Context: an optimization exercise on an open-source flow, tuned for small area and a short achievable clock period. The choices shown serve that exercise and are no tape-out recipe. At most, simulation tests tie the RTL to the original design; equivalence was not proved. Not every run is shown, and edits may drop behaviour that the tests do not exercise. No functional check of the RTL was part of runs 2 to 5 and 7.

### flow/config.mk
export PLATFORM = sky130hd
export DESIGN_NAME = residual_block
export DESIGN_NICKNAME = residual_block
export VERILOG_FILES = /design/flow/design.v
export SDC_FILE = /design/flow/constraint.sdc
export NUM_CORES = 4
export LEC_CHECK = 0
export CAP_MARGIN = 20
export CORE_MARGIN = 2
export CORE_UTILIZATION = 40
export SLEW_MARGIN = 20
### flow/constraint.sdc
create_clock -name core_clock -period 10.0 [get_ports {clk}]
set_input_delay 2.0000 -clock core_clock [delete_from_list [all_inputs] [get_ports {clk}]]
set_output_delay 2.0000 -clock core_clock [all_outputs]
set_load 0.01 [all_outputs]
### flow/design.v
`timescale 1ns / 1ps
module conv2d #(
    parameter BATCH_SIZE   = 1,
    parameter IN_CHANNELS  = 2,
    parameter OUT_CHANNELS = 1,
    parameter IN_HEIGHT    = 4,
    parameter IN_WIDTH     = 4,
    parameter KERNEL_SIZE  = 2,
    parameter STRIDE       = 2,  
    parameter PADDING      = 0,  
    parameter DATA_WIDTH   = 32
)(
    input clk,
    input rst,
    input start,
    output reg done,
    input  [BATCH_SIZE*IN_CHANNELS*IN_HEIGHT*IN_WIDTH*DATA_WIDTH-1:0] input_tensor_flat,
    input  [OUT_CHANNELS*IN_CHANNELS*KERNEL_SIZE*KERNEL_SIZE*DATA_WIDTH-1:0] weights_flat,
    input  [OUT_CHANNELS*DATA_WIDTH-1:0] bias_flat,
    output reg [BATCH_SIZE*OUT_CHANNELS*((IN_HEIGHT + (2 * PADDING) - KERNEL_SIZE) / STRIDE + 1)*
                ((IN_WIDTH  + (2 * PADDING) - KERNEL_SIZE) / STRIDE + 1)*DATA_WIDTH-1:0] output_tensor_flat
);
    localparam OUT_HEIGHT = (IN_HEIGHT + (2 * PADDING) - KERNEL_SIZE) / STRIDE + 1;
    localparam OUT_WIDTH  = (IN_WIDTH  + (2 * PADDING) - KERNEL_SIZE) / STRIDE + 1;
    reg signed [DATA_WIDTH-1:0] input_tensor  [0:BATCH_SIZE*IN_CHANNELS*IN_HEIGHT*IN_WIDTH-1];
    reg signed [DATA_WIDTH-1:0] weights       [0:OUT_CHANNELS*IN_CHANNELS*KERNEL_SIZE*KERNEL_SIZE-1];
    reg signed [DATA_WIDTH-1:0] bias          [0:OUT_CHANNELS-1];
    reg signed [DATA_WIDTH-1:0] output_tensor [0:BATCH_SIZE*OUT_CHANNELS*OUT_HEIGHT*OUT_WIDTH-1];
    localparam S_IDLE = 2'b00;
    localparam S_COMPUTE = 2'b01;
    localparam S_DONE = 2'b10;
    reg [1:0] current_state, next_state;
    integer b, out_ch, in_ch, out_h, out_w, k_h, k_w;
    integer input_h, input_w;
    integer in_index, w_index, out_index;
    reg signed [DATA_WIDTH*2-1:0] acc_full_precision;  
    reg signed [DATA_WIDTH-1:0] input_val_temp;  
    always @(posedge clk or posedge rst) begin
        if (rst)
            current_state <= S_IDLE;
        else
            current_state <= next_state;
    end
    always @(*) begin
        next_state = current_state;
        case (current_state)
            S_IDLE: begin
                if (start)
                    next_state = S_COMPUTE;
            end
            S_COMPUTE: begin
                next_state = S_DONE;
            end
            S_DONE: begin
                if (!start)  
                    next_state = S_IDLE;
            end
            default: next_state = S_IDLE;
        endcase
    end
    always @(posedge clk or posedge rst) begin
        if (rst) begin
            done <= 0;
        end else if (next_state == S_DONE && current_state == S_COMPUTE) begin
            done <= 1;
        end else begin
            done <= 0;
        end
    end
    always @(*) begin
        for (integer i = 0; i < BATCH_SIZE*IN_CHANNELS*IN_HEIGHT*IN_WIDTH; i = i + 1)
            input_tensor[i] = input_tensor_flat[i*DATA_WIDTH +: DATA_WIDTH];
        for (integer i = 0; i < OUT_CHANNELS*IN_CHANNELS*KERNEL_SIZE*KERNEL_SIZE; i = i + 1)
            weights[i] = weights_flat[i*DATA_WIDTH +: DATA_WIDTH];
        for (integer i = 0; i < OUT_CHANNELS; i = i + 1)
            bias[i] = bias_flat[i*DATA_WIDTH +: DATA_WIDTH];
    end
    always @(posedge clk or posedge rst) begin
        if (rst) begin
            for (integer i = 0; i < BATCH_SIZE*OUT_CHANNELS*OUT_HEIGHT*OUT_WIDTH; i = i + 1)
                output_tensor[i] <= 0;
        end else if (current_state == S_COMPUTE) begin
            for (b = 0; b < BATCH_SIZE; b = b + 1) begin
                for (out_ch = 0; out_ch < OUT_CHANNELS; out_ch = out_ch + 1) begin
                    for (out_h = 0; out_h < OUT_HEIGHT; out_h = out_h + 1) begin
                        for (out_w = 0; out_w < OUT_WIDTH; out_w = out_w + 1) begin
                            acc_full_precision = bias[out_ch];  
                            for (in_ch = 0; in_ch < IN_CHANNELS; in_ch = in_ch + 1) begin
                                for (k_h = 0; k_h < KERNEL_SIZE; k_h = k_h + 1) begin
                                    for (k_w = 0; k_w < KERNEL_SIZE; k_w = k_w + 1) begin
                                        input_h = out_h * STRIDE + k_h - PADDING;
                                        input_w = out_w * STRIDE + k_w - PADDING;
                                        if (input_h >= 0 && input_h < IN_HEIGHT &&
                                            input_w >= 0 && input_w < IN_WIDTH) begin
                                            in_index = b*IN_CHANNELS*IN_HEIGHT*IN_WIDTH +
                                                       in_ch*IN_HEIGHT*IN_WIDTH +
                                                       input_h*IN_WIDTH + input_w;
                                            input_val_temp = input_tensor[in_index];
                                        end else begin
                                            input_val_temp = 0;  
                                        end
                                        w_index = out_ch*IN_CHANNELS*KERNEL_SIZE*KERNEL_SIZE +
                                                  in_ch*KERNEL_SIZE*KERNEL_SIZE +
                                                  k_h*KERNEL_SIZE + k_w;
                                        acc_full_precision = acc_full_precision + (input_val_temp * weights[w_index]);
                                    end
                                end
                            end
                            out_index = b*OUT_CHANNELS*OUT_HEIGHT*OUT_WIDTH +
                                        out_ch*OUT_HEIGHT*OUT_WIDTH +
                                        out_h*OUT_WIDTH + out_w;
                            output_tensor[out_index] <= acc_full_precision[DATA_WIDTH-1:0];
                        end
                    end
                end
            end
        end
    end
    always @(*) begin
        for (integer i = 0; i < BATCH_SIZE*OUT_CHANNELS*OUT_HEIGHT*OUT_WIDTH; i = i + 1)
            output_tensor_flat[i*DATA_WIDTH +: DATA_WIDTH] = output_tensor[i];
    end
endmodule
`timescale 1ns / 1ps
module conv1x1 #(
    parameter BATCH_SIZE   = 1,
    parameter IN_CHANNELS  = 1,
    parameter OUT_CHANNELS = 1,
    parameter IN_HEIGHT    = 4,
    parameter IN_WIDTH     = 4,
    parameter STRIDE       = 1,  
    parameter DATA_WIDTH   = 32
)(
    input clk,
    input rst,
    input start,
    output wire done,
    input  [BATCH_SIZE*IN_CHANNELS*IN_HEIGHT*IN_WIDTH*DATA_WIDTH-1:0] input_tensor_flat,
    input  [OUT_CHANNELS*IN_CHANNELS*1*1*DATA_WIDTH-1:0] weights_flat,  
    input  [OUT_CHANNELS*DATA_WIDTH-1:0] bias_flat,
    output [BATCH_SIZE*OUT_CHANNELS*
            ((IN_HEIGHT - 1) / STRIDE + 1) *  
            ((IN_WIDTH  - 1) / STRIDE + 1) *  
            DATA_WIDTH-1:0] output_tensor_flat
);
    conv2d #(
        .BATCH_SIZE(BATCH_SIZE),
        .IN_CHANNELS(IN_CHANNELS),
        .OUT_CHANNELS(OUT_CHANNELS),
        .IN_HEIGHT(IN_HEIGHT),
        .IN_WIDTH(IN_WIDTH),
        .KERNEL_SIZE(1),  
        .STRIDE(STRIDE),  
        .PADDING(0),      
        .DATA_WIDTH(DATA_WIDTH)
    ) conv_inst (
        .clk(clk),
        .rst(rst),
        .start(start),
        .done(done),
        .input_tensor_flat(input_tensor_flat),
        .weights_flat(weights_flat),
        .bias_flat(bias_flat),
        .output_tensor_flat(output_tensor_flat)
    );
endmodule
`timescale 1ns / 1ps
module activation_wrapper #(
    parameter DATA_WIDTH   = 8,
    parameter NUM_ELEMENTS = 16,
    parameter USE_LEAKY_RELU = 1  
)(
    input clk,
    input rst,
    input start,
    output reg done,
    input  signed [DATA_WIDTH*NUM_ELEMENTS-1:0] input_tensor_flat,
    output reg signed [DATA_WIDTH*NUM_ELEMENTS-1:0] output_tensor_flat
);
    reg signed [DATA_WIDTH-1:0] input_elements [0:NUM_ELEMENTS-1];
    reg signed [DATA_WIDTH-1:0] output_elements [0:NUM_ELEMENTS-1];
    localparam S_IDLE    = 2'b00;
    localparam S_PROCESS = 2'b01;
    localparam S_DONE    = 2'b10;
    reg [1:0] current_state, next_state;
    always @(posedge clk or posedge rst) begin
        if (rst)
            current_state <= S_IDLE;
        else
            current_state <= next_state;
    end
    always @(*) begin
        next_state = current_state;
        case (current_state)
            S_IDLE:    if (start) next_state = S_PROCESS;
            S_PROCESS: next_state = S_DONE;
            S_DONE:    if (!start) next_state = S_IDLE;
        endcase
    end
    always @(posedge clk or posedge rst) begin
        if (rst)
            done <= 0;
        else if (next_state == S_DONE && current_state == S_PROCESS)
            done <= 1;
        else
            done <= 0;
    end
    integer i;
    always @(*) begin
        for (i = 0; i < NUM_ELEMENTS; i = i + 1)
            input_elements[i] = input_tensor_flat[i*DATA_WIDTH +: DATA_WIDTH];
    end
    always @(posedge clk or posedge rst) begin
        if (rst) begin
            for (i = 0; i < NUM_ELEMENTS; i = i + 1)
                output_elements[i] <= 0;
        end else if (current_state == S_PROCESS) begin
            for (i = 0; i < NUM_ELEMENTS; i = i + 1) begin
                if (USE_LEAKY_RELU) begin
                    if (input_elements[i][DATA_WIDTH-1] == 1'b1)
                        output_elements[i] <= input_elements[i] >>> 7;
                    else
                        output_elements[i] <= input_elements[i];
                end else begin
                    if (input_elements[i][DATA_WIDTH-1] == 1'b0)
                        output_elements[i] <= input_elements[i];
                    else
                        output_elements[i] <= {DATA_WIDTH{1'b0}};
                end
            end
        end
    end
    always @(*) begin
        for (i = 0; i < NUM_ELEMENTS; i = i + 1)
            output_tensor_flat[i*DATA_WIDTH +: DATA_WIDTH] = output_elements[i];
    end
endmodule
`timescale 1ns / 1ps
module residual_block #(
    parameter DATA_WIDTH      = 8,
    parameter IN_CHANNELS     = 1,
    parameter IN_HEIGHT       = 4,
    parameter IN_WIDTH        = 4,
    parameter KERNEL_SIZE     = 2,  
    parameter STRIDE          = 1,  
    parameter OUT_CHANNELS    = 1,  
    parameter USE_LEAKY_RELU  = 1,
    parameter USE_PROJECTION_SHORTCUT = 1  
)(
    input clk,
    input rst,
    input start,
    output reg done,
    input  signed [DATA_WIDTH*IN_CHANNELS*IN_HEIGHT*IN_WIDTH-1:0] input_tensor,
    input  [OUT_CHANNELS*IN_CHANNELS*1*1*DATA_WIDTH-1:0] conv1_weights_flat,
    input  [OUT_CHANNELS*DATA_WIDTH-1:0] conv1_bias_flat,
    input  [OUT_CHANNELS*IN_CHANNELS*KERNEL_SIZE*KERNEL_SIZE*DATA_WIDTH-1:0] conv2_weights_flat,
    input  [OUT_CHANNELS*DATA_WIDTH-1:0] conv2_bias_flat,
    input  [OUT_CHANNELS*OUT_CHANNELS*1*1*DATA_WIDTH-1:0] conv3_weights_flat,
    input  [OUT_CHANNELS*DATA_WIDTH-1:0] conv3_bias_flat,
    input  [OUT_CHANNELS*IN_CHANNELS*1*1*DATA_WIDTH-1:0] conv_shortcut_weights_flat,  
    input  [OUT_CHANNELS*DATA_WIDTH-1:0] conv_shortcut_bias_flat,
    output reg signed [DATA_WIDTH*OUT_CHANNELS*( (IN_HEIGHT-KERNEL_SIZE)/STRIDE + 1 )*( (IN_WIDTH-KERNEL_SIZE)/STRIDE + 1 )-1:0] output_tensor
);
    localparam CONV2_OUT_HEIGHT = (IN_HEIGHT - KERNEL_SIZE) / STRIDE + 1;
    localparam CONV2_OUT_WIDTH  = (IN_WIDTH  - KERNEL_SIZE) / STRIDE + 1;
    localparam NUM_OUTPUT_ELEMENTS = OUT_CHANNELS * CONV2_OUT_HEIGHT * CONV2_OUT_WIDTH;
    wire signed [DATA_WIDTH*OUT_CHANNELS*IN_HEIGHT*IN_WIDTH-1:0] conv1_out;  
    wire signed [DATA_WIDTH*OUT_CHANNELS*CONV2_OUT_HEIGHT*CONV2_OUT_WIDTH-1:0] conv2_out;
    wire signed [DATA_WIDTH*OUT_CHANNELS*CONV2_OUT_HEIGHT*CONV2_OUT_WIDTH-1:0] conv3_out;
    wire signed [DATA_WIDTH*NUM_OUTPUT_ELEMENTS-1:0] activated_out;  
    wire signed [DATA_WIDTH*NUM_OUTPUT_ELEMENTS-1:0] shortcut_out;  
    wire conv1_done, conv2_done, conv3_done, act_done, conv_shortcut_done;  
    localparam RB_IDLE = 4'd0;  
    localparam RB_CONV1 = 4'd1;
    localparam RB_CONV2 = 4'd2;
    localparam RB_CONV3 = 4'd3;
    localparam RB_ACT = 4'd4;
    localparam RB_SHORTCUT = 4'd5;  
    localparam RB_ADD = 4'd6;
    localparam RB_DONE = 4'd7;
    reg [3:0] current_rb_state, next_rb_state;  
    reg conv1_start_reg, conv2_start_reg, conv3_start_reg, act_start_reg, conv_shortcut_start_reg;
    always @(posedge clk or posedge rst) begin
        if (rst)
            current_rb_state <= RB_IDLE;
        else
            current_rb_state <= next_rb_state;
    end
    always @(*) begin
        next_rb_state = current_rb_state;
        conv1_start_reg = 0;
        conv2_start_reg = 0;
        conv3_start_reg = 0;
        act_start_reg = 0;
        conv_shortcut_start_reg = 0;
        done = 0;
        case (current_rb_state)
            RB_IDLE: begin
                if (start) begin
                    conv1_start_reg = 1;
                    next_rb_state = RB_CONV1;
                end
            end
            RB_CONV1: begin
                if (conv1_done) begin
                    conv2_start_reg = 1;
                    next_rb_state = RB_CONV2;
                end else begin
                    conv1_start_reg = 1;  
                end
            end
            RB_CONV2: begin
                if (conv2_done) begin
                    conv3_start_reg = 1;
                    next_rb_state = RB_CONV3;
                end else begin
                    conv2_start_reg = 1;  
                end
            end
            RB_CONV3: begin
                if (conv3_done) begin
                    act_start_reg = 1;
                    next_rb_state = RB_ACT;
                end else begin
                    conv3_start_reg = 1;  
                end
            end
            RB_ACT: begin
                if (act_done) begin
                    if (USE_PROJECTION_SHORTCUT || (IN_CHANNELS != OUT_CHANNELS) || (STRIDE != 1) || (KERNEL_SIZE != 1) ) begin
                        conv_shortcut_start_reg = 1;
                        next_rb_state = RB_SHORTCUT;
                    end else begin
                        next_rb_state = RB_ADD;
                    end
                end else begin
                    act_start_reg = 1;  
                end
            end
            RB_SHORTCUT: begin
                if (conv_shortcut_done) begin
                    next_rb_state = RB_ADD;
                end else begin
                    conv_shortcut_start_reg = 1;  
                end
            end
            RB_ADD: begin
                next_rb_state = RB_DONE;  
            end
            RB_DONE: begin
                done = 1;
                if (!start)  
                    next_rb_state = RB_IDLE;
            end
            default: next_rb_state = RB_IDLE;
        endcase
    end
    conv1x1 #(
        .DATA_WIDTH(DATA_WIDTH),
        .IN_CHANNELS(IN_CHANNELS),
        .OUT_CHANNELS(OUT_CHANNELS),  
        .IN_HEIGHT(IN_HEIGHT),
        .IN_WIDTH(IN_WIDTH)
    ) conv1 (
        .clk(clk),
        .rst(rst),
        .start(conv1_start_reg),
        .done(conv1_done),
        .input_tensor_flat(input_tensor),
        .weights_flat(conv1_weights_flat),
        .bias_flat(conv1_bias_flat),
        .output_tensor_flat(conv1_out)
    );
    conv2d #(
        .DATA_WIDTH(DATA_WIDTH),
        .IN_CHANNELS(OUT_CHANNELS),  
        .KERNEL_SIZE(KERNEL_SIZE),
        .STRIDE(STRIDE),  
        .PADDING(0),  
        .IN_HEIGHT(IN_HEIGHT),  
        .IN_WIDTH(IN_WIDTH),
        .OUT_CHANNELS(OUT_CHANNELS)  
    ) conv2 (
        .clk(clk),
        .rst(rst),
        .start(conv2_start_reg),
        .done(conv2_done),
        .input_tensor_flat(conv1_out),
        .weights_flat(conv2_weights_flat),
        .bias_flat(conv2_bias_flat),
        .output_tensor_flat(conv2_out)
    );
    conv1x1 #(
        .DATA_WIDTH(DATA_WIDTH),
        .IN_CHANNELS(OUT_CHANNELS),  
        .OUT_CHANNELS(OUT_CHANNELS),  
        .IN_HEIGHT(CONV2_OUT_HEIGHT),
        .IN_WIDTH(CONV2_OUT_WIDTH)
    ) conv3 (
        .clk(clk),
        .rst(rst),
        .start(conv3_start_reg),
        .done(conv3_done),
        .input_tensor_flat(conv2_out),
        .weights_flat(conv3_weights_flat),
        .bias_flat(conv3_bias_flat),
        .output_tensor_flat(conv3_out)
    );
    activation_wrapper #(
        .DATA_WIDTH(DATA_WIDTH),
        .NUM_ELEMENTS(NUM_OUTPUT_ELEMENTS),  
        .USE_LEAKY_RELU(USE_LEAKY_RELU)
    ) act (
        .clk(clk),
        .rst(rst),
        .start(act_start_reg),
        .done(act_done),  
        .input_tensor_flat(conv3_out),
        .output_tensor_flat(activated_out)
    );
    generate
        if (USE_PROJECTION_SHORTCUT || (IN_CHANNELS != OUT_CHANNELS) || (STRIDE != 1) || (KERNEL_SIZE != 1) ) begin : shortcut_projection_needed
            conv1x1 #(
                .DATA_WIDTH(DATA_WIDTH),
                .IN_CHANNELS(IN_CHANNELS),
                .OUT_CHANNELS(OUT_CHANNELS),
                .IN_HEIGHT(IN_HEIGHT),
                .IN_WIDTH(IN_WIDTH),
                .STRIDE(STRIDE)  
            ) conv_shortcut_inst (
                .clk(clk),
                .rst(rst),
                .start(conv_shortcut_start_reg),
                .done(conv_shortcut_done),
                .input_tensor_flat(input_tensor),
                .weights_flat(conv_shortcut_weights_flat),
                .bias_flat(conv_shortcut_bias_flat),
                .output_tensor_flat(shortcut_out)
            );
        end else begin : identity_shortcut_path
            assign shortcut_out = input_tensor;
            assign conv_shortcut_done = 1'b1;  
        end
    endgenerate
    wire signed [DATA_WIDTH*NUM_OUTPUT_ELEMENTS-1:0] combinatorial_sum_result;
    genvar g;
    generate
        for (g = 0; g < NUM_OUTPUT_ELEMENTS; g = g + 1) begin : elem_add
            assign combinatorial_sum_result[g*DATA_WIDTH +: DATA_WIDTH] =
                activated_out[g*DATA_WIDTH +: DATA_WIDTH] + shortcut_out[g*DATA_WIDTH +: DATA_WIDTH];
        end
    endgenerate
    always @(posedge clk or posedge rst) begin
        if (rst) begin
            for (integer i = 0; i < NUM_OUTPUT_ELEMENTS; i = i + 1) begin
                output_tensor[i*DATA_WIDTH +: DATA_WIDTH] <= {DATA_WIDTH{1'b0}};
            end
        end else if (current_rb_state == RB_ADD) begin
            output_tensor <= combinatorial_sum_result;
        end else if (current_rb_state == RB_DONE && !start) begin
            for (integer i = 0; i < NUM_OUTPUT_ELEMENTS; i = i + 1) begin
                output_tensor[i*DATA_WIDTH +: DATA_WIDTH] <= {DATA_WIDTH{1'b0}};
            end
        end
    end
    initial begin
        if (USE_PROJECTION_SHORTCUT == 0 && (IN_CHANNELS != OUT_CHANNELS || KERNEL_SIZE != 1 || STRIDE != 1) ) begin
            $display("WARNING: For identity shortcut (USE_PROJECTION_SHORTCUT=0), IN_CHANNELS must match OUT_CHANNELS, KERNEL_SIZE must be 1, and STRIDE must be 1. Current settings will result in a mismatch and likely incorrect residual addition.");
        end
    end
endmodule
### flow/run.sh
#!/bin/bash
# synth_recipe.tcl (not shown) runs the flow's synth.tcl, then flattens the netlist and writes it again
# the make line also repeats each setting of config.mk as NAME=value (left out here)
make -C /OpenROAD-flow-scripts/flow DESIGN_CONFIG=/design/flow/config.mk WORK_HOME=/design/flow/orfs CLKGATE_MAP_FILE= SYNTH_SCRIPT=/design/flow/synth_recipe.tcl finish
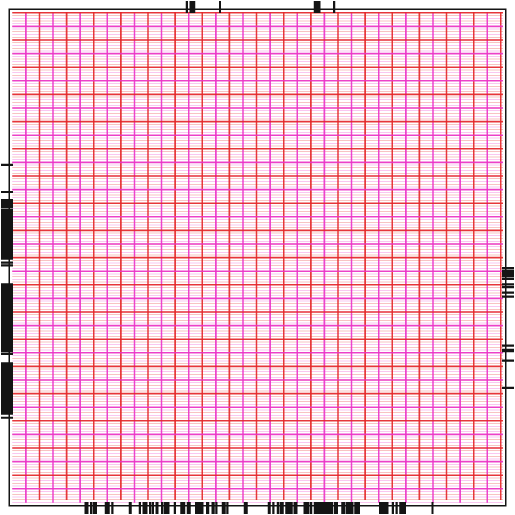
Fig. 1. PDN straps and rails (run 1).
Scale: 1 px per µm. Pins as bars on the die edge.
| color | net |
|---|---|
| red | VDD |
| magenta | VSS |
met1 rails: 181
rows: 180
Die Y: 495.1 µm
core box area: 240300 µm²
die width: 495.1 µm

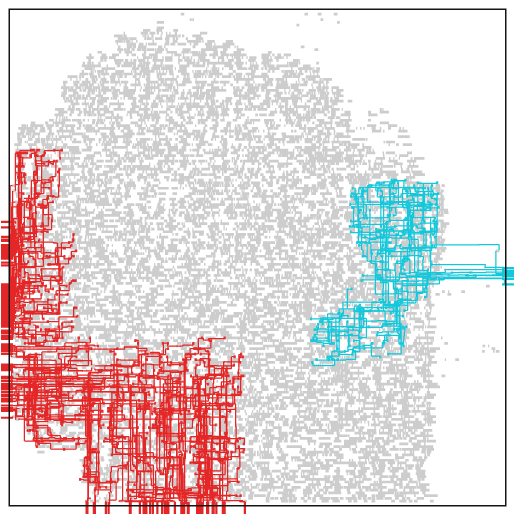
Fig. 2. Port wiring (run 1).
Scale: 1 px per µm.
| color | port | direction | edge | end cells | buffers | wire |
|---|---|---|---|---|---|---|
| cyan | conv3_weights_flat | input | right | 324 | 15 | 6650 µm |
| red | input_tensor | input | 87 left, 41 bottom | 900 | 130 | 21.4 mm |
I/O pin cnt: 292
port bufs: 291

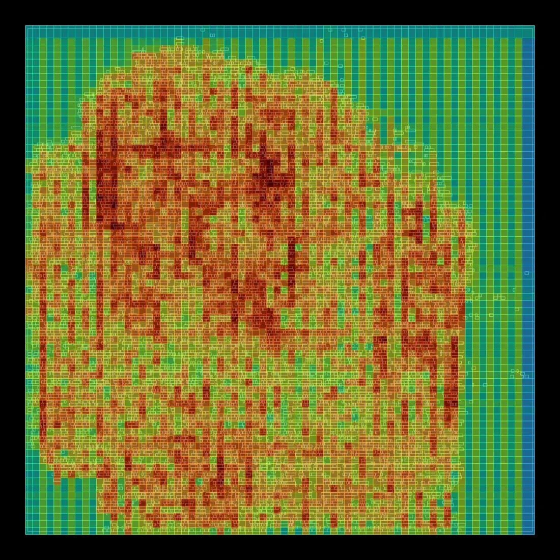
Fig. 3. Track usage over the die (run 1).
Final Core Density: 43.76%
Top Usage Layer GRT: met2
M3 GR Usage: 5.940%

==> out/metrics.cfg, run 1 <==
[sta]
fmax_mhz = 113.3
slew_viol_final = 0
clock_skew_ns = 0.03814
tns_ns = 0
period_needed_ns = 8.826
rsz0062_at_grt = false

[detailed_routing]
drt_iter0_drc = 5592
ant_nets = 0
drc_errors = 0
wire_per_inst_um = 22.22
viasPerCell = 5.077
dr.pass1.iters = 6
drt_wl_total_um = 319900
num_vias = 73100

[synthesis]
syn_inst = 11140
postSynthAreaPerCell_um2 = 8.665
synth_ff_type = dfrtp_1
synth-async-reset-ratio_pct = 100.0
synth_seq_cells = 506
synth_nets = 14040
synth_top_cells_by_area = fa_1, ha_1, dfrtp_1, xnor2_1, nand2_1
yosysTopAreaCell = fa_1
ys_warn_count = 20

[grt]
antenna_found_initial = 48
grt_pass1_vias = 78620

[worst_setup_path]
worst_ep_arrival_time_ns = 9.43
r2r_start = conv1.conv_inst.output_tensor[5][2]$_DFFE_PP0N_
crit_start = conv2_weights_flat[20]
endpoint_kind = flip-flop
r2r-end = conv2.output_tensor[1][7]$_DFFE_PP0N_
cp.depth = 22
critPathBufInv = 6
cpPeakStageDelay_ns = 1.03

[cts]
cts_made_buffers = 61
cts_num_sinks = 506
postCtsHoldBufs = 0

[status]
outcome = complete, no violations

[finish]
drive_gt1_share_pct = 2.993
syn_to_final_growth_pct = 8.991

[worst_hold_path]
hp-start = conv3.conv_inst.current_state[1]$_DFF_PP0_

[run 1: logic make-up after synthesis]
group                      synth area share, %
muxes                                  0.02205
and+or+nand+nor                          17.18
adders and majority gates                45.01
AOI/OAI and AO/OA                        2.692
xor gates and xnor gates                 11.74
DFF                                      13.12
buffers and inverters                    10.25
[run 1: cells in the mapped netlist (all sizes together) (2+ instances only)]
| cell type | instances |
|---|---|
| nand2 | 2367 |
| inv | 2107 |
| ha | 1368 |
| fa | 1314 |
| and2 | 1111 |
| xnor2 | 1026 |
| dfrtp | 506 |
| clkbuf | 487 |
| o21ai | 216 |
| xor2 | 195 |
| a21oi | 92 |
| nor2 | 72 |
| a21o | 71 |
| buf | 37 |
| nor2b | 36 |
| nand2b | 30 |
| xnor3 | 27 |
| o21bai | 19 |
| a22o | 18 |
| a2111o | 9 |
| o211ai | 9 |
| a211oi | 3 |
| or2b | 3 |
| clkinv | 2 |
| nor3 | 2 |
[run 1: layout by cell type, fill, tap and decap left out, types with 71 or more instances in the layout]
master / n
a21o_1: 71
a21oi_1: 91
and2_1: 1111
buf_4: 159
clkdlybuf4s50_1: 259
dfrtp_1: 501
fa_1: 1314
ha_1: 1368
inv_1: 2103
nand2_1: 2366
nor2_1: 72
o21ai_0: 212
xnor2_1: 1025
xor2_1: 195
[run 1: worst max path at each step]
stage                                            endpoint  slack [ns]
finish              conv2.output_tensor[5][7]$_DFFE_PP0N_        1.17
global route        conv2.output_tensor[5][7]$_DFFE_PP0N_        0.97
CTS                 conv2.output_tensor[5][7]$_DFFE_PP0N_        1.28
detailed placement  conv2.output_tensor[5][7]$_DFFE_PP0N_        0.54
global placement    conv2.output_tensor[5][7]$_DFFE_PP0N_        0.69
floorplan                      asynchronous set/reset pin        1.13
[run 1: area by class of cell]
type	instances	area (µm²)
inverters	2109	7920
well taps	3185	3985
diodes	23	57.56
clock buffers	73	1652
flip-flops and latches	506	12670
fillers	23530	135200
repair buffers	464	4257
multi-input cells	7996	73970
clock inverters	43	643.1
[run 1: stage by stage]
step | cells | setup slack (ns) | utilization [%]
3_3_place_gp | 14260 | 0.6857 | 42.78
6_report | 14400 | 1.174 | 43.76
3_5_place_dp | 14260 | 0.5390 | 42.78
2_1_floorplan | 11140 | 1.132 | -
5_1_grt | 14380 | 0.9747 | 43.74
4_1_cts | 14380 | 1.279 | 43.74
[run 1: layer usage]
layer  routed length [µm]  vias up  track usage, %
met3                28140      636           5.940
met2               145300     2669           42.39
met4                13180       42           9.456
met5                  262        -               0
met1               133100    36880           35.19
li1                     -    32880               -
--- run 2 (changed files replaced; the others as in run 1) ---
==> flow/design.v <==
`timescale 1ns / 1ps
module residual_block (
    input clk,
    input rst,
    input start,
    output reg done,
    input  signed [127:0] input_tensor,
    input  [7:0]  conv1_weights_flat,
    input  [7:0]  conv1_bias_flat,
    input  [31:0] conv2_weights_flat,
    input  [7:0]  conv2_bias_flat,
    input  [7:0]  conv3_weights_flat,
    input  [7:0]  conv3_bias_flat,
    input  [7:0]  conv_shortcut_weights_flat,
    input  [7:0]  conv_shortcut_bias_flat,
    output reg signed [71:0] output_tensor
);
    wire [7:0] w1 = conv1_weights_flat,  b1 = conv1_bias_flat;
    wire [7:0] b2 = conv2_bias_flat;
    wire [7:0] w3 = conv3_weights_flat,  b3 = conv3_bias_flat;
    wire [7:0] ws = conv_shortcut_weights_flat, bs = conv_shortcut_bias_flat;
    function [7:0] xe(input integer i);
        xe = input_tensor[i*8 +: 8];
    endfunction
    function [7:0] w2e(input integer k);
        w2e = conv2_weights_flat[k*8 +: 8];
    endfunction
    reg [3:0] cnt;
    always @(posedge clk or posedge rst) begin
        if (rst) begin
            cnt  <= 4'd0;
            done <= 1'b0;
        end else if (!start) begin
            cnt  <= 4'd0;
            done <= 1'b0;
        end else begin
            if (cnt != 4'd11) cnt <= cnt + 4'd1;
            if (cnt == 4'd11) done <= 1'b1;
        end
    end
    reg [7:0] w1r, w3r, b1r, swr, wsr;    
    reg [7:0] W, t;                       
    reg [7:0] Cp;                         
    always @(posedge clk) begin
        w1r <= w1;
        w3r <= w3;
        b1r <= b1;
        wsr <= ws;
        swr <= w2e(0) + w2e(1) + w2e(2) + w2e(3);
        W   <= w1r * w3r;
        t   <= b2 + b1r * swr;
        Cp  <= b3 + w3r * t;
    end
    reg [1:0] oh, ow;
    always @(*) begin
        case (cnt)
            4'd0: begin oh = 2'd0; ow = 2'd0; end
            4'd1: begin oh = 2'd0; ow = 2'd1; end
            4'd2: begin oh = 2'd0; ow = 2'd2; end
            4'd3: begin oh = 2'd1; ow = 2'd0; end
            4'd4: begin oh = 2'd1; ow = 2'd1; end
            4'd5: begin oh = 2'd1; ow = 2'd2; end
            4'd6: begin oh = 2'd2; ow = 2'd0; end
            4'd7: begin oh = 2'd2; ow = 2'd1; end
            default: begin oh = 2'd2; ow = 2'd2; end
        endcase
    end
    reg [7:0] X [0:3];
    reg [7:0] WR [0:3];
    reg [7:0] XS;
    integer a, b;
    reg [1:0] r, c;
    always @(posedge clk) begin
        for (a = 0; a < 2; a = a + 1)
            for (b = 0; b < 2; b = b + 1) begin
                r = (oh[0] ^ a[0]) ? oh + 2'd1 : oh;
                c = (ow[0] ^ b[0]) ? ow + 2'd1 : ow;
                X[a*2+b]  <= xe(r*4 + c);
                WR[a*2+b] <= w2e((a[0] ^ oh[0])*2 + (b[0] ^ ow[0]));
            end
        XS <= xe(cnt);
    end
    reg [7:0] P01, P23, U;
    always @(posedge clk) begin
        P01 <= X[0]*WR[0] + X[1]*WR[1];
        P23 <= X[2]*WR[2] + X[3]*WR[3];
        U   <= bs + wsr * XS;
    end
    reg [7:0] T3, U3;
    always @(posedge clk) begin
        T3 <= W * (P01 + P23);
        U3 <= U;
    end
    wire [7:0] T  = T3 + Cp;
    wire [7:0] A  = T[7] ? 8'hFF : T;
    wire [7:0] O  = A + U3;
    wire [3:0] jw = cnt - 4'd3;
    integer j;
    always @(posedge clk) begin
        for (j = 0; j < 9; j = j + 1)
            if (start && !done && cnt >= 4'd3 && jw == j)
                output_tensor[j*8 +: 8] <= O;
    end
endmodule
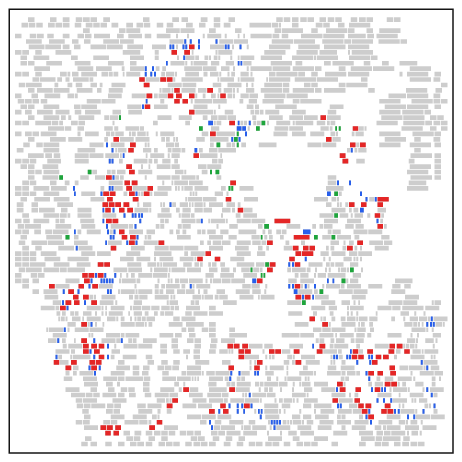
Fig. 4. Selected gate families (run 2).
Scale: 2 px per µm.
| color | family | cells | most used |
|---|---|---|---|
| blue | nand cells | 182 | nand2_1 |
| green | nor cells | 31 | nor2b_1 |
| red | xor and xnor cells | 181 | xnor2_1 |
most common cell after layout, fill and taps aside: clkdlybuf4s50_1
multi-input combinational area share: 50.91%
Final Non-Filler Cells: 2625

==> run 2 against run 1 <==
Critical path type is now flip-flop to flip-flop. Register-to-register slack improved by 2.1 ns. Critical endpoint is now T3[7]$_DFF_P_. Synthesized area fell by 80%. Clock-buffer cell count fell by 40.
==> out/metrics.cfg, run 2 <==
[synthesis]
synth_top_cells_by_area = dfxtp_1, fa_1, ha_1, edfxtp_1, mux4_2
synth_nets = 2268
postSynthAreaPerCell_um2 = 11.09
synth-async-reset-ratio_pct = 1.976
syn_inst = 1700
ys_warn_count = 3
synth_most_common_cell = inv_1
yosysTopAreaCell = dfxtp_1
yosys-top-cells-count = inv_1, ha_1, dfxtp_1
synth_ff_type = dfxtp_1

[detailed_routing]
num_vias = 12690
drc_errors = 0
dr.pass1.iters = 5
viasPerCell = 4.833
drt_iter0_drc = 470
ant_nets = 0
wire_per_inst_um = 17.59

[worst_setup_path]
worst_ep_arrival_time_ns = 5.81
r2r-end = T3[7]$_DFF_P_
endpoint_kind = flip-flop
crit_start = P01[0]$_DFF_P_
cp-endpoint = T3[7]$_DFF_P_

[sta]
fmax_mhz = 186.4
slew_viol_final = 0
clock_skew_ns = 0.01312

[finish]
drive_gt1_share_pct = 6.640
layout_common_cells = clkdlybuf4s50_1, inv_1, ha_1, dfxtp_1, nand2_1
syn_to_final_growth_pct = 24.15
diodes = 0

[floorplan]
io_pins = 292

[status]
outcome = complete, no violations

[place]
dpl.cell_count = 2571

[grt]
antenna_found_initial = 0
grt_pass1_vias = 14110

[cts]
cts_made_buffers = 29
postCtsHoldBufs = 0
cts_num_sinks = 253

[worst_hold_path]
hp-start = U[0]$_DFF_P_

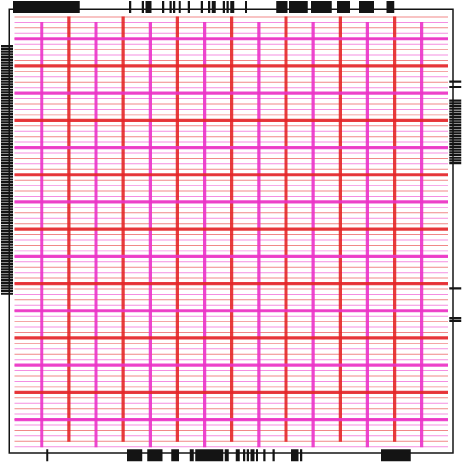
Fig. 5. PDN straps and rails (run 2).
Scale: 2 px per µm. Pins as bars on the die edge.
core box area: 46560 µm²
die width: 221.1 µm
Die Y: 221.1 µm

## run 2: cell count changes after synthesis, moves of 877 or more
cell,delta
and2_1,-947
inv_1,-1842
xnor2_1,-877
fa_1,-1157
ha_1,-1176
nand2_1,-2194
## run 2: final cells by class
type                       instances  area (µm²)
multi-input combinational       1146       11910
timing repair buffer             299        2973
fill                            4210       23150
clock inverter                    21       203.9
inverter                         266       998.5
sequential                       253        5813
tap                              607       759.5
clock buffer                      33       740.7
## run 2: per-layer routing
metal	track usage (%)	up-vias	wire, µm	share of wire, %
li1	-	6079	-	-
met3	2.576	72	2017	4.4
met1	23.30	6211	19000	41
met2	34.84	325	23470	51
met4	7.079	0	1682	3.6
met5	0	-	0	0
## run 2: worst min path at each step
| stage | to | cells past startpoint |
|---|---|---|
| floorplan | U3[0]$_DFF_P_ | 0 |
| global placement | U3[0]$_DFF_P_ | 0 |
| detailed placement | U3[0]$_DFF_P_ | 0 |
| CTS | U3[0]$_DFF_P_ | 0 |
| global route | U3[0]$_DFF_P_ | 0 |
| finish | U3[0]$_DFF_P_ | 0 |
## run 2: cell families after synthesis
| logic type | after synthesis | share of synthesized area [%] |
|---|---|---|
| AND/OR/NAND/NOR | 388 | 10.46 |
| AO/OA/AOI/OAI | 93 | 3.120 |
| multiplexers | 135 | 11.42 |
| buffers and inverters | 301 | 6.126 |
| XOR/XNOR | 181 | 8.635 |
| adder cells (fa/ha/maj) | 349 | 29.42 |
| flip-flops | 253 | 30.82 |
## run 2: critical path, cell delays in order, from the launching register on
cell and delay [ns]:
dfxtp_1 0.32, ha_1 0.18, inv_1 0.06, fa_1 0.39
nand2b_1 0.16, o2bb2ai_1 0.15, xnor2_1 0.34, nand2_1 0.14
fa_1 0.47, fa_1 0.55, inv_1 0.05, fa_1 0.48
inv_1 0.06, fa_1 0.53, inv_1 0.04, ha_1 0.32
a21oi_1 0.17, xnor2_1 0.15, xnor2_1 0.16, xnor3_1 0.35
xnor3_1 0.19
## run 2: metrics by stage
| step | hold WS (ns) | instance area, µm² | utilization [%] | worst slack (ns) |
|---|---|---|---|---|
| global route | 0.3300 | 23400 | 50.27 | 4.345 |
| floorplan | 0.3096 | 18850 | - | 5.002 |
| CTS | 0.3283 | 23400 | 50.26 | 4.611 |
| detailed placement | 0.3136 | 22460 | 48.23 | 4.455 |
| finish | 0.3260 | 23400 | 50.27 | 4.635 |
| global placement | 0.3155 | 22460 | 48.23 | 4.469 |
Fig. 6: run 2, met3 routing
Scale: 1.5 px per µm.
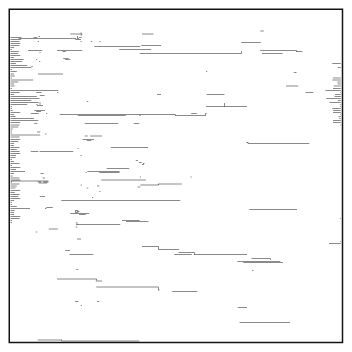

--- run 3 (changed files replaced; the others as in run 2) ---
==> flow/design.v <==
`timescale 1ns / 1ps
module residual_block (
    input clk,
    input rst,
    input start,
    output reg done,
    input  signed [127:0] input_tensor,
    input  [7:0]  conv1_weights_flat,
    input  [7:0]  conv1_bias_flat,
    input  [31:0] conv2_weights_flat,
    input  [7:0]  conv2_bias_flat,
    input  [7:0]  conv3_weights_flat,
    input  [7:0]  conv3_bias_flat,
    input  [7:0]  conv_shortcut_weights_flat,
    input  [7:0]  conv_shortcut_bias_flat,
    output reg signed [71:0] output_tensor
);
    reg [3:0] cnt;
    always @(posedge clk or posedge rst) begin
        if (rst) begin
            cnt  <= 4'd0;
            done <= 1'b0;
        end else if (!start) begin
            cnt  <= 4'd0;
            done <= 1'b0;
        end else begin
            if (cnt != 4'd11) cnt <= cnt + 4'd1;
            if (cnt == 4'd11) done <= 1'b1;
        end
    end
    reg [1:0] oh, ow;
    always @(*) begin
        case (cnt)
            4'd0: begin oh = 2'd0; ow = 2'd0; end
            4'd1: begin oh = 2'd0; ow = 2'd1; end
            4'd2: begin oh = 2'd0; ow = 2'd2; end
            4'd3: begin oh = 2'd1; ow = 2'd0; end
            4'd4: begin oh = 2'd1; ow = 2'd1; end
            4'd5: begin oh = 2'd1; ow = 2'd2; end
            4'd6: begin oh = 2'd2; ow = 2'd0; end
            4'd7: begin oh = 2'd2; ow = 2'd1; end
            default: begin oh = 2'd2; ow = 2'd2; end
        endcase
    end
    reg [7:0] X0, X1, X2, X3, WR0, WR1, WR2, WR3, XS;
    reg [1:0] r0, r1, c0, c1;
    always @(*) begin
        r0 = oh[0] ? oh + 2'd1 : oh;     
        r1 = oh[0] ? oh : oh + 2'd1;     
        c0 = ow[0] ? ow + 2'd1 : ow;
        c1 = ow[0] ? ow : ow + 2'd1;
    end
    always @(posedge clk) begin
        X0  <= input_tensor[{r0, c0}*8 +: 8];
        X1  <= input_tensor[{r0, c1}*8 +: 8];
        X2  <= input_tensor[{r1, c0}*8 +: 8];
        X3  <= input_tensor[{r1, c1}*8 +: 8];
        WR0 <= conv2_weights_flat[{oh[0], ow[0]}*8 +: 8];
        WR1 <= conv2_weights_flat[{oh[0], ~ow[0]}*8 +: 8];
        WR2 <= conv2_weights_flat[{~oh[0], ow[0]}*8 +: 8];
        WR3 <= conv2_weights_flat[{~oh[0], ~ow[0]}*8 +: 8];
        XS  <= input_tensor[cnt*8 +: 8];
    end
    reg [7:0] w1r, w3r, b1r, b2r, b3r, wsr;
    always @(posedge clk) begin
        w1r <= conv1_weights_flat;
        w3r <= conv3_weights_flat;
        b1r <= conv1_bias_flat;
        b2r <= conv2_bias_flat;
        b3r <= conv3_bias_flat;
        wsr <= conv_shortcut_weights_flat;
    end
    reg [7:0] Wr, Zr, Yr, swr, Cp;
    wire p1 = w1r[0] & w3r[0];
    wire p2 = w1r[0] & w3r[1];
    wire p3 = w1r[0] & w3r[2];
    wire p4 = w1r[0] & w3r[3];
    wire p5 = w1r[0] & w3r[4];
    wire p6 = w1r[0] & w3r[5];
    wire p7 = w1r[0] & w3r[6];
    wire p8 = w1r[0] & w3r[7];
    wire p9 = w1r[1] & w3r[0];
    wire p10 = w1r[1] & w3r[1];
    wire p11 = w1r[1] & w3r[2];
    wire p12 = w1r[1] & w3r[3];
    wire p13 = w1r[1] & w3r[4];
    wire p14 = w1r[1] & w3r[5];
    wire p15 = w1r[1] & w3r[6];
    wire p16 = w1r[2] & w3r[0];
    wire p17 = w1r[2] & w3r[1];
    wire p18 = w1r[2] & w3r[2];
    wire p19 = w1r[2] & w3r[3];
    wire p20 = w1r[2] & w3r[4];
    wire p21 = w1r[2] & w3r[5];
    wire p22 = w1r[3] & w3r[0];
    wire p23 = w1r[3] & w3r[1];
    wire p24 = w1r[3] & w3r[2];
    wire p25 = w1r[3] & w3r[3];
    wire p26 = w1r[3] & w3r[4];
    wire p27 = w1r[4] & w3r[0];
    wire p28 = w1r[4] & w3r[1];
    wire p29 = w1r[4] & w3r[2];
    wire p30 = w1r[4] & w3r[3];
    wire p31 = w1r[5] & w3r[0];
    wire p32 = w1r[5] & w3r[1];
    wire p33 = w1r[5] & w3r[2];
    wire p34 = w1r[6] & w3r[0];
    wire p35 = w1r[6] & w3r[1];
    wire p36 = w1r[7] & w3r[0];
    wire n37 = p3 ^ p10 ^ p16;
    wire n38 = (p3 & p10) | (p3 & p16) | (p10 & p16);
    wire n39 = p4 ^ p11 ^ p17;
    wire n40 = (p4 & p11) | (p4 & p17) | (p11 & p17);
    wire n41 = p22 ^ n38 ^ n39;
    wire n42 = (p22 & n38) | (p22 & n39) | (n38 & n39);
    wire n43 = p5 ^ p12 ^ p18;
    wire n44 = (p5 & p12) | (p5 & p18) | (p12 & p18);
    wire n45 = p23 ^ p27 ^ n40;
    wire n46 = (p23 & p27) | (p23 & n40) | (p27 & n40);
    wire n47 = n43 ^ n45 ^ n42;
    wire n48 = (n43 & n45) | (n43 & n42) | (n45 & n42);
    wire n49 = p6 ^ p13 ^ p19;
    wire n50 = (p6 & p13) | (p6 & p19) | (p13 & p19);
    wire n51 = p24 ^ p28 ^ p31;
    wire n52 = (p24 & p28) | (p24 & p31) | (p28 & p31);
    wire n53 = n44 ^ n49 ^ n51;
    wire n54 = (n44 & n49) | (n44 & n51) | (n49 & n51);
    wire n55 = n46 ^ n53 ^ n48;
    wire n56 = (n46 & n53) | (n46 & n48) | (n53 & n48);
    wire n57 = p7 ^ p14 ^ p20;
    wire n58 = (p7 & p14) | (p7 & p20) | (p14 & p20);
    wire n59 = p25 ^ p29 ^ p32;
    wire n60 = (p25 & p29) | (p25 & p32) | (p29 & p32);
    wire n61 = p34 ^ n50 ^ n52;
    wire n62 = (p34 & n50) | (p34 & n52) | (n50 & n52);
    wire n63 = n57 ^ n59 ^ n61;
    wire n64 = (n57 & n59) | (n57 & n61) | (n59 & n61);
    wire n65 = n54 ^ n63 ^ n56;
    wire n66 = (n54 & n63) | (n54 & n56) | (n63 & n56);
    wire n67 = p8 ^ p15;
    wire n68 = p21 ^ p26;
    wire n69 = p30 ^ p33;
    wire n70 = p35 ^ p36;
    wire n71 = n67 ^ n68;
    wire n72 = n69 ^ n70;
    wire n73 = n58 ^ n60;
    wire n74 = n71 ^ n72;
    wire n75 = n73 ^ n74;
    wire n76 = n62 ^ n75;
    wire n77 = n76 ^ n64;
    wire [7:0] W_n_a = {n77, n65, n55, n47, n41, n37, p2, p1};
    wire [7:0] W_n_b = {n66, 1'b0, 1'b0, 1'b0, 1'b0, 1'b0, p9, 1'b0};
    wire [7:0] W_n = W_n_a + W_n_b;
    wire p78 = w3r[0] & b1r[0];
    wire p79 = w3r[0] & b1r[1];
    wire p80 = w3r[0] & b1r[2];
    wire p81 = w3r[0] & b1r[3];
    wire p82 = w3r[0] & b1r[4];
    wire p83 = w3r[0] & b1r[5];
    wire p84 = w3r[0] & b1r[6];
    wire p85 = w3r[0] & b1r[7];
    wire p86 = w3r[1] & b1r[0];
    wire p87 = w3r[1] & b1r[1];
    wire p88 = w3r[1] & b1r[2];
    wire p89 = w3r[1] & b1r[3];
    wire p90 = w3r[1] & b1r[4];
    wire p91 = w3r[1] & b1r[5];
    wire p92 = w3r[1] & b1r[6];
    wire p93 = w3r[2] & b1r[0];
    wire p94 = w3r[2] & b1r[1];
    wire p95 = w3r[2] & b1r[2];
    wire p96 = w3r[2] & b1r[3];
    wire p97 = w3r[2] & b1r[4];
    wire p98 = w3r[2] & b1r[5];
    wire p99 = w3r[3] & b1r[0];
    wire p100 = w3r[3] & b1r[1];
    wire p101 = w3r[3] & b1r[2];
    wire p102 = w3r[3] & b1r[3];
    wire p103 = w3r[3] & b1r[4];
    wire p104 = w3r[4] & b1r[0];
    wire p105 = w3r[4] & b1r[1];
    wire p106 = w3r[4] & b1r[2];
    wire p107 = w3r[4] & b1r[3];
    wire p108 = w3r[5] & b1r[0];
    wire p109 = w3r[5] & b1r[1];
    wire p110 = w3r[5] & b1r[2];
    wire p111 = w3r[6] & b1r[0];
    wire p112 = w3r[6] & b1r[1];
    wire p113 = w3r[7] & b1r[0];
    wire n114 = p80 ^ p87 ^ p93;
    wire n115 = (p80 & p87) | (p80 & p93) | (p87 & p93);
    wire n116 = p81 ^ p88 ^ p94;
    wire n117 = (p81 & p88) | (p81 & p94) | (p88 & p94);
    wire n118 = p99 ^ n115 ^ n116;
    wire n119 = (p99 & n115) | (p99 & n116) | (n115 & n116);
    wire n120 = p82 ^ p89 ^ p95;
    wire n121 = (p82 & p89) | (p82 & p95) | (p89 & p95);
    wire n122 = p100 ^ p104 ^ n117;
    wire n123 = (p100 & p104) | (p100 & n117) | (p104 & n117);
    wire n124 = n120 ^ n122 ^ n119;
    wire n125 = (n120 & n122) | (n120 & n119) | (n122 & n119);
    wire n126 = p83 ^ p90 ^ p96;
    wire n127 = (p83 & p90) | (p83 & p96) | (p90 & p96);
    wire n128 = p101 ^ p105 ^ p108;
    wire n129 = (p101 & p105) | (p101 & p108) | (p105 & p108);
    wire n130 = n121 ^ n126 ^ n128;
    wire n131 = (n121 & n126) | (n121 & n128) | (n126 & n128);
    wire n132 = n123 ^ n130 ^ n125;
    wire n133 = (n123 & n130) | (n123 & n125) | (n130 & n125);
    wire n134 = p84 ^ p91 ^ p97;
    wire n135 = (p84 & p91) | (p84 & p97) | (p91 & p97);
    wire n136 = p102 ^ p106 ^ p109;
    wire n137 = (p102 & p106) | (p102 & p109) | (p106 & p109);
    wire n138 = p111 ^ n127 ^ n129;
    wire n139 = (p111 & n127) | (p111 & n129) | (n127 & n129);
    wire n140 = n134 ^ n136 ^ n138;
    wire n141 = (n134 & n136) | (n134 & n138) | (n136 & n138);
    wire n142 = n131 ^ n140 ^ n133;
    wire n143 = (n131 & n140) | (n131 & n133) | (n140 & n133);
    wire n144 = p85 ^ p92;
    wire n145 = p98 ^ p103;
    wire n146 = p107 ^ p110;
    wire n147 = p112 ^ p113;
    wire n148 = n144 ^ n145;
    wire n149 = n146 ^ n147;
    wire n150 = n135 ^ n137;
    wire n151 = n148 ^ n149;
    wire n152 = n150 ^ n151;
    wire n153 = n139 ^ n152;
    wire n154 = n153 ^ n141;
    wire [7:0] Z_n_a = {n154, n142, n132, n124, n118, n114, p79, p78};
    wire [7:0] Z_n_b = {n143, 1'b0, 1'b0, 1'b0, 1'b0, 1'b0, p86, 1'b0};
    wire [7:0] Z_n = Z_n_a + Z_n_b;
    wire p155 = w3r[0] & b2r[0];
    wire p156 = w3r[0] & b2r[1];
    wire p157 = w3r[0] & b2r[2];
    wire p158 = w3r[0] & b2r[3];
    wire p159 = w3r[0] & b2r[4];
    wire p160 = w3r[0] & b2r[5];
    wire p161 = w3r[0] & b2r[6];
    wire p162 = w3r[0] & b2r[7];
    wire p163 = w3r[1] & b2r[0];
    wire p164 = w3r[1] & b2r[1];
    wire p165 = w3r[1] & b2r[2];
    wire p166 = w3r[1] & b2r[3];
    wire p167 = w3r[1] & b2r[4];
    wire p168 = w3r[1] & b2r[5];
    wire p169 = w3r[1] & b2r[6];
    wire p170 = w3r[2] & b2r[0];
    wire p171 = w3r[2] & b2r[1];
    wire p172 = w3r[2] & b2r[2];
    wire p173 = w3r[2] & b2r[3];
    wire p174 = w3r[2] & b2r[4];
    wire p175 = w3r[2] & b2r[5];
    wire p176 = w3r[3] & b2r[0];
    wire p177 = w3r[3] & b2r[1];
    wire p178 = w3r[3] & b2r[2];
    wire p179 = w3r[3] & b2r[3];
    wire p180 = w3r[3] & b2r[4];
    wire p181 = w3r[4] & b2r[0];
    wire p182 = w3r[4] & b2r[1];
    wire p183 = w3r[4] & b2r[2];
    wire p184 = w3r[4] & b2r[3];
    wire p185 = w3r[5] & b2r[0];
    wire p186 = w3r[5] & b2r[1];
    wire p187 = w3r[5] & b2r[2];
    wire p188 = w3r[6] & b2r[0];
    wire p189 = w3r[6] & b2r[1];
    wire p190 = w3r[7] & b2r[0];
    wire n191 = b3r[1] ^ p156 ^ p163;
    wire n192 = (b3r[1] & p156) | (b3r[1] & p163) | (p156 & p163);
    wire n193 = b3r[2] ^ p157 ^ p164;
    wire n194 = (b3r[2] & p157) | (b3r[2] & p164) | (p157 & p164);
    wire n195 = p170 ^ n192 ^ n193;
    wire n196 = (p170 & n192) | (p170 & n193) | (n192 & n193);
    wire n197 = b3r[3] ^ p158 ^ p165;
    wire n198 = (b3r[3] & p158) | (b3r[3] & p165) | (p158 & p165);
    wire n199 = p171 ^ p176 ^ n194;
    wire n200 = (p171 & p176) | (p171 & n194) | (p176 & n194);
    wire n201 = n197 ^ n199 ^ n196;
    wire n202 = (n197 & n199) | (n197 & n196) | (n199 & n196);
    wire n203 = b3r[4] ^ p159 ^ p166;
    wire n204 = (b3r[4] & p159) | (b3r[4] & p166) | (p159 & p166);
    wire n205 = p172 ^ p177 ^ p181;
    wire n206 = (p172 & p177) | (p172 & p181) | (p177 & p181);
    wire n207 = n198 ^ n203 ^ n205;
    wire n208 = (n198 & n203) | (n198 & n205) | (n203 & n205);
    wire n209 = n200 ^ n207 ^ n202;
    wire n210 = (n200 & n207) | (n200 & n202) | (n207 & n202);
    wire n211 = b3r[5] ^ p160 ^ p167;
    wire n212 = (b3r[5] & p160) | (b3r[5] & p167) | (p160 & p167);
    wire n213 = p173 ^ p178 ^ p182;
    wire n214 = (p173 & p178) | (p173 & p182) | (p178 & p182);
    wire n215 = p185 ^ n204 ^ n206;
    wire n216 = (p185 & n204) | (p185 & n206) | (n204 & n206);
    wire n217 = n211 ^ n213 ^ n215;
    wire n218 = (n211 & n213) | (n211 & n215) | (n213 & n215);
    wire n219 = n208 ^ n217 ^ n210;
    wire n220 = (n208 & n217) | (n208 & n210) | (n217 & n210);
    wire n221 = b3r[6] ^ p161 ^ p168;
    wire n222 = (b3r[6] & p161) | (b3r[6] & p168) | (p161 & p168);
    wire n223 = p174 ^ p179 ^ p183;
    wire n224 = (p174 & p179) | (p174 & p183) | (p179 & p183);
    wire n225 = p186 ^ p188 ^ n212;
    wire n226 = (p186 & p188) | (p186 & n212) | (p188 & n212);
    wire n227 = n214 ^ n221 ^ n223;
    wire n228 = (n214 & n221) | (n214 & n223) | (n221 & n223);
    wire n229 = n216 ^ n225 ^ n227;
    wire n230 = (n216 & n225) | (n216 & n227) | (n225 & n227);
    wire n231 = n218 ^ n229 ^ n220;
    wire n232 = (n218 & n229) | (n218 & n220) | (n229 & n220);
    wire n233 = b3r[7] ^ p162;
    wire n234 = p169 ^ p175;
    wire n235 = p180 ^ p184;
    wire n236 = p187 ^ p189;
    wire n237 = p190 ^ n233;
    wire n238 = n234 ^ n235;
    wire n239 = n236 ^ n222;
    wire n240 = n224 ^ n237;
    wire n241 = n238 ^ n239;
    wire n242 = n240 ^ n226;
    wire n243 = n241 ^ n228;
    wire n244 = n242 ^ n243;
    wire n245 = n244 ^ n230;
    wire [7:0] Y_n_a = {n245, n231, n219, n209, n201, n195, n191, b3r[0]};
    wire [7:0] Y_n_b = {n232, 1'b0, 1'b0, 1'b0, 1'b0, 1'b0, 1'b0, p155};
    wire [7:0] Y_n = Y_n_a + Y_n_b;
    wire [7:0] sw_n = WR0 + WR1 + WR2 + WR3;
    always @(posedge clk) begin Wr <= W_n; Zr <= Z_n; Yr <= Y_n; swr <= sw_n; end
    wire p246 = Zr[0] & swr[0];
    wire p247 = Zr[0] & swr[1];
    wire p248 = Zr[0] & swr[2];
    wire p249 = Zr[0] & swr[3];
    wire p250 = Zr[0] & swr[4];
    wire p251 = Zr[0] & swr[5];
    wire p252 = Zr[0] & swr[6];
    wire p253 = Zr[0] & swr[7];
    wire p254 = Zr[1] & swr[0];
    wire p255 = Zr[1] & swr[1];
    wire p256 = Zr[1] & swr[2];
    wire p257 = Zr[1] & swr[3];
    wire p258 = Zr[1] & swr[4];
    wire p259 = Zr[1] & swr[5];
    wire p260 = Zr[1] & swr[6];
    wire p261 = Zr[2] & swr[0];
    wire p262 = Zr[2] & swr[1];
    wire p263 = Zr[2] & swr[2];
    wire p264 = Zr[2] & swr[3];
    wire p265 = Zr[2] & swr[4];
    wire p266 = Zr[2] & swr[5];
    wire p267 = Zr[3] & swr[0];
    wire p268 = Zr[3] & swr[1];
    wire p269 = Zr[3] & swr[2];
    wire p270 = Zr[3] & swr[3];
    wire p271 = Zr[3] & swr[4];
    wire p272 = Zr[4] & swr[0];
    wire p273 = Zr[4] & swr[1];
    wire p274 = Zr[4] & swr[2];
    wire p275 = Zr[4] & swr[3];
    wire p276 = Zr[5] & swr[0];
    wire p277 = Zr[5] & swr[1];
    wire p278 = Zr[5] & swr[2];
    wire p279 = Zr[6] & swr[0];
    wire p280 = Zr[6] & swr[1];
    wire p281 = Zr[7] & swr[0];
    wire n282 = Yr[1] ^ p247 ^ p254;
    wire n283 = (Yr[1] & p247) | (Yr[1] & p254) | (p247 & p254);
    wire n284 = Yr[2] ^ p248 ^ p255;
    wire n285 = (Yr[2] & p248) | (Yr[2] & p255) | (p248 & p255);
    wire n286 = p261 ^ n283 ^ n284;
    wire n287 = (p261 & n283) | (p261 & n284) | (n283 & n284);
    wire n288 = Yr[3] ^ p249 ^ p256;
    wire n289 = (Yr[3] & p249) | (Yr[3] & p256) | (p249 & p256);
    wire n290 = p262 ^ p267 ^ n285;
    wire n291 = (p262 & p267) | (p262 & n285) | (p267 & n285);
    wire n292 = n288 ^ n290 ^ n287;
    wire n293 = (n288 & n290) | (n288 & n287) | (n290 & n287);
    wire n294 = Yr[4] ^ p250 ^ p257;
    wire n295 = (Yr[4] & p250) | (Yr[4] & p257) | (p250 & p257);
    wire n296 = p263 ^ p268 ^ p272;
    wire n297 = (p263 & p268) | (p263 & p272) | (p268 & p272);
    wire n298 = n289 ^ n294 ^ n296;
    wire n299 = (n289 & n294) | (n289 & n296) | (n294 & n296);
    wire n300 = n291 ^ n298 ^ n293;
    wire n301 = (n291 & n298) | (n291 & n293) | (n298 & n293);
    wire n302 = Yr[5] ^ p251 ^ p258;
    wire n303 = (Yr[5] & p251) | (Yr[5] & p258) | (p251 & p258);
    wire n304 = p264 ^ p269 ^ p273;
    wire n305 = (p264 & p269) | (p264 & p273) | (p269 & p273);
    wire n306 = p276 ^ n295 ^ n297;
    wire n307 = (p276 & n295) | (p276 & n297) | (n295 & n297);
    wire n308 = n302 ^ n304 ^ n306;
    wire n309 = (n302 & n304) | (n302 & n306) | (n304 & n306);
    wire n310 = n299 ^ n308 ^ n301;
    wire n311 = (n299 & n308) | (n299 & n301) | (n308 & n301);
    wire n312 = Yr[6] ^ p252 ^ p259;
    wire n313 = (Yr[6] & p252) | (Yr[6] & p259) | (p252 & p259);
    wire n314 = p265 ^ p270 ^ p274;
    wire n315 = (p265 & p270) | (p265 & p274) | (p270 & p274);
    wire n316 = p277 ^ p279 ^ n303;
    wire n317 = (p277 & p279) | (p277 & n303) | (p279 & n303);
    wire n318 = n305 ^ n312 ^ n314;
    wire n319 = (n305 & n312) | (n305 & n314) | (n312 & n314);
    wire n320 = n307 ^ n316 ^ n318;
    wire n321 = (n307 & n316) | (n307 & n318) | (n316 & n318);
    wire n322 = n309 ^ n320 ^ n311;
    wire n323 = (n309 & n320) | (n309 & n311) | (n320 & n311);
    wire n324 = Yr[7] ^ p253;
    wire n325 = p260 ^ p266;
    wire n326 = p271 ^ p275;
    wire n327 = p278 ^ p280;
    wire n328 = p281 ^ n324;
    wire n329 = n325 ^ n326;
    wire n330 = n327 ^ n313;
    wire n331 = n315 ^ n328;
    wire n332 = n329 ^ n330;
    wire n333 = n331 ^ n317;
    wire n334 = n332 ^ n319;
    wire n335 = n333 ^ n334;
    wire n336 = n335 ^ n321;
    wire [7:0] C_n_a = {n336, n322, n310, n300, n292, n286, n282, Yr[0]};
    wire [7:0] C_n_b = {n323, 1'b0, 1'b0, 1'b0, 1'b0, 1'b0, 1'b0, p246};
    wire [7:0] C_n = C_n_a + C_n_b;
    always @(posedge clk) Cp <= C_n;
    wire p337 = X0[0] & WR0[0];
    wire p338 = X0[0] & WR0[1];
    wire p339 = X0[0] & WR0[2];
    wire p340 = X0[0] & WR0[3];
    wire p341 = X0[0] & WR0[4];
    wire p342 = X0[0] & WR0[5];
    wire p343 = X0[0] & WR0[6];
    wire p344 = X0[0] & WR0[7];
    wire p345 = X0[1] & WR0[0];
    wire p346 = X0[1] & WR0[1];
    wire p347 = X0[1] & WR0[2];
    wire p348 = X0[1] & WR0[3];
    wire p349 = X0[1] & WR0[4];
    wire p350 = X0[1] & WR0[5];
    wire p351 = X0[1] & WR0[6];
    wire p352 = X0[2] & WR0[0];
    wire p353 = X0[2] & WR0[1];
    wire p354 = X0[2] & WR0[2];
    wire p355 = X0[2] & WR0[3];
    wire p356 = X0[2] & WR0[4];
    wire p357 = X0[2] & WR0[5];
    wire p358 = X0[3] & WR0[0];
    wire p359 = X0[3] & WR0[1];
    wire p360 = X0[3] & WR0[2];
    wire p361 = X0[3] & WR0[3];
    wire p362 = X0[3] & WR0[4];
    wire p363 = X0[4] & WR0[0];
    wire p364 = X0[4] & WR0[1];
    wire p365 = X0[4] & WR0[2];
    wire p366 = X0[4] & WR0[3];
    wire p367 = X0[5] & WR0[0];
    wire p368 = X0[5] & WR0[1];
    wire p369 = X0[5] & WR0[2];
    wire p370 = X0[6] & WR0[0];
    wire p371 = X0[6] & WR0[1];
    wire p372 = X0[7] & WR0[0];
    wire p373 = X1[0] & WR1[0];
    wire p374 = X1[0] & WR1[1];
    wire p375 = X1[0] & WR1[2];
    wire p376 = X1[0] & WR1[3];
    wire p377 = X1[0] & WR1[4];
    wire p378 = X1[0] & WR1[5];
    wire p379 = X1[0] & WR1[6];
    wire p380 = X1[0] & WR1[7];
    wire p381 = X1[1] & WR1[0];
    wire p382 = X1[1] & WR1[1];
    wire p383 = X1[1] & WR1[2];
    wire p384 = X1[1] & WR1[3];
    wire p385 = X1[1] & WR1[4];
    wire p386 = X1[1] & WR1[5];
    wire p387 = X1[1] & WR1[6];
    wire p388 = X1[2] & WR1[0];
    wire p389 = X1[2] & WR1[1];
    wire p390 = X1[2] & WR1[2];
    wire p391 = X1[2] & WR1[3];
    wire p392 = X1[2] & WR1[4];
    wire p393 = X1[2] & WR1[5];
    wire p394 = X1[3] & WR1[0];
    wire p395 = X1[3] & WR1[1];
    wire p396 = X1[3] & WR1[2];
    wire p397 = X1[3] & WR1[3];
    wire p398 = X1[3] & WR1[4];
    wire p399 = X1[4] & WR1[0];
    wire p400 = X1[4] & WR1[1];
    wire p401 = X1[4] & WR1[2];
    wire p402 = X1[4] & WR1[3];
    wire p403 = X1[5] & WR1[0];
    wire p404 = X1[5] & WR1[1];
    wire p405 = X1[5] & WR1[2];
    wire p406 = X1[6] & WR1[0];
    wire p407 = X1[6] & WR1[1];
    wire p408 = X1[7] & WR1[0];
    wire p409 = X2[0] & WR2[0];
    wire p410 = X2[0] & WR2[1];
    wire p411 = X2[0] & WR2[2];
    wire p412 = X2[0] & WR2[3];
    wire p413 = X2[0] & WR2[4];
    wire p414 = X2[0] & WR2[5];
    wire p415 = X2[0] & WR2[6];
    wire p416 = X2[0] & WR2[7];
    wire p417 = X2[1] & WR2[0];
    wire p418 = X2[1] & WR2[1];
    wire p419 = X2[1] & WR2[2];
    wire p420 = X2[1] & WR2[3];
    wire p421 = X2[1] & WR2[4];
    wire p422 = X2[1] & WR2[5];
    wire p423 = X2[1] & WR2[6];
    wire p424 = X2[2] & WR2[0];
    wire p425 = X2[2] & WR2[1];
    wire p426 = X2[2] & WR2[2];
    wire p427 = X2[2] & WR2[3];
    wire p428 = X2[2] & WR2[4];
    wire p429 = X2[2] & WR2[5];
    wire p430 = X2[3] & WR2[0];
    wire p431 = X2[3] & WR2[1];
    wire p432 = X2[3] & WR2[2];
    wire p433 = X2[3] & WR2[3];
    wire p434 = X2[3] & WR2[4];
    wire p435 = X2[4] & WR2[0];
    wire p436 = X2[4] & WR2[1];
    wire p437 = X2[4] & WR2[2];
    wire p438 = X2[4] & WR2[3];
    wire p439 = X2[5] & WR2[0];
    wire p440 = X2[5] & WR2[1];
    wire p441 = X2[5] & WR2[2];
    wire p442 = X2[6] & WR2[0];
    wire p443 = X2[6] & WR2[1];
    wire p444 = X2[7] & WR2[0];
    wire p445 = X3[0] & WR3[0];
    wire p446 = X3[0] & WR3[1];
    wire p447 = X3[0] & WR3[2];
    wire p448 = X3[0] & WR3[3];
    wire p449 = X3[0] & WR3[4];
    wire p450 = X3[0] & WR3[5];
    wire p451 = X3[0] & WR3[6];
    wire p452 = X3[0] & WR3[7];
    wire p453 = X3[1] & WR3[0];
    wire p454 = X3[1] & WR3[1];
    wire p455 = X3[1] & WR3[2];
    wire p456 = X3[1] & WR3[3];
    wire p457 = X3[1] & WR3[4];
    wire p458 = X3[1] & WR3[5];
    wire p459 = X3[1] & WR3[6];
    wire p460 = X3[2] & WR3[0];
    wire p461 = X3[2] & WR3[1];
    wire p462 = X3[2] & WR3[2];
    wire p463 = X3[2] & WR3[3];
    wire p464 = X3[2] & WR3[4];
    wire p465 = X3[2] & WR3[5];
    wire p466 = X3[3] & WR3[0];
    wire p467 = X3[3] & WR3[1];
    wire p468 = X3[3] & WR3[2];
    wire p469 = X3[3] & WR3[3];
    wire p470 = X3[3] & WR3[4];
    wire p471 = X3[4] & WR3[0];
    wire p472 = X3[4] & WR3[1];
    wire p473 = X3[4] & WR3[2];
    wire p474 = X3[4] & WR3[3];
    wire p475 = X3[5] & WR3[0];
    wire p476 = X3[5] & WR3[1];
    wire p477 = X3[5] & WR3[2];
    wire p478 = X3[6] & WR3[0];
    wire p479 = X3[6] & WR3[1];
    wire p480 = X3[7] & WR3[0];
    wire n481 = p337 ^ p373 ^ p409;
    wire n482 = (p337 & p373) | (p337 & p409) | (p373 & p409);
    wire n483 = p338 ^ p345 ^ p374;
    wire n484 = (p338 & p345) | (p338 & p374) | (p345 & p374);
    wire n485 = p381 ^ p410 ^ p417;
    wire n486 = (p381 & p410) | (p381 & p417) | (p410 & p417);
    wire n487 = p446 ^ p453 ^ n482;
    wire n488 = (p446 & p453) | (p446 & n482) | (p453 & n482);
    wire n489 = n483 ^ n485 ^ n487;
    wire n490 = (n483 & n485) | (n483 & n487) | (n485 & n487);
    wire n491 = p339 ^ p346 ^ p352;
    wire n492 = (p339 & p346) | (p339 & p352) | (p346 & p352);
    wire n493 = p375 ^ p382 ^ p388;
    wire n494 = (p375 & p382) | (p375 & p388) | (p382 & p388);
    wire n495 = p411 ^ p418 ^ p424;
    wire n496 = (p411 & p418) | (p411 & p424) | (p418 & p424);
    wire n497 = p447 ^ p454 ^ p460;
    wire n498 = (p447 & p454) | (p447 & p460) | (p454 & p460);
    wire n499 = n484 ^ n486 ^ n491;
    wire n500 = (n484 & n486) | (n484 & n491) | (n486 & n491);
    wire n501 = n493 ^ n495 ^ n497;
    wire n502 = (n493 & n495) | (n493 & n497) | (n495 & n497);
    wire n503 = n488 ^ n499 ^ n501;
    wire n504 = (n488 & n499) | (n488 & n501) | (n499 & n501);
    wire n505 = p340 ^ p347 ^ p353;
    wire n506 = (p340 & p347) | (p340 & p353) | (p347 & p353);
    wire n507 = p358 ^ p376 ^ p383;
    wire n508 = (p358 & p376) | (p358 & p383) | (p376 & p383);
    wire n509 = p389 ^ p394 ^ p412;
    wire n510 = (p389 & p394) | (p389 & p412) | (p394 & p412);
    wire n511 = p419 ^ p425 ^ p430;
    wire n512 = (p419 & p425) | (p419 & p430) | (p425 & p430);
    wire n513 = p448 ^ p455 ^ p461;
    wire n514 = (p448 & p455) | (p448 & p461) | (p455 & p461);
    wire n515 = p466 ^ n492 ^ n494;
    wire n516 = (p466 & n492) | (p466 & n494) | (n492 & n494);
    wire n517 = n496 ^ n498 ^ n505;
    wire n518 = (n496 & n498) | (n496 & n505) | (n498 & n505);
    wire n519 = n507 ^ n509 ^ n511;
    wire n520 = (n507 & n509) | (n507 & n511) | (n509 & n511);
    wire n521 = n513 ^ n500 ^ n502;
    wire n522 = (n513 & n500) | (n513 & n502) | (n500 & n502);
    wire n523 = n515 ^ n517 ^ n519;
    wire n524 = (n515 & n517) | (n515 & n519) | (n517 & n519);
    wire n525 = n504 ^ n521 ^ n523;
    wire n526 = (n504 & n521) | (n504 & n523) | (n521 & n523);
    wire n527 = p341 ^ p348 ^ p354;
    wire n528 = (p341 & p348) | (p341 & p354) | (p348 & p354);
    wire n529 = p359 ^ p363 ^ p377;
    wire n530 = (p359 & p363) | (p359 & p377) | (p363 & p377);
    wire n531 = p384 ^ p390 ^ p395;
    wire n532 = (p384 & p390) | (p384 & p395) | (p390 & p395);
    wire n533 = p399 ^ p413 ^ p420;
    wire n534 = (p399 & p413) | (p399 & p420) | (p413 & p420);
    wire n535 = p426 ^ p431 ^ p435;
    wire n536 = (p426 & p431) | (p426 & p435) | (p431 & p435);
    wire n537 = p449 ^ p456 ^ p462;
    wire n538 = (p449 & p456) | (p449 & p462) | (p456 & p462);
    wire n539 = p467 ^ p471 ^ n506;
    wire n540 = (p467 & p471) | (p467 & n506) | (p471 & n506);
    wire n541 = n508 ^ n510 ^ n512;
    wire n542 = (n508 & n510) | (n508 & n512) | (n510 & n512);
    wire n543 = n514 ^ n527 ^ n529;
    wire n544 = (n514 & n527) | (n514 & n529) | (n527 & n529);
    wire n545 = n531 ^ n533 ^ n535;
    wire n546 = (n531 & n533) | (n531 & n535) | (n533 & n535);
    wire n547 = n537 ^ n516 ^ n518;
    wire n548 = (n537 & n516) | (n537 & n518) | (n516 & n518);
    wire n549 = n520 ^ n539 ^ n541;
    wire n550 = (n520 & n539) | (n520 & n541) | (n539 & n541);
    wire n551 = n543 ^ n545 ^ n522;
    wire n552 = (n543 & n545) | (n543 & n522) | (n545 & n522);
    wire n553 = n524 ^ n547 ^ n549;
    wire n554 = (n524 & n547) | (n524 & n549) | (n547 & n549);
    wire n555 = n551 ^ n526 ^ n553;
    wire n556 = (n551 & n526) | (n551 & n553) | (n526 & n553);
    wire n557 = p342 ^ p349 ^ p355;
    wire n558 = (p342 & p349) | (p342 & p355) | (p349 & p355);
    wire n559 = p360 ^ p364 ^ p367;
    wire n560 = (p360 & p364) | (p360 & p367) | (p364 & p367);
    wire n561 = p378 ^ p385 ^ p391;
    wire n562 = (p378 & p385) | (p378 & p391) | (p385 & p391);
    wire n563 = p396 ^ p400 ^ p403;
    wire n564 = (p396 & p400) | (p396 & p403) | (p400 & p403);
    wire n565 = p414 ^ p421 ^ p427;
    wire n566 = (p414 & p421) | (p414 & p427) | (p421 & p427);
    wire n567 = p432 ^ p436 ^ p439;
    wire n568 = (p432 & p436) | (p432 & p439) | (p436 & p439);
    wire n569 = p450 ^ p457 ^ p463;
    wire n570 = (p450 & p457) | (p450 & p463) | (p457 & p463);
    wire n571 = p468 ^ p472 ^ p475;
    wire n572 = (p468 & p472) | (p468 & p475) | (p472 & p475);
    wire n573 = n528 ^ n530 ^ n532;
    wire n574 = (n528 & n530) | (n528 & n532) | (n530 & n532);
    wire n575 = n534 ^ n536 ^ n538;
    wire n576 = (n534 & n536) | (n534 & n538) | (n536 & n538);
    wire n577 = n557 ^ n559 ^ n561;
    wire n578 = (n557 & n559) | (n557 & n561) | (n559 & n561);
    wire n579 = n563 ^ n565 ^ n567;
    wire n580 = (n563 & n565) | (n563 & n567) | (n565 & n567);
    wire n581 = n569 ^ n571 ^ n540;
    wire n582 = (n569 & n571) | (n569 & n540) | (n571 & n540);
    wire n583 = n542 ^ n544 ^ n546;
    wire n584 = (n542 & n544) | (n542 & n546) | (n544 & n546);
    wire n585 = n573 ^ n575 ^ n577;
    wire n586 = (n573 & n575) | (n573 & n577) | (n575 & n577);
    wire n587 = n579 ^ n548 ^ n550;
    wire n588 = (n579 & n548) | (n579 & n550) | (n548 & n550);
    wire n589 = n581 ^ n583 ^ n585;
    wire n590 = (n581 & n583) | (n581 & n585) | (n583 & n585);
    wire n591 = n552 ^ n554 ^ n587;
    wire n592 = (n552 & n554) | (n552 & n587) | (n554 & n587);
    wire n593 = n589 ^ n556;
    wire n594 = n589 & n556;
    wire n595 = p343 ^ p350 ^ p356;
    wire n596 = (p343 & p350) | (p343 & p356) | (p350 & p356);
    wire n597 = p361 ^ p365 ^ p368;
    wire n598 = (p361 & p365) | (p361 & p368) | (p365 & p368);
    wire n599 = p370 ^ p379 ^ p386;
    wire n600 = (p370 & p379) | (p370 & p386) | (p379 & p386);
    wire n601 = p392 ^ p397 ^ p401;
    wire n602 = (p392 & p397) | (p392 & p401) | (p397 & p401);
    wire n603 = p404 ^ p406 ^ p415;
    wire n604 = (p404 & p406) | (p404 & p415) | (p406 & p415);
    wire n605 = p422 ^ p428 ^ p433;
    wire n606 = (p422 & p428) | (p422 & p433) | (p428 & p433);
    wire n607 = p437 ^ p440 ^ p442;
    wire n608 = (p437 & p440) | (p437 & p442) | (p440 & p442);
    wire n609 = p451 ^ p458 ^ p464;
    wire n610 = (p451 & p458) | (p451 & p464) | (p458 & p464);
    wire n611 = p469 ^ p473 ^ p476;
    wire n612 = (p469 & p473) | (p469 & p476) | (p473 & p476);
    wire n613 = p478 ^ n558 ^ n560;
    wire n614 = (p478 & n558) | (p478 & n560) | (n558 & n560);
    wire n615 = n562 ^ n564 ^ n566;
    wire n616 = (n562 & n564) | (n562 & n566) | (n564 & n566);
    wire n617 = n568 ^ n570 ^ n572;
    wire n618 = (n568 & n570) | (n568 & n572) | (n570 & n572);
    wire n619 = n595 ^ n597 ^ n599;
    wire n620 = (n595 & n597) | (n595 & n599) | (n597 & n599);
    wire n621 = n601 ^ n603 ^ n605;
    wire n622 = (n601 & n603) | (n601 & n605) | (n603 & n605);
    wire n623 = n607 ^ n609 ^ n611;
    wire n624 = (n607 & n609) | (n607 & n611) | (n609 & n611);
    wire n625 = n574 ^ n576 ^ n578;
    wire n626 = (n574 & n576) | (n574 & n578) | (n576 & n578);
    wire n627 = n580 ^ n613 ^ n615;
    wire n628 = (n580 & n613) | (n580 & n615) | (n613 & n615);
    wire n629 = n617 ^ n619 ^ n621;
    wire n630 = (n617 & n619) | (n617 & n621) | (n619 & n621);
    wire n631 = n623 ^ n582 ^ n584;
    wire n632 = (n623 & n582) | (n623 & n584) | (n582 & n584);
    wire n633 = n586 ^ n625 ^ n627;
    wire n634 = (n586 & n625) | (n586 & n627) | (n625 & n627);
    wire n635 = n629 ^ n588 ^ n631;
    wire n636 = (n629 & n588) | (n629 & n631) | (n588 & n631);
    wire n637 = n590 ^ n633 ^ n592;
    wire n638 = (n590 & n633) | (n590 & n592) | (n633 & n592);
    wire n639 = p344 ^ p351;
    wire n640 = p357 ^ p362;
    wire n641 = p366 ^ p369;
    wire n642 = p371 ^ p372;
    wire n643 = p380 ^ p387;
    wire n644 = p393 ^ p398;
    wire n645 = p402 ^ p405;
    wire n646 = p407 ^ p408;
    wire n647 = p416 ^ p423;
    wire n648 = p429 ^ p434;
    wire n649 = p438 ^ p441;
    wire n650 = p443 ^ p444;
    wire n651 = p452 ^ p459;
    wire n652 = p465 ^ p470;
    wire n653 = p474 ^ p477;
    wire n654 = p479 ^ p480;
    wire n655 = n639 ^ n640;
    wire n656 = n641 ^ n642;
    wire n657 = n643 ^ n644;
    wire n658 = n645 ^ n646;
    wire n659 = n647 ^ n648;
    wire n660 = n649 ^ n650;
    wire n661 = n651 ^ n652;
    wire n662 = n653 ^ n654;
    wire n663 = n596 ^ n598;
    wire n664 = n600 ^ n602;
    wire n665 = n604 ^ n606;
    wire n666 = n608 ^ n610;
    wire n667 = n612 ^ n655;
    wire n668 = n656 ^ n657;
    wire n669 = n658 ^ n659;
    wire n670 = n660 ^ n661;
    wire n671 = n662 ^ n663;
    wire n672 = n664 ^ n665;
    wire n673 = n666 ^ n667;
    wire n674 = n668 ^ n669;
    wire n675 = n670 ^ n614;
    wire n676 = n616 ^ n618;
    wire n677 = n671 ^ n672;
    wire n678 = n673 ^ n674;
    wire n679 = n620 ^ n622;
    wire n680 = n624 ^ n675;
    wire n681 = n676 ^ n677;
    wire n682 = n678 ^ n679;
    wire n683 = n680 ^ n681;
    wire n684 = n626 ^ n628;
    wire n685 = n682 ^ n630;
    wire n686 = n683 ^ n684;
    wire n687 = n685 ^ n632;
    wire n688 = n686 ^ n634;
    wire n689 = n687 ^ n688;
    wire n690 = n636 ^ n689;
    reg [13:0] S2;
    always @(posedge clk) S2 <= {n638, n690, n637, n594, n635, n593, n591, n555, n525, n503, n490, n489, n481, p445};
    reg [7:0] U2;
    wire p691 = wsr[0] & XS[0];
    wire p692 = wsr[0] & XS[1];
    wire p693 = wsr[0] & XS[2];
    wire p694 = wsr[0] & XS[3];
    wire p695 = wsr[0] & XS[4];
    wire p696 = wsr[0] & XS[5];
    wire p697 = wsr[0] & XS[6];
    wire p698 = wsr[0] & XS[7];
    wire p699 = wsr[1] & XS[0];
    wire p700 = wsr[1] & XS[1];
    wire p701 = wsr[1] & XS[2];
    wire p702 = wsr[1] & XS[3];
    wire p703 = wsr[1] & XS[4];
    wire p704 = wsr[1] & XS[5];
    wire p705 = wsr[1] & XS[6];
    wire p706 = wsr[2] & XS[0];
    wire p707 = wsr[2] & XS[1];
    wire p708 = wsr[2] & XS[2];
    wire p709 = wsr[2] & XS[3];
    wire p710 = wsr[2] & XS[4];
    wire p711 = wsr[2] & XS[5];
    wire p712 = wsr[3] & XS[0];
    wire p713 = wsr[3] & XS[1];
    wire p714 = wsr[3] & XS[2];
    wire p715 = wsr[3] & XS[3];
    wire p716 = wsr[3] & XS[4];
    wire p717 = wsr[4] & XS[0];
    wire p718 = wsr[4] & XS[1];
    wire p719 = wsr[4] & XS[2];
    wire p720 = wsr[4] & XS[3];
    wire p721 = wsr[5] & XS[0];
    wire p722 = wsr[5] & XS[1];
    wire p723 = wsr[5] & XS[2];
    wire p724 = wsr[6] & XS[0];
    wire p725 = wsr[6] & XS[1];
    wire p726 = wsr[7] & XS[0];
    wire n727 = p693 ^ p700 ^ p706;
    wire n728 = (p693 & p700) | (p693 & p706) | (p700 & p706);
    wire n729 = p694 ^ p701 ^ p707;
    wire n730 = (p694 & p701) | (p694 & p707) | (p701 & p707);
    wire n731 = p712 ^ n728 ^ n729;
    wire n732 = (p712 & n728) | (p712 & n729) | (n728 & n729);
    wire n733 = p695 ^ p702 ^ p708;
    wire n734 = (p695 & p702) | (p695 & p708) | (p702 & p708);
    wire n735 = p713 ^ p717 ^ n730;
    wire n736 = (p713 & p717) | (p713 & n730) | (p717 & n730);
    wire n737 = n733 ^ n732 ^ n735;
    wire n738 = (n733 & n732) | (n733 & n735) | (n732 & n735);
    wire n739 = p696 ^ p703 ^ p709;
    wire n740 = (p696 & p703) | (p696 & p709) | (p703 & p709);
    wire n741 = p714 ^ p718 ^ p721;
    wire n742 = (p714 & p718) | (p714 & p721) | (p718 & p721);
    wire n743 = n734 ^ n739 ^ n741;
    wire n744 = (n734 & n739) | (n734 & n741) | (n739 & n741);
    wire n745 = n736 ^ n743 ^ n738;
    wire n746 = (n736 & n743) | (n736 & n738) | (n743 & n738);
    wire n747 = p697 ^ p704 ^ p710;
    wire n748 = (p697 & p704) | (p697 & p710) | (p704 & p710);
    wire n749 = p715 ^ p719 ^ p722;
    wire n750 = (p715 & p719) | (p715 & p722) | (p719 & p722);
    wire n751 = p724 ^ n740 ^ n742;
    wire n752 = (p724 & n740) | (p724 & n742) | (n740 & n742);
    wire n753 = n747 ^ n749 ^ n744;
    wire n754 = (n747 & n749) | (n747 & n744) | (n749 & n744);
    wire n755 = n751 ^ n753 ^ n746;
    wire n756 = (n751 & n753) | (n751 & n746) | (n753 & n746);
    wire n757 = p698 ^ p705;
    wire n758 = p711 ^ p716;
    wire n759 = p720 ^ p723;
    wire n760 = p725 ^ p726;
    wire n761 = n757 ^ n758;
    wire n762 = n759 ^ n760;
    wire n763 = n748 ^ n750;
    wire n764 = n761 ^ n762;
    wire n765 = n763 ^ n764;
    wire n766 = n752 ^ n765;
    wire n767 = n766 ^ n754;
    wire [7:0] U_n_a = {n767, n755, n745, n737, n731, n727, p692, p691};
    wire [7:0] U_n_b = {n756, 1'b0, 1'b0, 1'b0, 1'b0, 1'b0, p699, 1'b0};
    wire [7:0] U_n = U_n_a + U_n_b;
    always @(posedge clk) U2 <= U_n;
    wire n768 = S2[9] ^ S2[10] ^ S2[11];
    wire n769 = (S2[9] & S2[10]) | (S2[9] & S2[11]) | (S2[10] & S2[11]);
    wire n770 = S2[12] ^ S2[13];
    wire [7:0] S3_a = {n770, n768, S2[7], S2[6], S2[5], S2[3], S2[2], S2[0]};
    wire [7:0] S3_b = {n769, 1'b0, S2[8], 1'b0, 1'b0, S2[4], 1'b0, S2[1]};
    wire [7:0] S = S3_a + S3_b;
    wire p771 = Wr[0] & S[0];
    wire p772 = Wr[0] & S[1];
    wire p773 = Wr[0] & S[2];
    wire p774 = Wr[0] & S[3];
    wire p775 = Wr[0] & S[4];
    wire p776 = Wr[0] & S[5];
    wire p777 = Wr[0] & S[6];
    wire p778 = Wr[0] & S[7];
    wire p779 = Wr[1] & S[0];
    wire p780 = Wr[1] & S[1];
    wire p781 = Wr[1] & S[2];
    wire p782 = Wr[1] & S[3];
    wire p783 = Wr[1] & S[4];
    wire p784 = Wr[1] & S[5];
    wire p785 = Wr[1] & S[6];
    wire p786 = Wr[2] & S[0];
    wire p787 = Wr[2] & S[1];
    wire p788 = Wr[2] & S[2];
    wire p789 = Wr[2] & S[3];
    wire p790 = Wr[2] & S[4];
    wire p791 = Wr[2] & S[5];
    wire p792 = Wr[3] & S[0];
    wire p793 = Wr[3] & S[1];
    wire p794 = Wr[3] & S[2];
    wire p795 = Wr[3] & S[3];
    wire p796 = Wr[3] & S[4];
    wire p797 = Wr[4] & S[0];
    wire p798 = Wr[4] & S[1];
    wire p799 = Wr[4] & S[2];
    wire p800 = Wr[4] & S[3];
    wire p801 = Wr[5] & S[0];
    wire p802 = Wr[5] & S[1];
    wire p803 = Wr[5] & S[2];
    wire p804 = Wr[6] & S[0];
    wire p805 = Wr[6] & S[1];
    wire p806 = Wr[7] & S[0];
    wire n807 = p773 ^ p780 ^ p786;
    wire n808 = (p773 & p780) | (p773 & p786) | (p780 & p786);
    wire n809 = p774 ^ p781 ^ p787;
    wire n810 = (p774 & p781) | (p774 & p787) | (p781 & p787);
    wire n811 = p792 ^ n808 ^ n809;
    wire n812 = (p792 & n808) | (p792 & n809) | (n808 & n809);
    wire n813 = p775 ^ p782 ^ p788;
    wire n814 = (p775 & p782) | (p775 & p788) | (p782 & p788);
    wire n815 = p793 ^ p797 ^ n810;
    wire n816 = (p793 & p797) | (p793 & n810) | (p797 & n810);
    wire n817 = n813 ^ n812;
    wire n818 = n813 & n812;
    wire n819 = p776 ^ p783 ^ p789;
    wire n820 = (p776 & p783) | (p776 & p789) | (p783 & p789);
    wire n821 = p794 ^ p798 ^ p801;
    wire n822 = (p794 & p798) | (p794 & p801) | (p798 & p801);
    wire n823 = n814 ^ n819 ^ n821;
    wire n824 = (n814 & n819) | (n814 & n821) | (n819 & n821);
    wire n825 = n816 ^ n823;
    wire n826 = n816 & n823;
    wire n827 = p777 ^ p784 ^ p790;
    wire n828 = (p777 & p784) | (p777 & p790) | (p784 & p790);
    wire n829 = p795 ^ p799 ^ p802;
    wire n830 = (p795 & p799) | (p795 & p802) | (p799 & p802);
    wire n831 = p804 ^ n820 ^ n822;
    wire n832 = (p804 & n820) | (p804 & n822) | (n820 & n822);
    wire n833 = p778 ^ p785;
    wire n834 = p791 ^ p796;
    wire n835 = p800 ^ p803;
    wire n836 = p805 ^ p806;
    wire n837 = n833 ^ n834;
    wire n838 = n835 ^ n836;
    wire n839 = n828 ^ n830;
    wire n840 = n837 ^ n838;
    wire n841 = n839 ^ n840;
    reg [15:0] T3;
    always @(posedge clk) T3 <= {n841, n832, n826, n831, n824, n829, n827, n825, n818, n817, n815, n811, n807, p779, p772, p771};
    reg [7:0] U3;
    always @(posedge clk) U3 <= U2 + conv_shortcut_bias_flat;
    wire n842 = T3[1] ^ T3[2] ^ Cp[1];
    wire n843 = (T3[1] & T3[2]) | (T3[1] & Cp[1]) | (T3[2] & Cp[1]);
    wire n844 = T3[3] ^ Cp[2] ^ n843;
    wire n845 = (T3[3] & Cp[2]) | (T3[3] & n843) | (Cp[2] & n843);
    wire n846 = T3[4] ^ Cp[3] ^ n845;
    wire n847 = (T3[4] & Cp[3]) | (T3[4] & n845) | (Cp[3] & n845);
    wire n848 = T3[5] ^ T3[6] ^ Cp[4];
    wire n849 = (T3[5] & T3[6]) | (T3[5] & Cp[4]) | (T3[6] & Cp[4]);
    wire n850 = T3[7] ^ T3[8] ^ Cp[5];
    wire n851 = (T3[7] & T3[8]) | (T3[7] & Cp[5]) | (T3[8] & Cp[5]);
    wire n852 = T3[9] ^ T3[10] ^ T3[11];
    wire n853 = (T3[9] & T3[10]) | (T3[9] & T3[11]) | (T3[10] & T3[11]);
    wire n854 = T3[12] ^ T3[13] ^ Cp[6];
    wire n855 = (T3[12] & T3[13]) | (T3[12] & Cp[6]) | (T3[13] & Cp[6]);
    wire n856 = n851 ^ n852 ^ n854;
    wire n857 = (n851 & n852) | (n851 & n854) | (n852 & n854);
    wire n858 = T3[14] ^ T3[15];
    wire n859 = Cp[7] ^ n858;
    wire n860 = n853 ^ n855;
    wire n861 = n859 ^ n860;
    wire [7:0] T4_a = {n861, n856, n849, n848, n846, n844, n842, T3[0]};
    wire [7:0] T4_b = {n857, 1'b0, n850, n847, 1'b0, 1'b0, 1'b0, Cp[0]};
    wire [7:0] T = T4_a + T4_b;
    wire [7:0] O = T[7] ? U3 - 8'd1 : T + U3;
    wire [3:0] jw = cnt - 4'd3;
    integer j;
    always @(posedge clk) begin
        for (j = 0; j < 9; j = j + 1)
            if (start && !done && cnt >= 4'd3 && jw == j)
                output_tensor[j*8 +: 8] <= O;
    end
endmodule
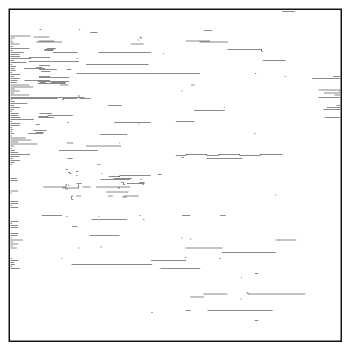
Fig. 7. Met3 routing (run 3).
Scale: 1.5 px per µm.
share of all routed wire: 4.2%
longest straight run: 81.9 µm
nets with wire on the layer: 176
M3 GR Usage: 2.131%
Vias: 12200
drt total wl: 47410 µm

==> run 3 against run 2 <==
Still clean on timing, DRC and antenna. Die area down 0.74%. Worst setup slack gained 0.79 ns. Design area about the same. Core utilization increased by 0.22 points.
==> out/metrics.cfg, run 3 <==
[status]
outcome = complete, no violations

[sta]
period_needed_ns = 4.572
setup_slack_ns = 5.428
tns_ns = 0
slew_viol_final = 0
fmax_mhz = 218.7

[worst_setup_path]
slowest_stage = xor3_1
cp.depth = 17
crit_start = Cp[1]$_DFF_P_
r2r-end = output_tensor[15]$_DFFE_PP_
cp-endpoint = output_tensor[15]$_DFFE_PP_
r2r_start = Cp[1]$_DFF_P_
cp_common_cell = fa_1
cpPeakStageDelay_ns = 0.51
critPathBufInv = 1

[synthesis]
postSynthAreaPerCell_um2 = 11.72
yosys-top-cells-count = and2_1, dfxtp_1, fa_1
yosysTopAreaCell = dfxtp_1
synth_top_cells_by_area = dfxtp_1, fa_1, edfxtp_1, and2_1, mux4_2
synth_ff_type = dfxtp_1
synth_seq_cells = 283
ys_warn_count = 1
synth_nets = 2070

[detailed_routing]
dr.pass1.iters = 4
drc_errors = 0
drt_iter0_drc = 610
viasPerCell = 4.823

[finish]
layout_commonest_cell = clkdlybuf4s50_1
syn_to_final_growth_pct = 25.11
layout_common_cells = clkdlybuf4s50_1, and2_1, dfxtp_1, fa_1, inv_1
drive_gt1_share_pct = 7.284

[place]
preCtsSetupSlack_ns = 5.422
port_buffers = 291

[cts]
cts_made_buffers = 31
cts_num_sinks = 283

[grt]
antenna_found_initial = 2
grt_pass1_vias = 13480

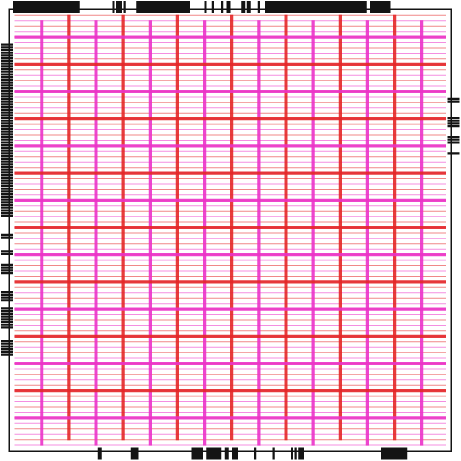
Fig. 8. PDN straps and rails (run 3).
Scale: 2 px per µm. Pins as bars on the die edge.
| color | net |
|---|---|
| magenta | VSS |
| red | VDD |
met5 straps: 15
signal pins: 292
core box area: 46360 µm²
Die Y: 220.3 µm
die width: 220.3 µm

run 3: changes by cell type in the layout (fill, tap and decap cells not counted), sizes merged, moves of 7 or more:
cell / before / now
clkbuf: 33 / 43
a21o: 19 / 6
nand2: 174 / 157
a21oi: 38 / 20
ha: 192 / 54
and2: 164 / 235
xor2: 29 / 41
nand3: 1 / 12
inv: 269 / 170
fa: 157 / 201
nor2b: 17 / 10
dfxtp: 176 / 206
run 3: cells by family (layout without fill, tap and decap cells):
| kind of cell | Yosys count | count (layout) | share of synthesized area (%) |
|---|---|---|---|
| AND/OR/NAND/NOR | 467 | 467 | 13.40 |
| AO/OA/AOI/OAI | 60 | 60 | 2.113 |
| buffers and inverters | 201 | 527 | 4.173 |
| other | 0 | 1 | 0 |
| adder cells (fa/ha/maj) | 255 | 255 | 25.12 |
| XOR/XNOR | 196 | 196 | 9.477 |
| multiplexers | 134 | 134 | 11.45 |
| flip-flops | 283 | 283 | 34.27 |
run 3: final cells by class:
type,count,area (µm²),area share (%)
multi-input combinational,1112,11530,49.27
clock buffer,43,882.1,3.769
timing repair buffer,301,2995,12.80
sequential,283,6414,27.40
clock inverter,15,190.2,0.8125
antenna,1,2.502,0.01069
inverter,168,630.6,2.694
tap,607,759.5,3.245
run 3: worst min-delay path by stage:
stage                   from  depth (start not counted)             to
3_3_place_gp   U2[0]$_DFF_P_                          1  U3[0]$_DFF_P_
6_report       U2[0]$_DFF_P_                          1  U3[0]$_DFF_P_
2_1_floorplan  U2[0]$_DFF_P_                          1  U3[0]$_DFF_P_
4_1_cts        U2[0]$_DFF_P_                          1  U3[0]$_DFF_P_
5_1_grt        U2[0]$_DFF_P_                          1  U3[0]$_DFF_P_
3_5_place_dp   U2[0]$_DFF_P_                          1  U3[0]$_DFF_P_
run 3: stage by stage:
step                std cells  instance area (µm²)  utilization (%)  hold slack (ns)
floorplan                1596                18710                -           0.4200
global placement         2470                22320            48.14           0.4559
detailed placement       2471                22330            48.17           0.4494
CTS                      2529                23400            50.48           0.4680
global route             2530                23410            50.49           0.4825
finish                   2530                23410            50.49           0.4601
run 3: layer usage:
metal	up-vias	routed length [µm]	GRT usage (%)
met1	6045	19630	25.63
li1	5753	-	-
met4	2	1163	5.996
met2	326	24610	35.61
met3	75	1999	2.131
met5	-	14	0
==> run 4, diff against run 3 <==
--- a/flow/design.v
+++ b/flow/design.v
@@ -28,37 +28,40 @@
             if (cnt == 4'd11) done <= 1'b1;
         end
     end
-    reg [1:0] oh, ow;
+    wire [3:0] cnt_n = !start ? 4'd0 : (cnt != 4'd11) ? cnt + 4'd1 : cnt;
+    reg [1:0] ohn, own;
     always @(*) begin
-        case (cnt)
-            4'd0: begin oh = 2'd0; ow = 2'd0; end
-            4'd1: begin oh = 2'd0; ow = 2'd1; end
-            4'd2: begin oh = 2'd0; ow = 2'd2; end
-            4'd3: begin oh = 2'd1; ow = 2'd0; end
-            4'd4: begin oh = 2'd1; ow = 2'd1; end
-            4'd5: begin oh = 2'd1; ow = 2'd2; end
-            4'd6: begin oh = 2'd2; ow = 2'd0; end
-            4'd7: begin oh = 2'd2; ow = 2'd1; end
-            default: begin oh = 2'd2; ow = 2'd2; end
+        case (cnt_n)
+            4'd0: begin ohn = 2'd0; own = 2'd0; end
+            4'd1: begin ohn = 2'd0; own = 2'd1; end
+            4'd2: begin ohn = 2'd0; own = 2'd2; end
+            4'd3: begin ohn = 2'd1; own = 2'd0; end
+            4'd4: begin ohn = 2'd1; own = 2'd1; end
+            4'd5: begin ohn = 2'd1; own = 2'd2; end
+            4'd6: begin ohn = 2'd2; own = 2'd0; end
+            4'd7: begin ohn = 2'd2; own = 2'd1; end
+            default: begin ohn = 2'd2; own = 2'd2; end
         endcase
     end
-    reg [7:0] X0, X1, X2, X3, WR0, WR1, WR2, WR3, XS;
-    reg [1:0] r0, r1, c0, c1;
-    always @(*) begin
-        r0 = oh[0] ? oh + 2'd1 : oh;     
-        r1 = oh[0] ? oh : oh + 2'd1;     
-        c0 = ow[0] ? ow + 2'd1 : ow;
-        c1 = ow[0] ? ow : ow + 2'd1;
+    reg hr0, hr1, hc0, hc1, ohp, owp;
+    always @(posedge clk) begin
+        hr0 <= ohn != 2'd0;
+        hr1 <= ohn == 2'd2;
+        hc0 <= own != 2'd0;
+        hc1 <= own == 2'd2;
+        ohp <= ohn[0];
+        owp <= own[0];
     end
+    reg [7:0] X0, X1, X2, X3, WR0, WR1, WR2, WR3, XS;
     always @(posedge clk) begin
-        X0  <= input_tensor[{r0, c0}*8 +: 8];
-        X1  <= input_tensor[{r0, c1}*8 +: 8];
-        X2  <= input_tensor[{r1, c0}*8 +: 8];
-        X3  <= input_tensor[{r1, c1}*8 +: 8];
-        WR0 <= conv2_weights_flat[{oh[0], ow[0]}*8 +: 8];
-        WR1 <= conv2_weights_flat[{oh[0], ~ow[0]}*8 +: 8];
-        WR2 <= conv2_weights_flat[{~oh[0], ow[0]}*8 +: 8];
-        WR3 <= conv2_weights_flat[{~oh[0], ~ow[0]}*8 +: 8];
+        X0  <= input_tensor[{hr0, 1'b0, hc0, 1'b0}*8 +: 8];
+        X1  <= input_tensor[{hr0, 1'b0, hc1, 1'b1}*8 +: 8];
+        X2  <= input_tensor[{hr1, 1'b1, hc0, 1'b0}*8 +: 8];
+        X3  <= input_tensor[{hr1, 1'b1, hc1, 1'b1}*8 +: 8];
+        WR0 <= conv2_weights_flat[{ohp, owp}*8 +: 8];
+        WR1 <= conv2_weights_flat[{ohp, ~owp}*8 +: 8];
+        WR2 <= conv2_weights_flat[{~ohp, owp}*8 +: 8];
+        WR3 <= conv2_weights_flat[{~ohp, ~owp}*8 +: 8];
         XS  <= input_tensor[cnt*8 +: 8];
     end
     reg [7:0] w1r, w3r, b1r, b2r, b3r, wsr;
@@ -961,10 +964,29 @@
     wire n859 = Cp[7] ^ n858;
     wire n860 = n853 ^ n855;
     wire n861 = n859 ^ n860;
+    wire n862 = T3[0] ^ Cp[0] ^ U3[0];
+    wire n863 = (T3[0] & Cp[0]) | (T3[0] & U3[0]) | (Cp[0] & U3[0]);
+    wire n864 = U3[1] ^ n863 ^ n842;
+    wire n865 = (U3[1] & n863) | (U3[1] & n842) | (n863 & n842);
+    wire n866 = U3[2] ^ n844 ^ n865;
+    wire n867 = (U3[2] & n844) | (U3[2] & n865) | (n844 & n865);
+    wire n868 = U3[3] ^ n846 ^ n867;
+    wire n869 = (U3[3] & n846) | (U3[3] & n867) | (n846 & n867);
+    wire n870 = U3[4] ^ n848 ^ n847;
+    wire n871 = (U3[4] & n848) | (U3[4] & n847) | (n848 & n847);
+    wire n872 = U3[5] ^ n849 ^ n850;
+    wire n873 = (U3[5] & n849) | (U3[5] & n850) | (n849 & n850);
+    wire n874 = U3[6] ^ n873 ^ n856;
+    wire n875 = (U3[6] & n873) | (U3[6] & n856) | (n873 & n856);
+    wire n876 = U3[7] ^ n861;
+    wire n877 = n857 ^ n876;
     wire [7:0] T4_a = {n861, n856, n849, n848, n846, n844, n842, T3[0]};
     wire [7:0] T4_b = {n857, 1'b0, n850, n847, 1'b0, 1'b0, 1'b0, Cp[0]};
+    wire [7:0] TU4_a = {n877, n874, n872, n869, n868, n866, n864, n862};
+    wire [7:0] TU4_b = {n875, 1'b0, n871, n870, 1'b0, 1'b0, 1'b0, 1'b0};
     wire [7:0] T = T4_a + T4_b;
-    wire [7:0] O = T[7] ? U3 - 8'd1 : T + U3;
+    wire [7:0] TU = TU4_a + TU4_b;
+    wire [7:0] O = T[7] ? U3 - 8'd1 : TU;
     wire [3:0] jw = cnt - 4'd3;
     integer j;
     always @(posedge clk) begin
--- a/flow/config.mk
+++ b/flow/config.mk
@@ -5,7 +5,9 @@
 export SDC_FILE = /design/flow/constraint.sdc
 export NUM_CORES = 4
 export LEC_CHECK = 0
+export ABC_CLOCK_PERIOD_IN_PS = 3500
 export CAP_MARGIN = 20
 export CORE_MARGIN = 2
 export CORE_UTILIZATION = 40
+export CTS_BUF_LIST = sky130_fd_sc_hd__clkbuf_4 sky130_fd_sc_hd__clkbuf_8
 export SLEW_MARGIN = 20
==> run 4 against run 3 <==
Still clean on timing, DRC and antenna. Routed wire length grew 5.3%. Core utilization grew 0.28 points. Synthesized area grew 1.2%. Cell count shrank 0.16%. Clock-buffer cell count grew 26. Critical endpoint is now Yr[7]$_DFF_P_.
==> out/metrics.cfg, run 4 <==
[status]
outcome = complete, no violations

[detailed_routing]
dr.pass1.iters = 25
drt_iter0_drc = 621
ant_nets = 0
wl_met2_um = 23350
drt_wl_total_um = 49910
highest_layer = met5
drc_errors = 0
num_vias = 12400
viasPerCell = 4.907
wire_per_inst_um = 19.76
wl_met3_um = 3827

[worst_setup_path]
crit_start = w3r[1]$_DFF_P_
cpPeakStageDelay_ns = 0.77
crit_chain = nand2_1 > fa_1 > inv_1 > fa_1 > fa_1 > fa_1 > fa_1 > fa_1 > xor2_1 > xnor2_1 > xnor2_1 > xnor2_1 > xnor2_1
worst_ep_arrival_time_ns = 4.94
critPathMaxFanout = 21
r2r-end = Yr[7]$_DFF_P_
endpoint_kind = flip-flop
cp_common_cell = fa_1
r2r_start = w3r[1]$_DFF_P_
slowest_stage = dfxtp_1

[cts]
postCtsHoldBufs = 0
cts_made_buffers = 49

[finish]
layout_commonest_cell = clkdlybuf4s50_1
syn_to_final_growth_pct = 25.11
fin_cells = 2526
fillers = 4158
layout_common_cells = clkdlybuf4s50_1, dfxtp_1, fa_1, and2_1, inv_1
drive_gt1_share_pct = 9.656

[place]
preCtsSetupSlack_ns = 5.489
dpl.cell_count = 2433
routabilityCongestion = 0.9285

[sta]
tns_ns = 0
slew_viol_final = 0
setup_slack_ns = 5.566
rsz0062_at_grt = false
period_needed_ns = 4.434
clock_skew_ns = 0.03568

[synthesis]
yosysTopAreaCell = dfxtp_1
postSynthAreaPerCell_um2 = 12.11
synth_edf_count = 72
synth_top_cells_by_area = dfxtp_1, fa_1, edfxtp_1, mux4_2, and2_1
synth_most_common_cell = dfxtp_1
yosys-top-cells-count = dfxtp_1, fa_1, and2_1
synth_ff_type = dfxtp_1
synth_seq_cells = 289
synth-async-reset-ratio_pct = 1.730
ys_warn_count = 1
syn_inst = 1563

[floorplan]
io_pins = 292

[grt]
grt_pass1_vias = 13400
grt_usage_pct = 20.70
antenna_found_initial = 5

==> run 4: cells by family (layout without fill, tap and decap cells) <==
family,Yosys count,in the layout,share of synthesized area (%)
adder cells (fa/ha/maj),253,253,24.97
XOR/XNOR,193,193,9.047
AO/OA/AOI/OAI,43,43,1.408
flip-flops,289,289,34.50
buffers and inverters,235,588,4.937
other,0,3,0
AND/OR/NAND/NOR,443,443,12.15
multiplexers,107,107,12.99
==> run 4: per-layer routing <==
metal | global-route usage, % | vias up
met5 | 0 | -
met4 | 9.198 | 2
met3 | 4.837 | 111
met2 | 34.09 | 501
met1 | 26.07 | 6094
li1 | - | 5687
==> run 4: critical path, delay by kind of cell, from the launching register on <==
family                   cells  cell delay [ns]
XOR/XNOR                     5             0.74
adder cells (fa/ha/maj)      6             2.56
buffers and inverters        1             0.09
flip-flops                   1             0.77
AND/OR/NAND/NOR              1             0.16
==> run 4: cell type report <==
class / instances / area [µm²] / share of cell area [%]
multi-input cells: 1039 / 11470 / 48.41
flip-flops and latches: 289 / 6534 / 27.58
repair buffers: 298 / 2965 / 12.52
clock buffers: 69 / 862.1 / 3.639
well taps: 607 / 759.5 / 3.206
inverters: 200 / 750.7 / 3.169
clock inverters: 21 / 341.6 / 1.442
diodes: 3 / 7.507 / 0.03169
==> run 4: worst min-delay path by stage <==
stage | start | endpoint | slack, ns | depth (start not counted)
CTS | U2[0]$_DFF_P_ | U3[0]$_DFF_P_ | 0.50 | 1
floorplan | U2[0]$_DFF_P_ | U3[0]$_DFF_P_ | 0.42 | 1
global placement | b3r[0]$_DFF_P_ | Yr[0]$_DFF_P_ | 0.47 | 1
global route | U2[0]$_DFF_P_ | U3[0]$_DFF_P_ | 0.51 | 1
detailed placement | b3r[0]$_DFF_P_ | Yr[0]$_DFF_P_ | 0.47 | 1
finish | U2[0]$_DFF_P_ | U3[0]$_DFF_P_ | 0.49 | 1
==> run 4: per-stage QoR <==
step	cell area [µm²]	hold WS, ns
after CTS	23680	0.4989
after global routing	23680	0.5138
after detailed placement	22480	0.4745
after floorplan	18930	0.4200
after global placement	22480	0.4747
final	23690	0.4916
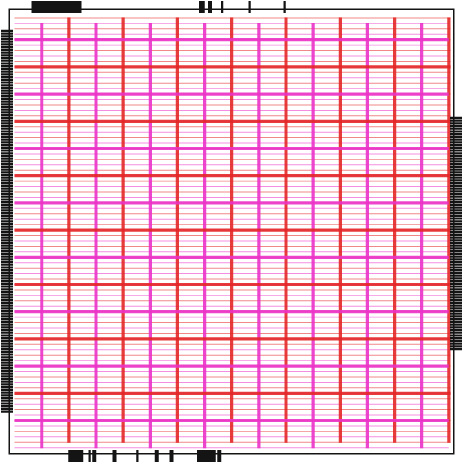
Fig. 9. PDN straps and rails (run 4).
Scale: 2 px per µm. Pins as bars on the die edge.
| color | net |
|---|---|
| red | VDD |
| magenta | VSS |
met1 rails: 80
rows: 79
signal pins: 292
met4 straps: 16
met5 straps: 15
die width: 221.6 µm
core box area: 46650 µm²

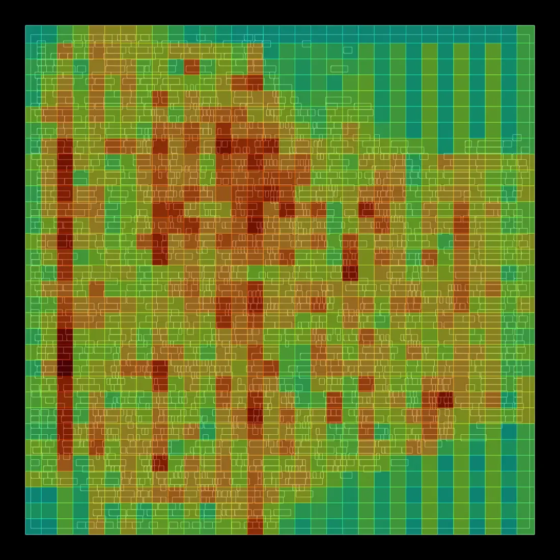
Fig. 10. Track usage over the die (run 4).
M3 GR Usage: 4.837%
Final Core Density: 50.77%

==> run 5: too many edits to list; what changed since run 4 <==
flow/design.v: 997 -> 1172 lines; modules unchanged: 0
  residual_block: edited, 996 -> 1160 lines
  fa3: new, 4 lines
  ha2: new, 4 lines
  xor2: new, 3 lines
==> module fa3 as of run 5 <==
module fa3 (input a, input b, input c, output s, output co);
    assign s  = a ^ b ^ c;
    assign co = (a & b) | (a & c) | (b & c);
endmodule
==> module ha2 as of run 5 <==
module ha2 (input a, input b, output s, output co);
    assign s  = a ^ b;
    assign co = a & b;
endmodule
==> module xor2 as of run 5 <==
module xor2 (input a, input b, output y);
    assign y = a ^ b;
endmodule
==> flow/flow/run.sh (new file) <==
#!/bin/bash
set -euo pipefail
export BUFFER_PORTS_ARGS="-buffer_cell sky130_fd_sc_hd__buf_1"
export SETUP_SLACK_MARGIN=6.9
export TNS_END_PERCENT=0
bash standard.sh > standard_flow.log 2>&1
==> flow/standard.sh (new file) <==
#!/bin/bash
# synth_recipe.tcl (not shown) runs the flow's synth.tcl, then flattens the netlist and writes it again
# the make line also repeats each setting of config.mk as NAME=value (left out here)
make -C /OpenROAD-flow-scripts/flow DESIGN_CONFIG=/design/flow/config.mk WORK_HOME=/design/flow/orfs CLKGATE_MAP_FILE= SYNTH_SCRIPT=/design/flow/synth_recipe.tcl "${@:-finish}"
==> flow/config.mk (replaced) <==
export PLATFORM = sky130hd
export DESIGN_NAME = residual_block
export DESIGN_NICKNAME = residual_block
export VERILOG_FILES = /design/flow/design.v
export SDC_FILE = /design/flow/constraint.sdc
export NUM_CORES = 4
export LEC_CHECK = 0
export CAP_MARGIN = 20
export CORE_MARGIN = 2
export CORE_UTILIZATION = 65
export CTS_CLUSTER_DIAMETER = 150
export CTS_CLUSTER_SIZE = 24
export SLEW_MARGIN = 20
export SYNTH_HIERARCHICAL = 1
removed: flow/run.sh
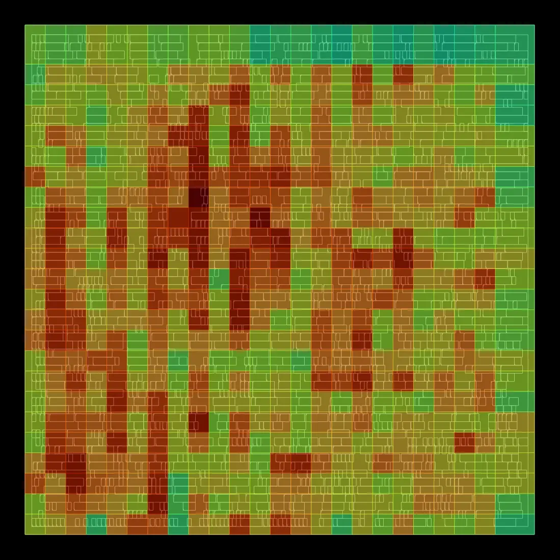
Fig. 11. Track usage over the die (run 5).
Final Core Density: 72.74%
met1 Use GR: 37.72%
WL/cell: 20.45 µm
All-Layer GR Usage: 31.05%
M2 GR Usage: 55.79%

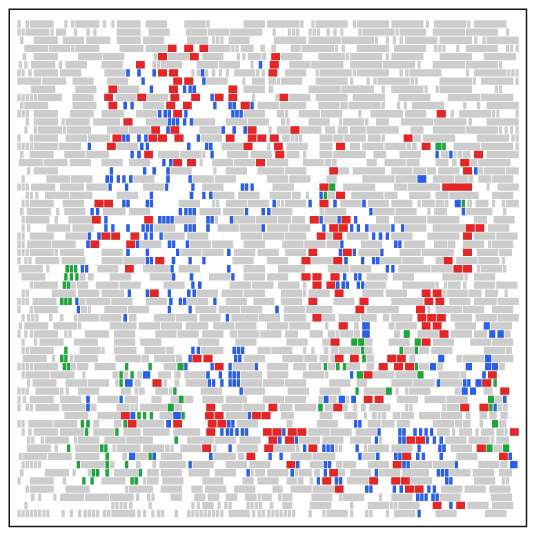
Fig. 12. Selected gate families (run 5).
Scale: 3 px per µm.
| color | family | cells | most used |
|---|---|---|---|
| green | nor cells | 79 | nor2_1 |
| red | xor and xnor cells | 174 | xor2_1 |
| blue | nand cells | 330 | nand2_1 |
Final Non-Filler Cells: 2173
most common cell after layout, fill and taps aside: nand2_1

==> run 5 against run 4 <==
Still clean on timing, DRC and antenna. Synthesized cell count shrank 2.3%. Worst hold slack lost 0.051 ns. Critical path depth shrank 7. Clock-buffer cell count shrank 48. Via count shrank 0.52%. Clock skew shrank 0.015 ns. Die area shrank 40%. Non-clock buffer count is the same. Sequential share of layout area grew 3.9 points. Routed wire length shrank 11%. Critical endpoint is now S2[6]$_DFF_P_. Highest routed layer is now met4.
==> out/metrics.cfg, run 5 <==
[status]
outcome = complete, no violations

[finish]
syn_to_final_growth_pct = 10.25
largest_reg_flops = 72
fillers = 2054
drive_gt1_share_pct = 9.710
layout_common_cells = nand2_1, buf_1, fa_1, dfxtp_1, xor2_1

[detailed_routing]
drt_iter0_drc = 677
drt_wl_total_um = 44440
drc_errors = 0
num_vias = 12330
viasPerCell = 5.674
ant_nets = 0
dr.pass1.iters = 5

[synthesis]
synth_top_cells_by_area = fa_1, dfxtp_1, edfxtp_1, mux4_2, xor2_1
yosys-top-cells-count = nand2_1, fa_1, dfxtp_1
synth_ff_type = dfxtp_1
synth_most_common_cell = nand2_1
postSynthAreaPerCell_um2 = 12.00
ys_warn_count = 7
syn_inst = 1527
synth_nets = 2022
yosysTopAreaCell = fa_1
synth_edf_count = 77
synth_seq_cells = 277
synth-async-reset-ratio_pct = 1.805

[place]
port_buffers = 291
preCtsSetupSlack_ns = 6.661
dpl.cell_count = 2144
hpwlAfterDp_um = 37060
routabilityCongestion = 0.9876

[floorplan]
die_h_um = 171.9
coreArea_um2 = 27780
io_pins = 292

[worst_setup_path]
worst_ep_arrival_time_ns = 3.66
critPathBufInv = 0
cpPeakStageDelay_ns = 0.58
critical_path.top_delay_family = adder cells
crit_chain = nand2_1 > fa_1 > fa_1 > fa_1 > fa_1 > fa_1
slowest_stage = fa_1
critPathMaxFanout = 7
endpoint_kind = flip-flop
cp_common_cell = fa_1

[grt]
antenna_found_initial = 3
grt_pass1_vias = 12920

[sta]
rsz0062_at_grt = true
setup_slack_ns = 6.730
clock_skew_ns = 0.02068
period_needed_ns = 3.270
tns_ns = 0
fmax_mhz = 305.8
slew_viol_final = 0

[cts]
clockRootBuffer = clkbuf_16
cts_num_sinks = 277
path_clk_slew_ns = 0.10
cts_made_buffers = 15

## run 5: changes by cell type after synthesis, sizes merged, moves of 10 or more
| cell | change |
|---|---|
| ha | +26 |
| nand2 | +131 |
| a21oi | +10 |
| xnor2 | -117 |
| nand2b | +10 |
| and2 | -195 |
| dfxtp | -17 |
| nor2 | +48 |
| mux2i | +19 |
| clkbuf | +20 |
| xor2 | +98 |
| or2 | +12 |
| inv | -101 |
## run 5: path summary, 6_finish.rpt
path | slack (ns) | startpoint | endpoint | cells past startpoint
worst max-delay path | 6.73 | X0[1]$_DFF_P_ | S2[6]$_DFF_P_ | 6
worst min register to register | 0.44 | output_tensor[66]$_DFF_P_ | output_tensor[58]$_DFFE_PP_ | 0
min in group asynchronous | 1.38 | rst | cnt[3]$_DFF_PP0_ | 2
max in group asynchronous | 8.42 | rst | done$_DFFE_PP0P_ | 2
worst max register to register | 6.73 | X0[1]$_DFF_P_ | S2[6]$_DFF_P_ | 6
worst min-delay path | 0.44 | output_tensor[66]$_DFF_P_ | output_tensor[58]$_DFFE_PP_ | 0
## run 5: cells by family after synthesis
family | synth area share (%)
fa+ha+maj | 27.24
buf+inv | 3.324
compound gates | 3.154
mux | 13.52
simple gates | 9.822
xor+xnor | 8.355
flops | 34.59
## run 5: area by class of cell
class	instances	area, µm²	share of cell area, %
multi-input cells	1094	11420	56.50
flip-flops and latches	277	6367	31.51
repair buffers	298	1145	5.665
well taps	378	473.0	2.340
clock buffers	21	397.9	1.969
inverters	100	375.4	1.857
clock inverters	2	25.02	0.1238
diodes	3	7.507	0.03715
## run 5: repair_timing
item                       in CTS  in global routing
setup endpoints to repair      22                 47
hold buffers                    0                  0
resized for setup              17                  3
pin swaps                       2                  0
hold endpoints to repair        0                  0
setup buffers                   3                  0
## run 5: stage by stage
stage               area [µm²]  hold WS, ns
detailed placement       19710       0.4200
CTS                      20190       0.4412
floorplan                18340       0.4285
finish                   20210       0.4406
global route             20210       0.4532
global placement         19710       0.4125
## run 5: modules after synthesis, one instance, submodules excluded
module,cells,flip-flops and latches,copies in the design
fa3,1,0,187
residual_block,1193,277,1
xor2,1,0,132
ha2,1,0,15
## run 5: layer usage
layer	vias to the layer above	GRT usage, %	share of wire, %
met5	-	0	0
met3	94	4.234	6.3
li1	5592	-	-
met1	6095	37.72	38
met4	0	13.19	4.4
met2	549	55.79	51
## run 5: worst register-to-register path: stages, from the launching register on
cell,delay [ns]
dfxtp_1,0.54
nand2_1,0.14
fa_1,0.56
fa_1,0.46
fa_1,0.46
fa_1,0.58
fa_1,0.42
## Run 6: large edit since run 5, in outline
flow/design.v: 1172 -> 1031 lines; modules unchanged: 2
  residual_block: edited, 1160 -> 1022 lines
  removed: xor2
==> flow/run.sh (new file) <==
#!/bin/bash
# synth_recipe.tcl (not shown) runs the flow's synth.tcl, then flattens the netlist and writes it again
# the make line also repeats each setting of config.mk as NAME=value (left out here)
make -C /OpenROAD-flow-scripts/flow DESIGN_CONFIG=/design/flow/config.mk WORK_HOME=/design/flow/orfs CLKGATE_MAP_FILE= SYNTH_SCRIPT=/design/flow/synth_recipe.tcl finish
--- a/flow/config.mk
+++ b/flow/config.mk
@@ -8,7 +8,5 @@
 export CAP_MARGIN = 20
 export CORE_MARGIN = 2
-export CORE_UTILIZATION = 65
-export CTS_CLUSTER_DIAMETER = 150
-export CTS_CLUSTER_SIZE = 24
+export CORE_UTILIZATION = 40
 export SLEW_MARGIN = 20
 export SYNTH_HIERARCHICAL = 1
removed: flow/flow/run.sh
removed: flow/standard.sh
==> run 6 against run 5 <==
Still clean on timing, DRC and antenna. Design area rose by 14%. Worst setup slack got worse by 0.79 ns. Synthesized area rose by 0.28%. Clock skew fell by 0.0059 ns. Clock-buffer cell count rose by 28. Flip-flop and latch count rose by 19. Fmax fell by 19%. First-iteration DRC count rose by 2.4%. Critical endpoint is now S2[11]$_DFF_P_.
==> out/metrics.cfg, run 6 <==
[synthesis]
synth_seq_cells = 296
synth_top_cells_by_area = dfxtp_1, fa_1, edfxtp_1, mux4_2, nand2_1
syn_inst = 1500
synth_ff_type = dfxtp_1
synth_nets = 1989
synth-async-reset-ratio_pct = 1.689
ys_warn_count = 7
muxShareOfSynthArea_pct = 12.78
synth_compound_area_share_pct = 2.308
yosys.area_share.simple_pct = 9.278
synth_top_family_by_area = adder cells
synth_fa_ha_area_share_pct = 27.20

[finish]
fin_util_pct = 50.90
layout_common_cells = nand2_1, clkdlybuf4s50_1, dfxtp_1, fa_1, xnor2_1
fillers = 3994
seqCellArea_um2 = 6676
fin_area_um2 = 23100

[sta]
hold-worst-slack_ns = 0.3250
tns_ns = 0
clock_skew_ns = 0.01476
slew_viol_final = 0
period_needed_ns = 4.062
rsz0062_at_grt = false

[floorplan]
fp.dieW_um = 218.4
die_h_um = 218.4
coreArea_um2 = 45380
io_pins = 292

[detailed_routing]
drt_wl_total_um = 48770
drc_errors = 0
drt_iter0_drc = 693
dr.pass1.iters = 5
wire_per_inst_um = 20.22
viasPerCell = 5.063

[worst_setup_path]
cp_common_cell = xnor2_1
cpPeakStageDelay_ns = 0.58
crit_chain = nand2_1 > fa_1 > fa_1 > fa_1 > fa_1 > fa_1 > xnor2_1 > xnor2_1 > xnor2_1 > xnor2_1 > xnor2_1 > xnor2_1
critPathMaxFanout = 9

[cts]
clockRootBuffer = clkbuf_16
cts-resized-gates = 0
cts_setup_buffers = 0
path_clk_slew_ns = 0.06
cts_num_sinks = 296
postCtsHoldBufs = 0

[place]
preCtsSetupSlack_ns = 5.923
place_area_um2 = 21900

[grt]
grt_usage_pct = 20.95
grt_pass1_vias = 13160
antenna_found_initial = 3

[status]
outcome = complete, no violations

[run 6: cell count changes after synthesis, sizes merged, moves of 7 or more]
cell,before,now
dfxtp,195,219
xnor2,30,137
xor2,144,38
fa,205,216
or2,12,1
a31oi,8,0
ha,71,54
nor2,62,13
mux2,9,2
nand2,304,356
[run 6: worst paths after layout]
| kind | startpoint | to | slack (ns) | depth (start not counted) |
|---|---|---|---|---|
| worst max-delay path | WR0[0]$_DFF_P_ | S2[11]$_DFF_P_ | 5.94 | 12 |
| worst min-delay path | b3n[0]$_DFF_P_ | Yr[0]$_DFF_P_ | 0.32 | 0 |
| worst max register to register | WR0[0]$_DFF_P_ | S2[11]$_DFF_P_ | 5.94 | 12 |
| worst min register to register | b3n[0]$_DFF_P_ | Yr[0]$_DFF_P_ | 0.32 | 0 |
| max in group asynchronous | rst | cnt[0]$_DFF_PP0_ | 8.18 | 2 |
| min in group asynchronous | rst | done$_DFFE_PP0P_ | 1.64 | 2 |
[run 6: kinds of logic after synthesis]
family	count (synthesis)
and+or+nand+nor	416
DFF	296
adders and majority gates	270
xor gates and xnor gates	177
buffers and inverters	159
muxes	114
AOI/OAI and AO/OA	68
[run 6: cell type report]
class / count / share of cell area, %
Inverter: 103 / 1.674
Antenna cell: 1 / 0.01083
Sequential cell: 296 / 28.90
Multi-Input combinational cell: 1045 / 48.07
Clock buffer: 49 / 4.420
Tap cell: 600 / 3.250
Timing Repair Buffer: 300 / 12.90
Clock inverter: 18 / 0.7745
[run 6: through the flow]
step	instances
2_1_floorplan	1500
3_3_place_gp	2344
3_5_place_dp	2344
4_1_cts	2411
5_1_grt	2411
6_report	2412
[run 6: metal layers]
layer	share of wire [%]	vias to the layer above	global-route usage (%)
li1	-	5494	-
met1	42	6115	27.72
met2	48	524	34.68
met3	7.5	78	4.092
met4	2.5	2	6.712
met5	0.027	-	0
[run 6: worst max-delay path: cells and delay by family (launching register included)]
family | cells | cell delay [ns]
xor gates and xnor gates | 6 | 0.87
adders and majority gates | 5 | 2.32
DFF | 1 | 0.58
and+or+nand+nor | 1 | 0.17
[run 6: modules after synthesis, one instance, submodules excluded]
module / times used / cells inside
residual_block: 1 / 1298
ha2: 3 / 1
fa3: 199 / 1
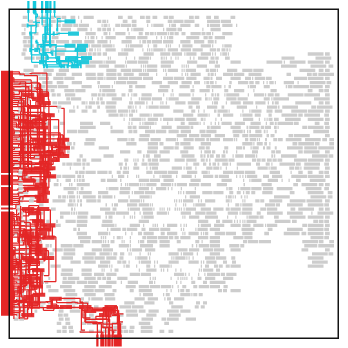
Fig. 13. Port wiring (run 6).
Scale: 1.5 px per µm.
| color | port | direction | edge | end cells | buffers | wire |
|---|---|---|---|---|---|---|
| cyan | conv3_weights_flat | input | top | 44 | 8 | 546 µm |
| red | input_tensor | input | 116 left, 12 bottom | 64 | 128 | 5110 µm |

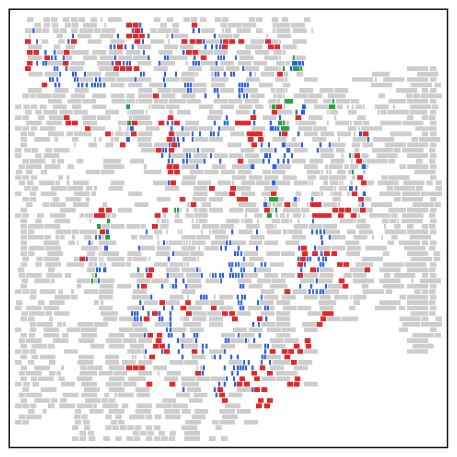
Fig. 14. Selected gate families (run 6).
Scale: 2 px per µm.
| color | family | cells | most used |
|---|---|---|---|
| green | nor cells | 26 | nor2_1 |
| blue | nand cells | 378 | nand2_1 |
| red | xor and xnor cells | 177 | xnor2_1 |
Final Non-Filler Cells: 2412
multi-input combinational area share: 48.07%

--- run 7: outline of the changes from run 6 ---
flow/design.v: 1031 -> 946 lines; modules unchanged: 2
  residual_block: edited, 1022 -> 937 lines
==> run 7 against run 6 <==
Fmax decreased by 0.59%. Worst hold slack improved by 0.043 ns. Die area fell by 3.0%. Global-route usage increased by 0.45 points. Register-to-register slack worse by 0.02 ns. Non-clock buffer count fell by 1. Synthesized cell count decreased by 1.3%. Critical path type unchanged. Critical endpoint is now T3[11]$_DFF_P_.
==> out/metrics.cfg, run 7 <==
[finish]
syn_to_final_growth_pct = 24.72
layout_common_cells = nand2_1, clkdlybuf4s50_1, fa_1, dfxtp_1, xnor2_1
fillers = 3996
seqCellArea_um2 = 6284
drive_gt1_share_pct = 9.178
layout_commonest_cell = nand2_1

[cts]
postCtsHoldBufs = 0
cts_num_sinks = 274
clockRootBuffer = clkbuf_16
path_clk_slew_ns = 0.06
cts-resized-gates = 0

[place]
preCtsSetupSlack_ns = 5.900
dpl.cell_count = 2314
routabilityCongestion = 0.9434
place_area_um2 = 21280
port_buffers = 291

[worst_setup_path]
r2r_start = Wr[2]$_DFF_P_
worst_ep_arrival_time_ns = 4.52
endpoint_kind = flip-flop
cpPeakStageDelay_ns = 0.46
r2r_cells = 14
r2r-end = T3[11]$_DFF_P_
cp-endpoint = T3[11]$_DFF_P_
critPathMaxFanout = 9

[sta]
rsz0062_at_grt = false
clock_skew_ns = 0.01919
period_needed_ns = 4.086
tns_ns = 0
slew_viol_final = 0
setup_slack_ns = 5.914

[synthesis]
synth-async-reset-ratio_pct = 1.825
synth_edf_count = 77
synth_seq_cells = 274
ys_warn_count = 7
yosys-top-cells-count = nand2_1, fa_1, dfxtp_1
yosysTopAreaCell = fa_1
synth_most_common_cell = nand2_1

[detailed_routing]
num_vias = 12170
viasPerCell = 5.136
drt_iter0_drc = 782
dr.pass1.iters = 5
drt_wl_total_um = 48900
wire_per_inst_um = 20.64

[floorplan]
coreArea_um2 = 44120
io_pins = 292
fp.dieW_um = 215.1

[status]
outcome = complete, no violations

## run 7: cell types whose count changed after synthesis, sizes merged, moves of 9 or more
cell,before,now
nand2,356,339
fa,216,198
ha,54,63
xnor2,137,124
mux2i,16,40
dfxtp,219,192
## run 7: cells by family (layout without fill, tap and decap cells)
group                      Yosys count  after routing  synth area share [%]
xor gates and xnor gates           161            161                 8.256
and+or+nand+nor                    399            399                 9.175
buffers and inverters              156            452                 3.559
AOI/OAI and AO/OA                   92             92                 3.173
other                                0              1                     0
adders and majority gates          261            261                 26.66
DFF                                274            274                 35.24
muxes                              137            137                 13.93
## run 7: through the flow
stage / hold WS (ns) / util (%)
4_1_cts: 0.3705 / 50.37
2_1_floorplan: 0.3379 / -
3_5_place_dp: 0.3558 / 48.22
5_1_grt: 0.4072 / 50.37
6_report: 0.3684 / 50.38
3_3_place_gp: 0.3568 / 48.22
## run 7: how the worst min path moves through the flow
stage	slack, ns	endpoint	cells after the start	start
final	0.37	Zr[0]$_DFF_P_	1	Z1[0]$_DFF_P_
after global routing	0.41	Zr[0]$_DFF_P_	1	Z1[0]$_DFF_P_
after CTS	0.37	Zr[0]$_DFF_P_	1	Z1[0]$_DFF_P_
after detailed placement	0.36	Zr[0]$_DFF_P_	1	Z1[0]$_DFF_P_
after global placement	0.36	Zr[0]$_DFF_P_	1	Z1[0]$_DFF_P_
after floorplan	0.34	Zr[0]$_DFF_P_	1	Z1[0]$_DFF_P_
## run 7: modules after synthesis (local to each module, per instance)
module          times used  cells
fa3                    181      1
ha2                      4      1
residual_block           1   1295
## run 7: metal layers
metal | global-route usage (%) | vias to the layer above | wire length, µm
met1 | 27.76 | 6086 | 20640
met2 | 36.90 | 552 | 23710
met4 | 5.448 | 0 | 1108
met5 | 0 | - | 0
li1 | - | 5458 | -
met3 | 4.119 | 71 | 3441
## run 7: layout make-up
cell class	count	share of cell area, %
clock buffers	35	3.552
multi-input cells	1050	49.08
flip-flops and latches	274	28.27
well taps	592	3.332
inverters	99	1.672
clock inverters	19	0.7148
repair buffers	299	13.37
diodes	1	0.01126
## run 7: worst max-delay path, delay by kind of cell, from the launching register on
family	cells	cell delay, ns
fa+ha+maj	4	1.68
xor+xnor	6	1.38
compound gates	2	0.39
flops	1	0.30
simple gates	1	0.11
buf+inv	1	0.10
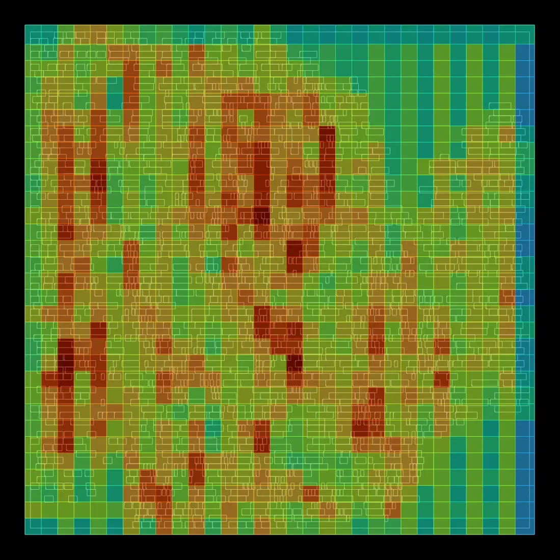
Fig. 15. Track usage over the die (run 7).
met1 Use GR: 27.76%
All-Layer GR Usage: 21.40%

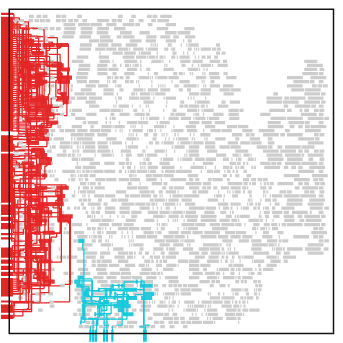
Fig. 16. Port wiring (run 7).
Scale: 1.5 px per µm.
| color | port | direction | edge | end cells | buffers | wire |
|---|---|---|---|---|---|---|
| cyan | conv3_weights_flat | input | bottom | 52 | 8 | 721 µm |
| red | input_tensor | input | left | 72 | 128 | 6180 µm |

## separate check: timing with driven ports
No port has a modelled driver above. Below, the same layouts with a new extraction and two added sets of constraints.
Step 1 (the two cells are an assumption about what drives the block):
set clk [get_ports {clk}]
set_driving_cell -lib_cell sky130_fd_sc_hd__clkbuf_16 $clk
set_driving_cell -lib_cell sky130_fd_sc_hd__buf_2 [delete_from_list [all_inputs] $clk]
Step 2 also shifts input and output timing later by t, the mid clock arrival at the registers, as if the neighbouring blocks saw the same clock.
a / b / c = ideal ports / drivers / drivers and shift; a / b = the first two.
run	t, ns	setup WS [ns]	clock arrival spread, ns	worst slew at a driven data input, ns
run 1	0.770	1.174 / 1.162 / 0.392	0.043 / 0.043	0.15
run 2	0.615	4.635 / 4.635 / 4.441	0.013 / 0.013	0.07
run 3	0.632	5.428 / 5.428 / 5.428	0.018 / 0.018	0.08
run 4	0.652	5.566 / 5.566 / 5.340	0.040 / 0.040	0.10
run 5	0.548	6.730 / 6.730 / 6.730	0.022 / 0.022	0.10
run 6	0.604	5.938 / 5.938 / 5.938	0.017 / 0.018	0.09
run 7	0.614	5.914 / 5.914 / 5.914	0.020 / 0.020	0.07
After both steps setup and hold are still met in every run listed. For run 1, which loses most, drivers alone change the setup slack by -0.012 ns; drivers and shift together by -0.782 ns.
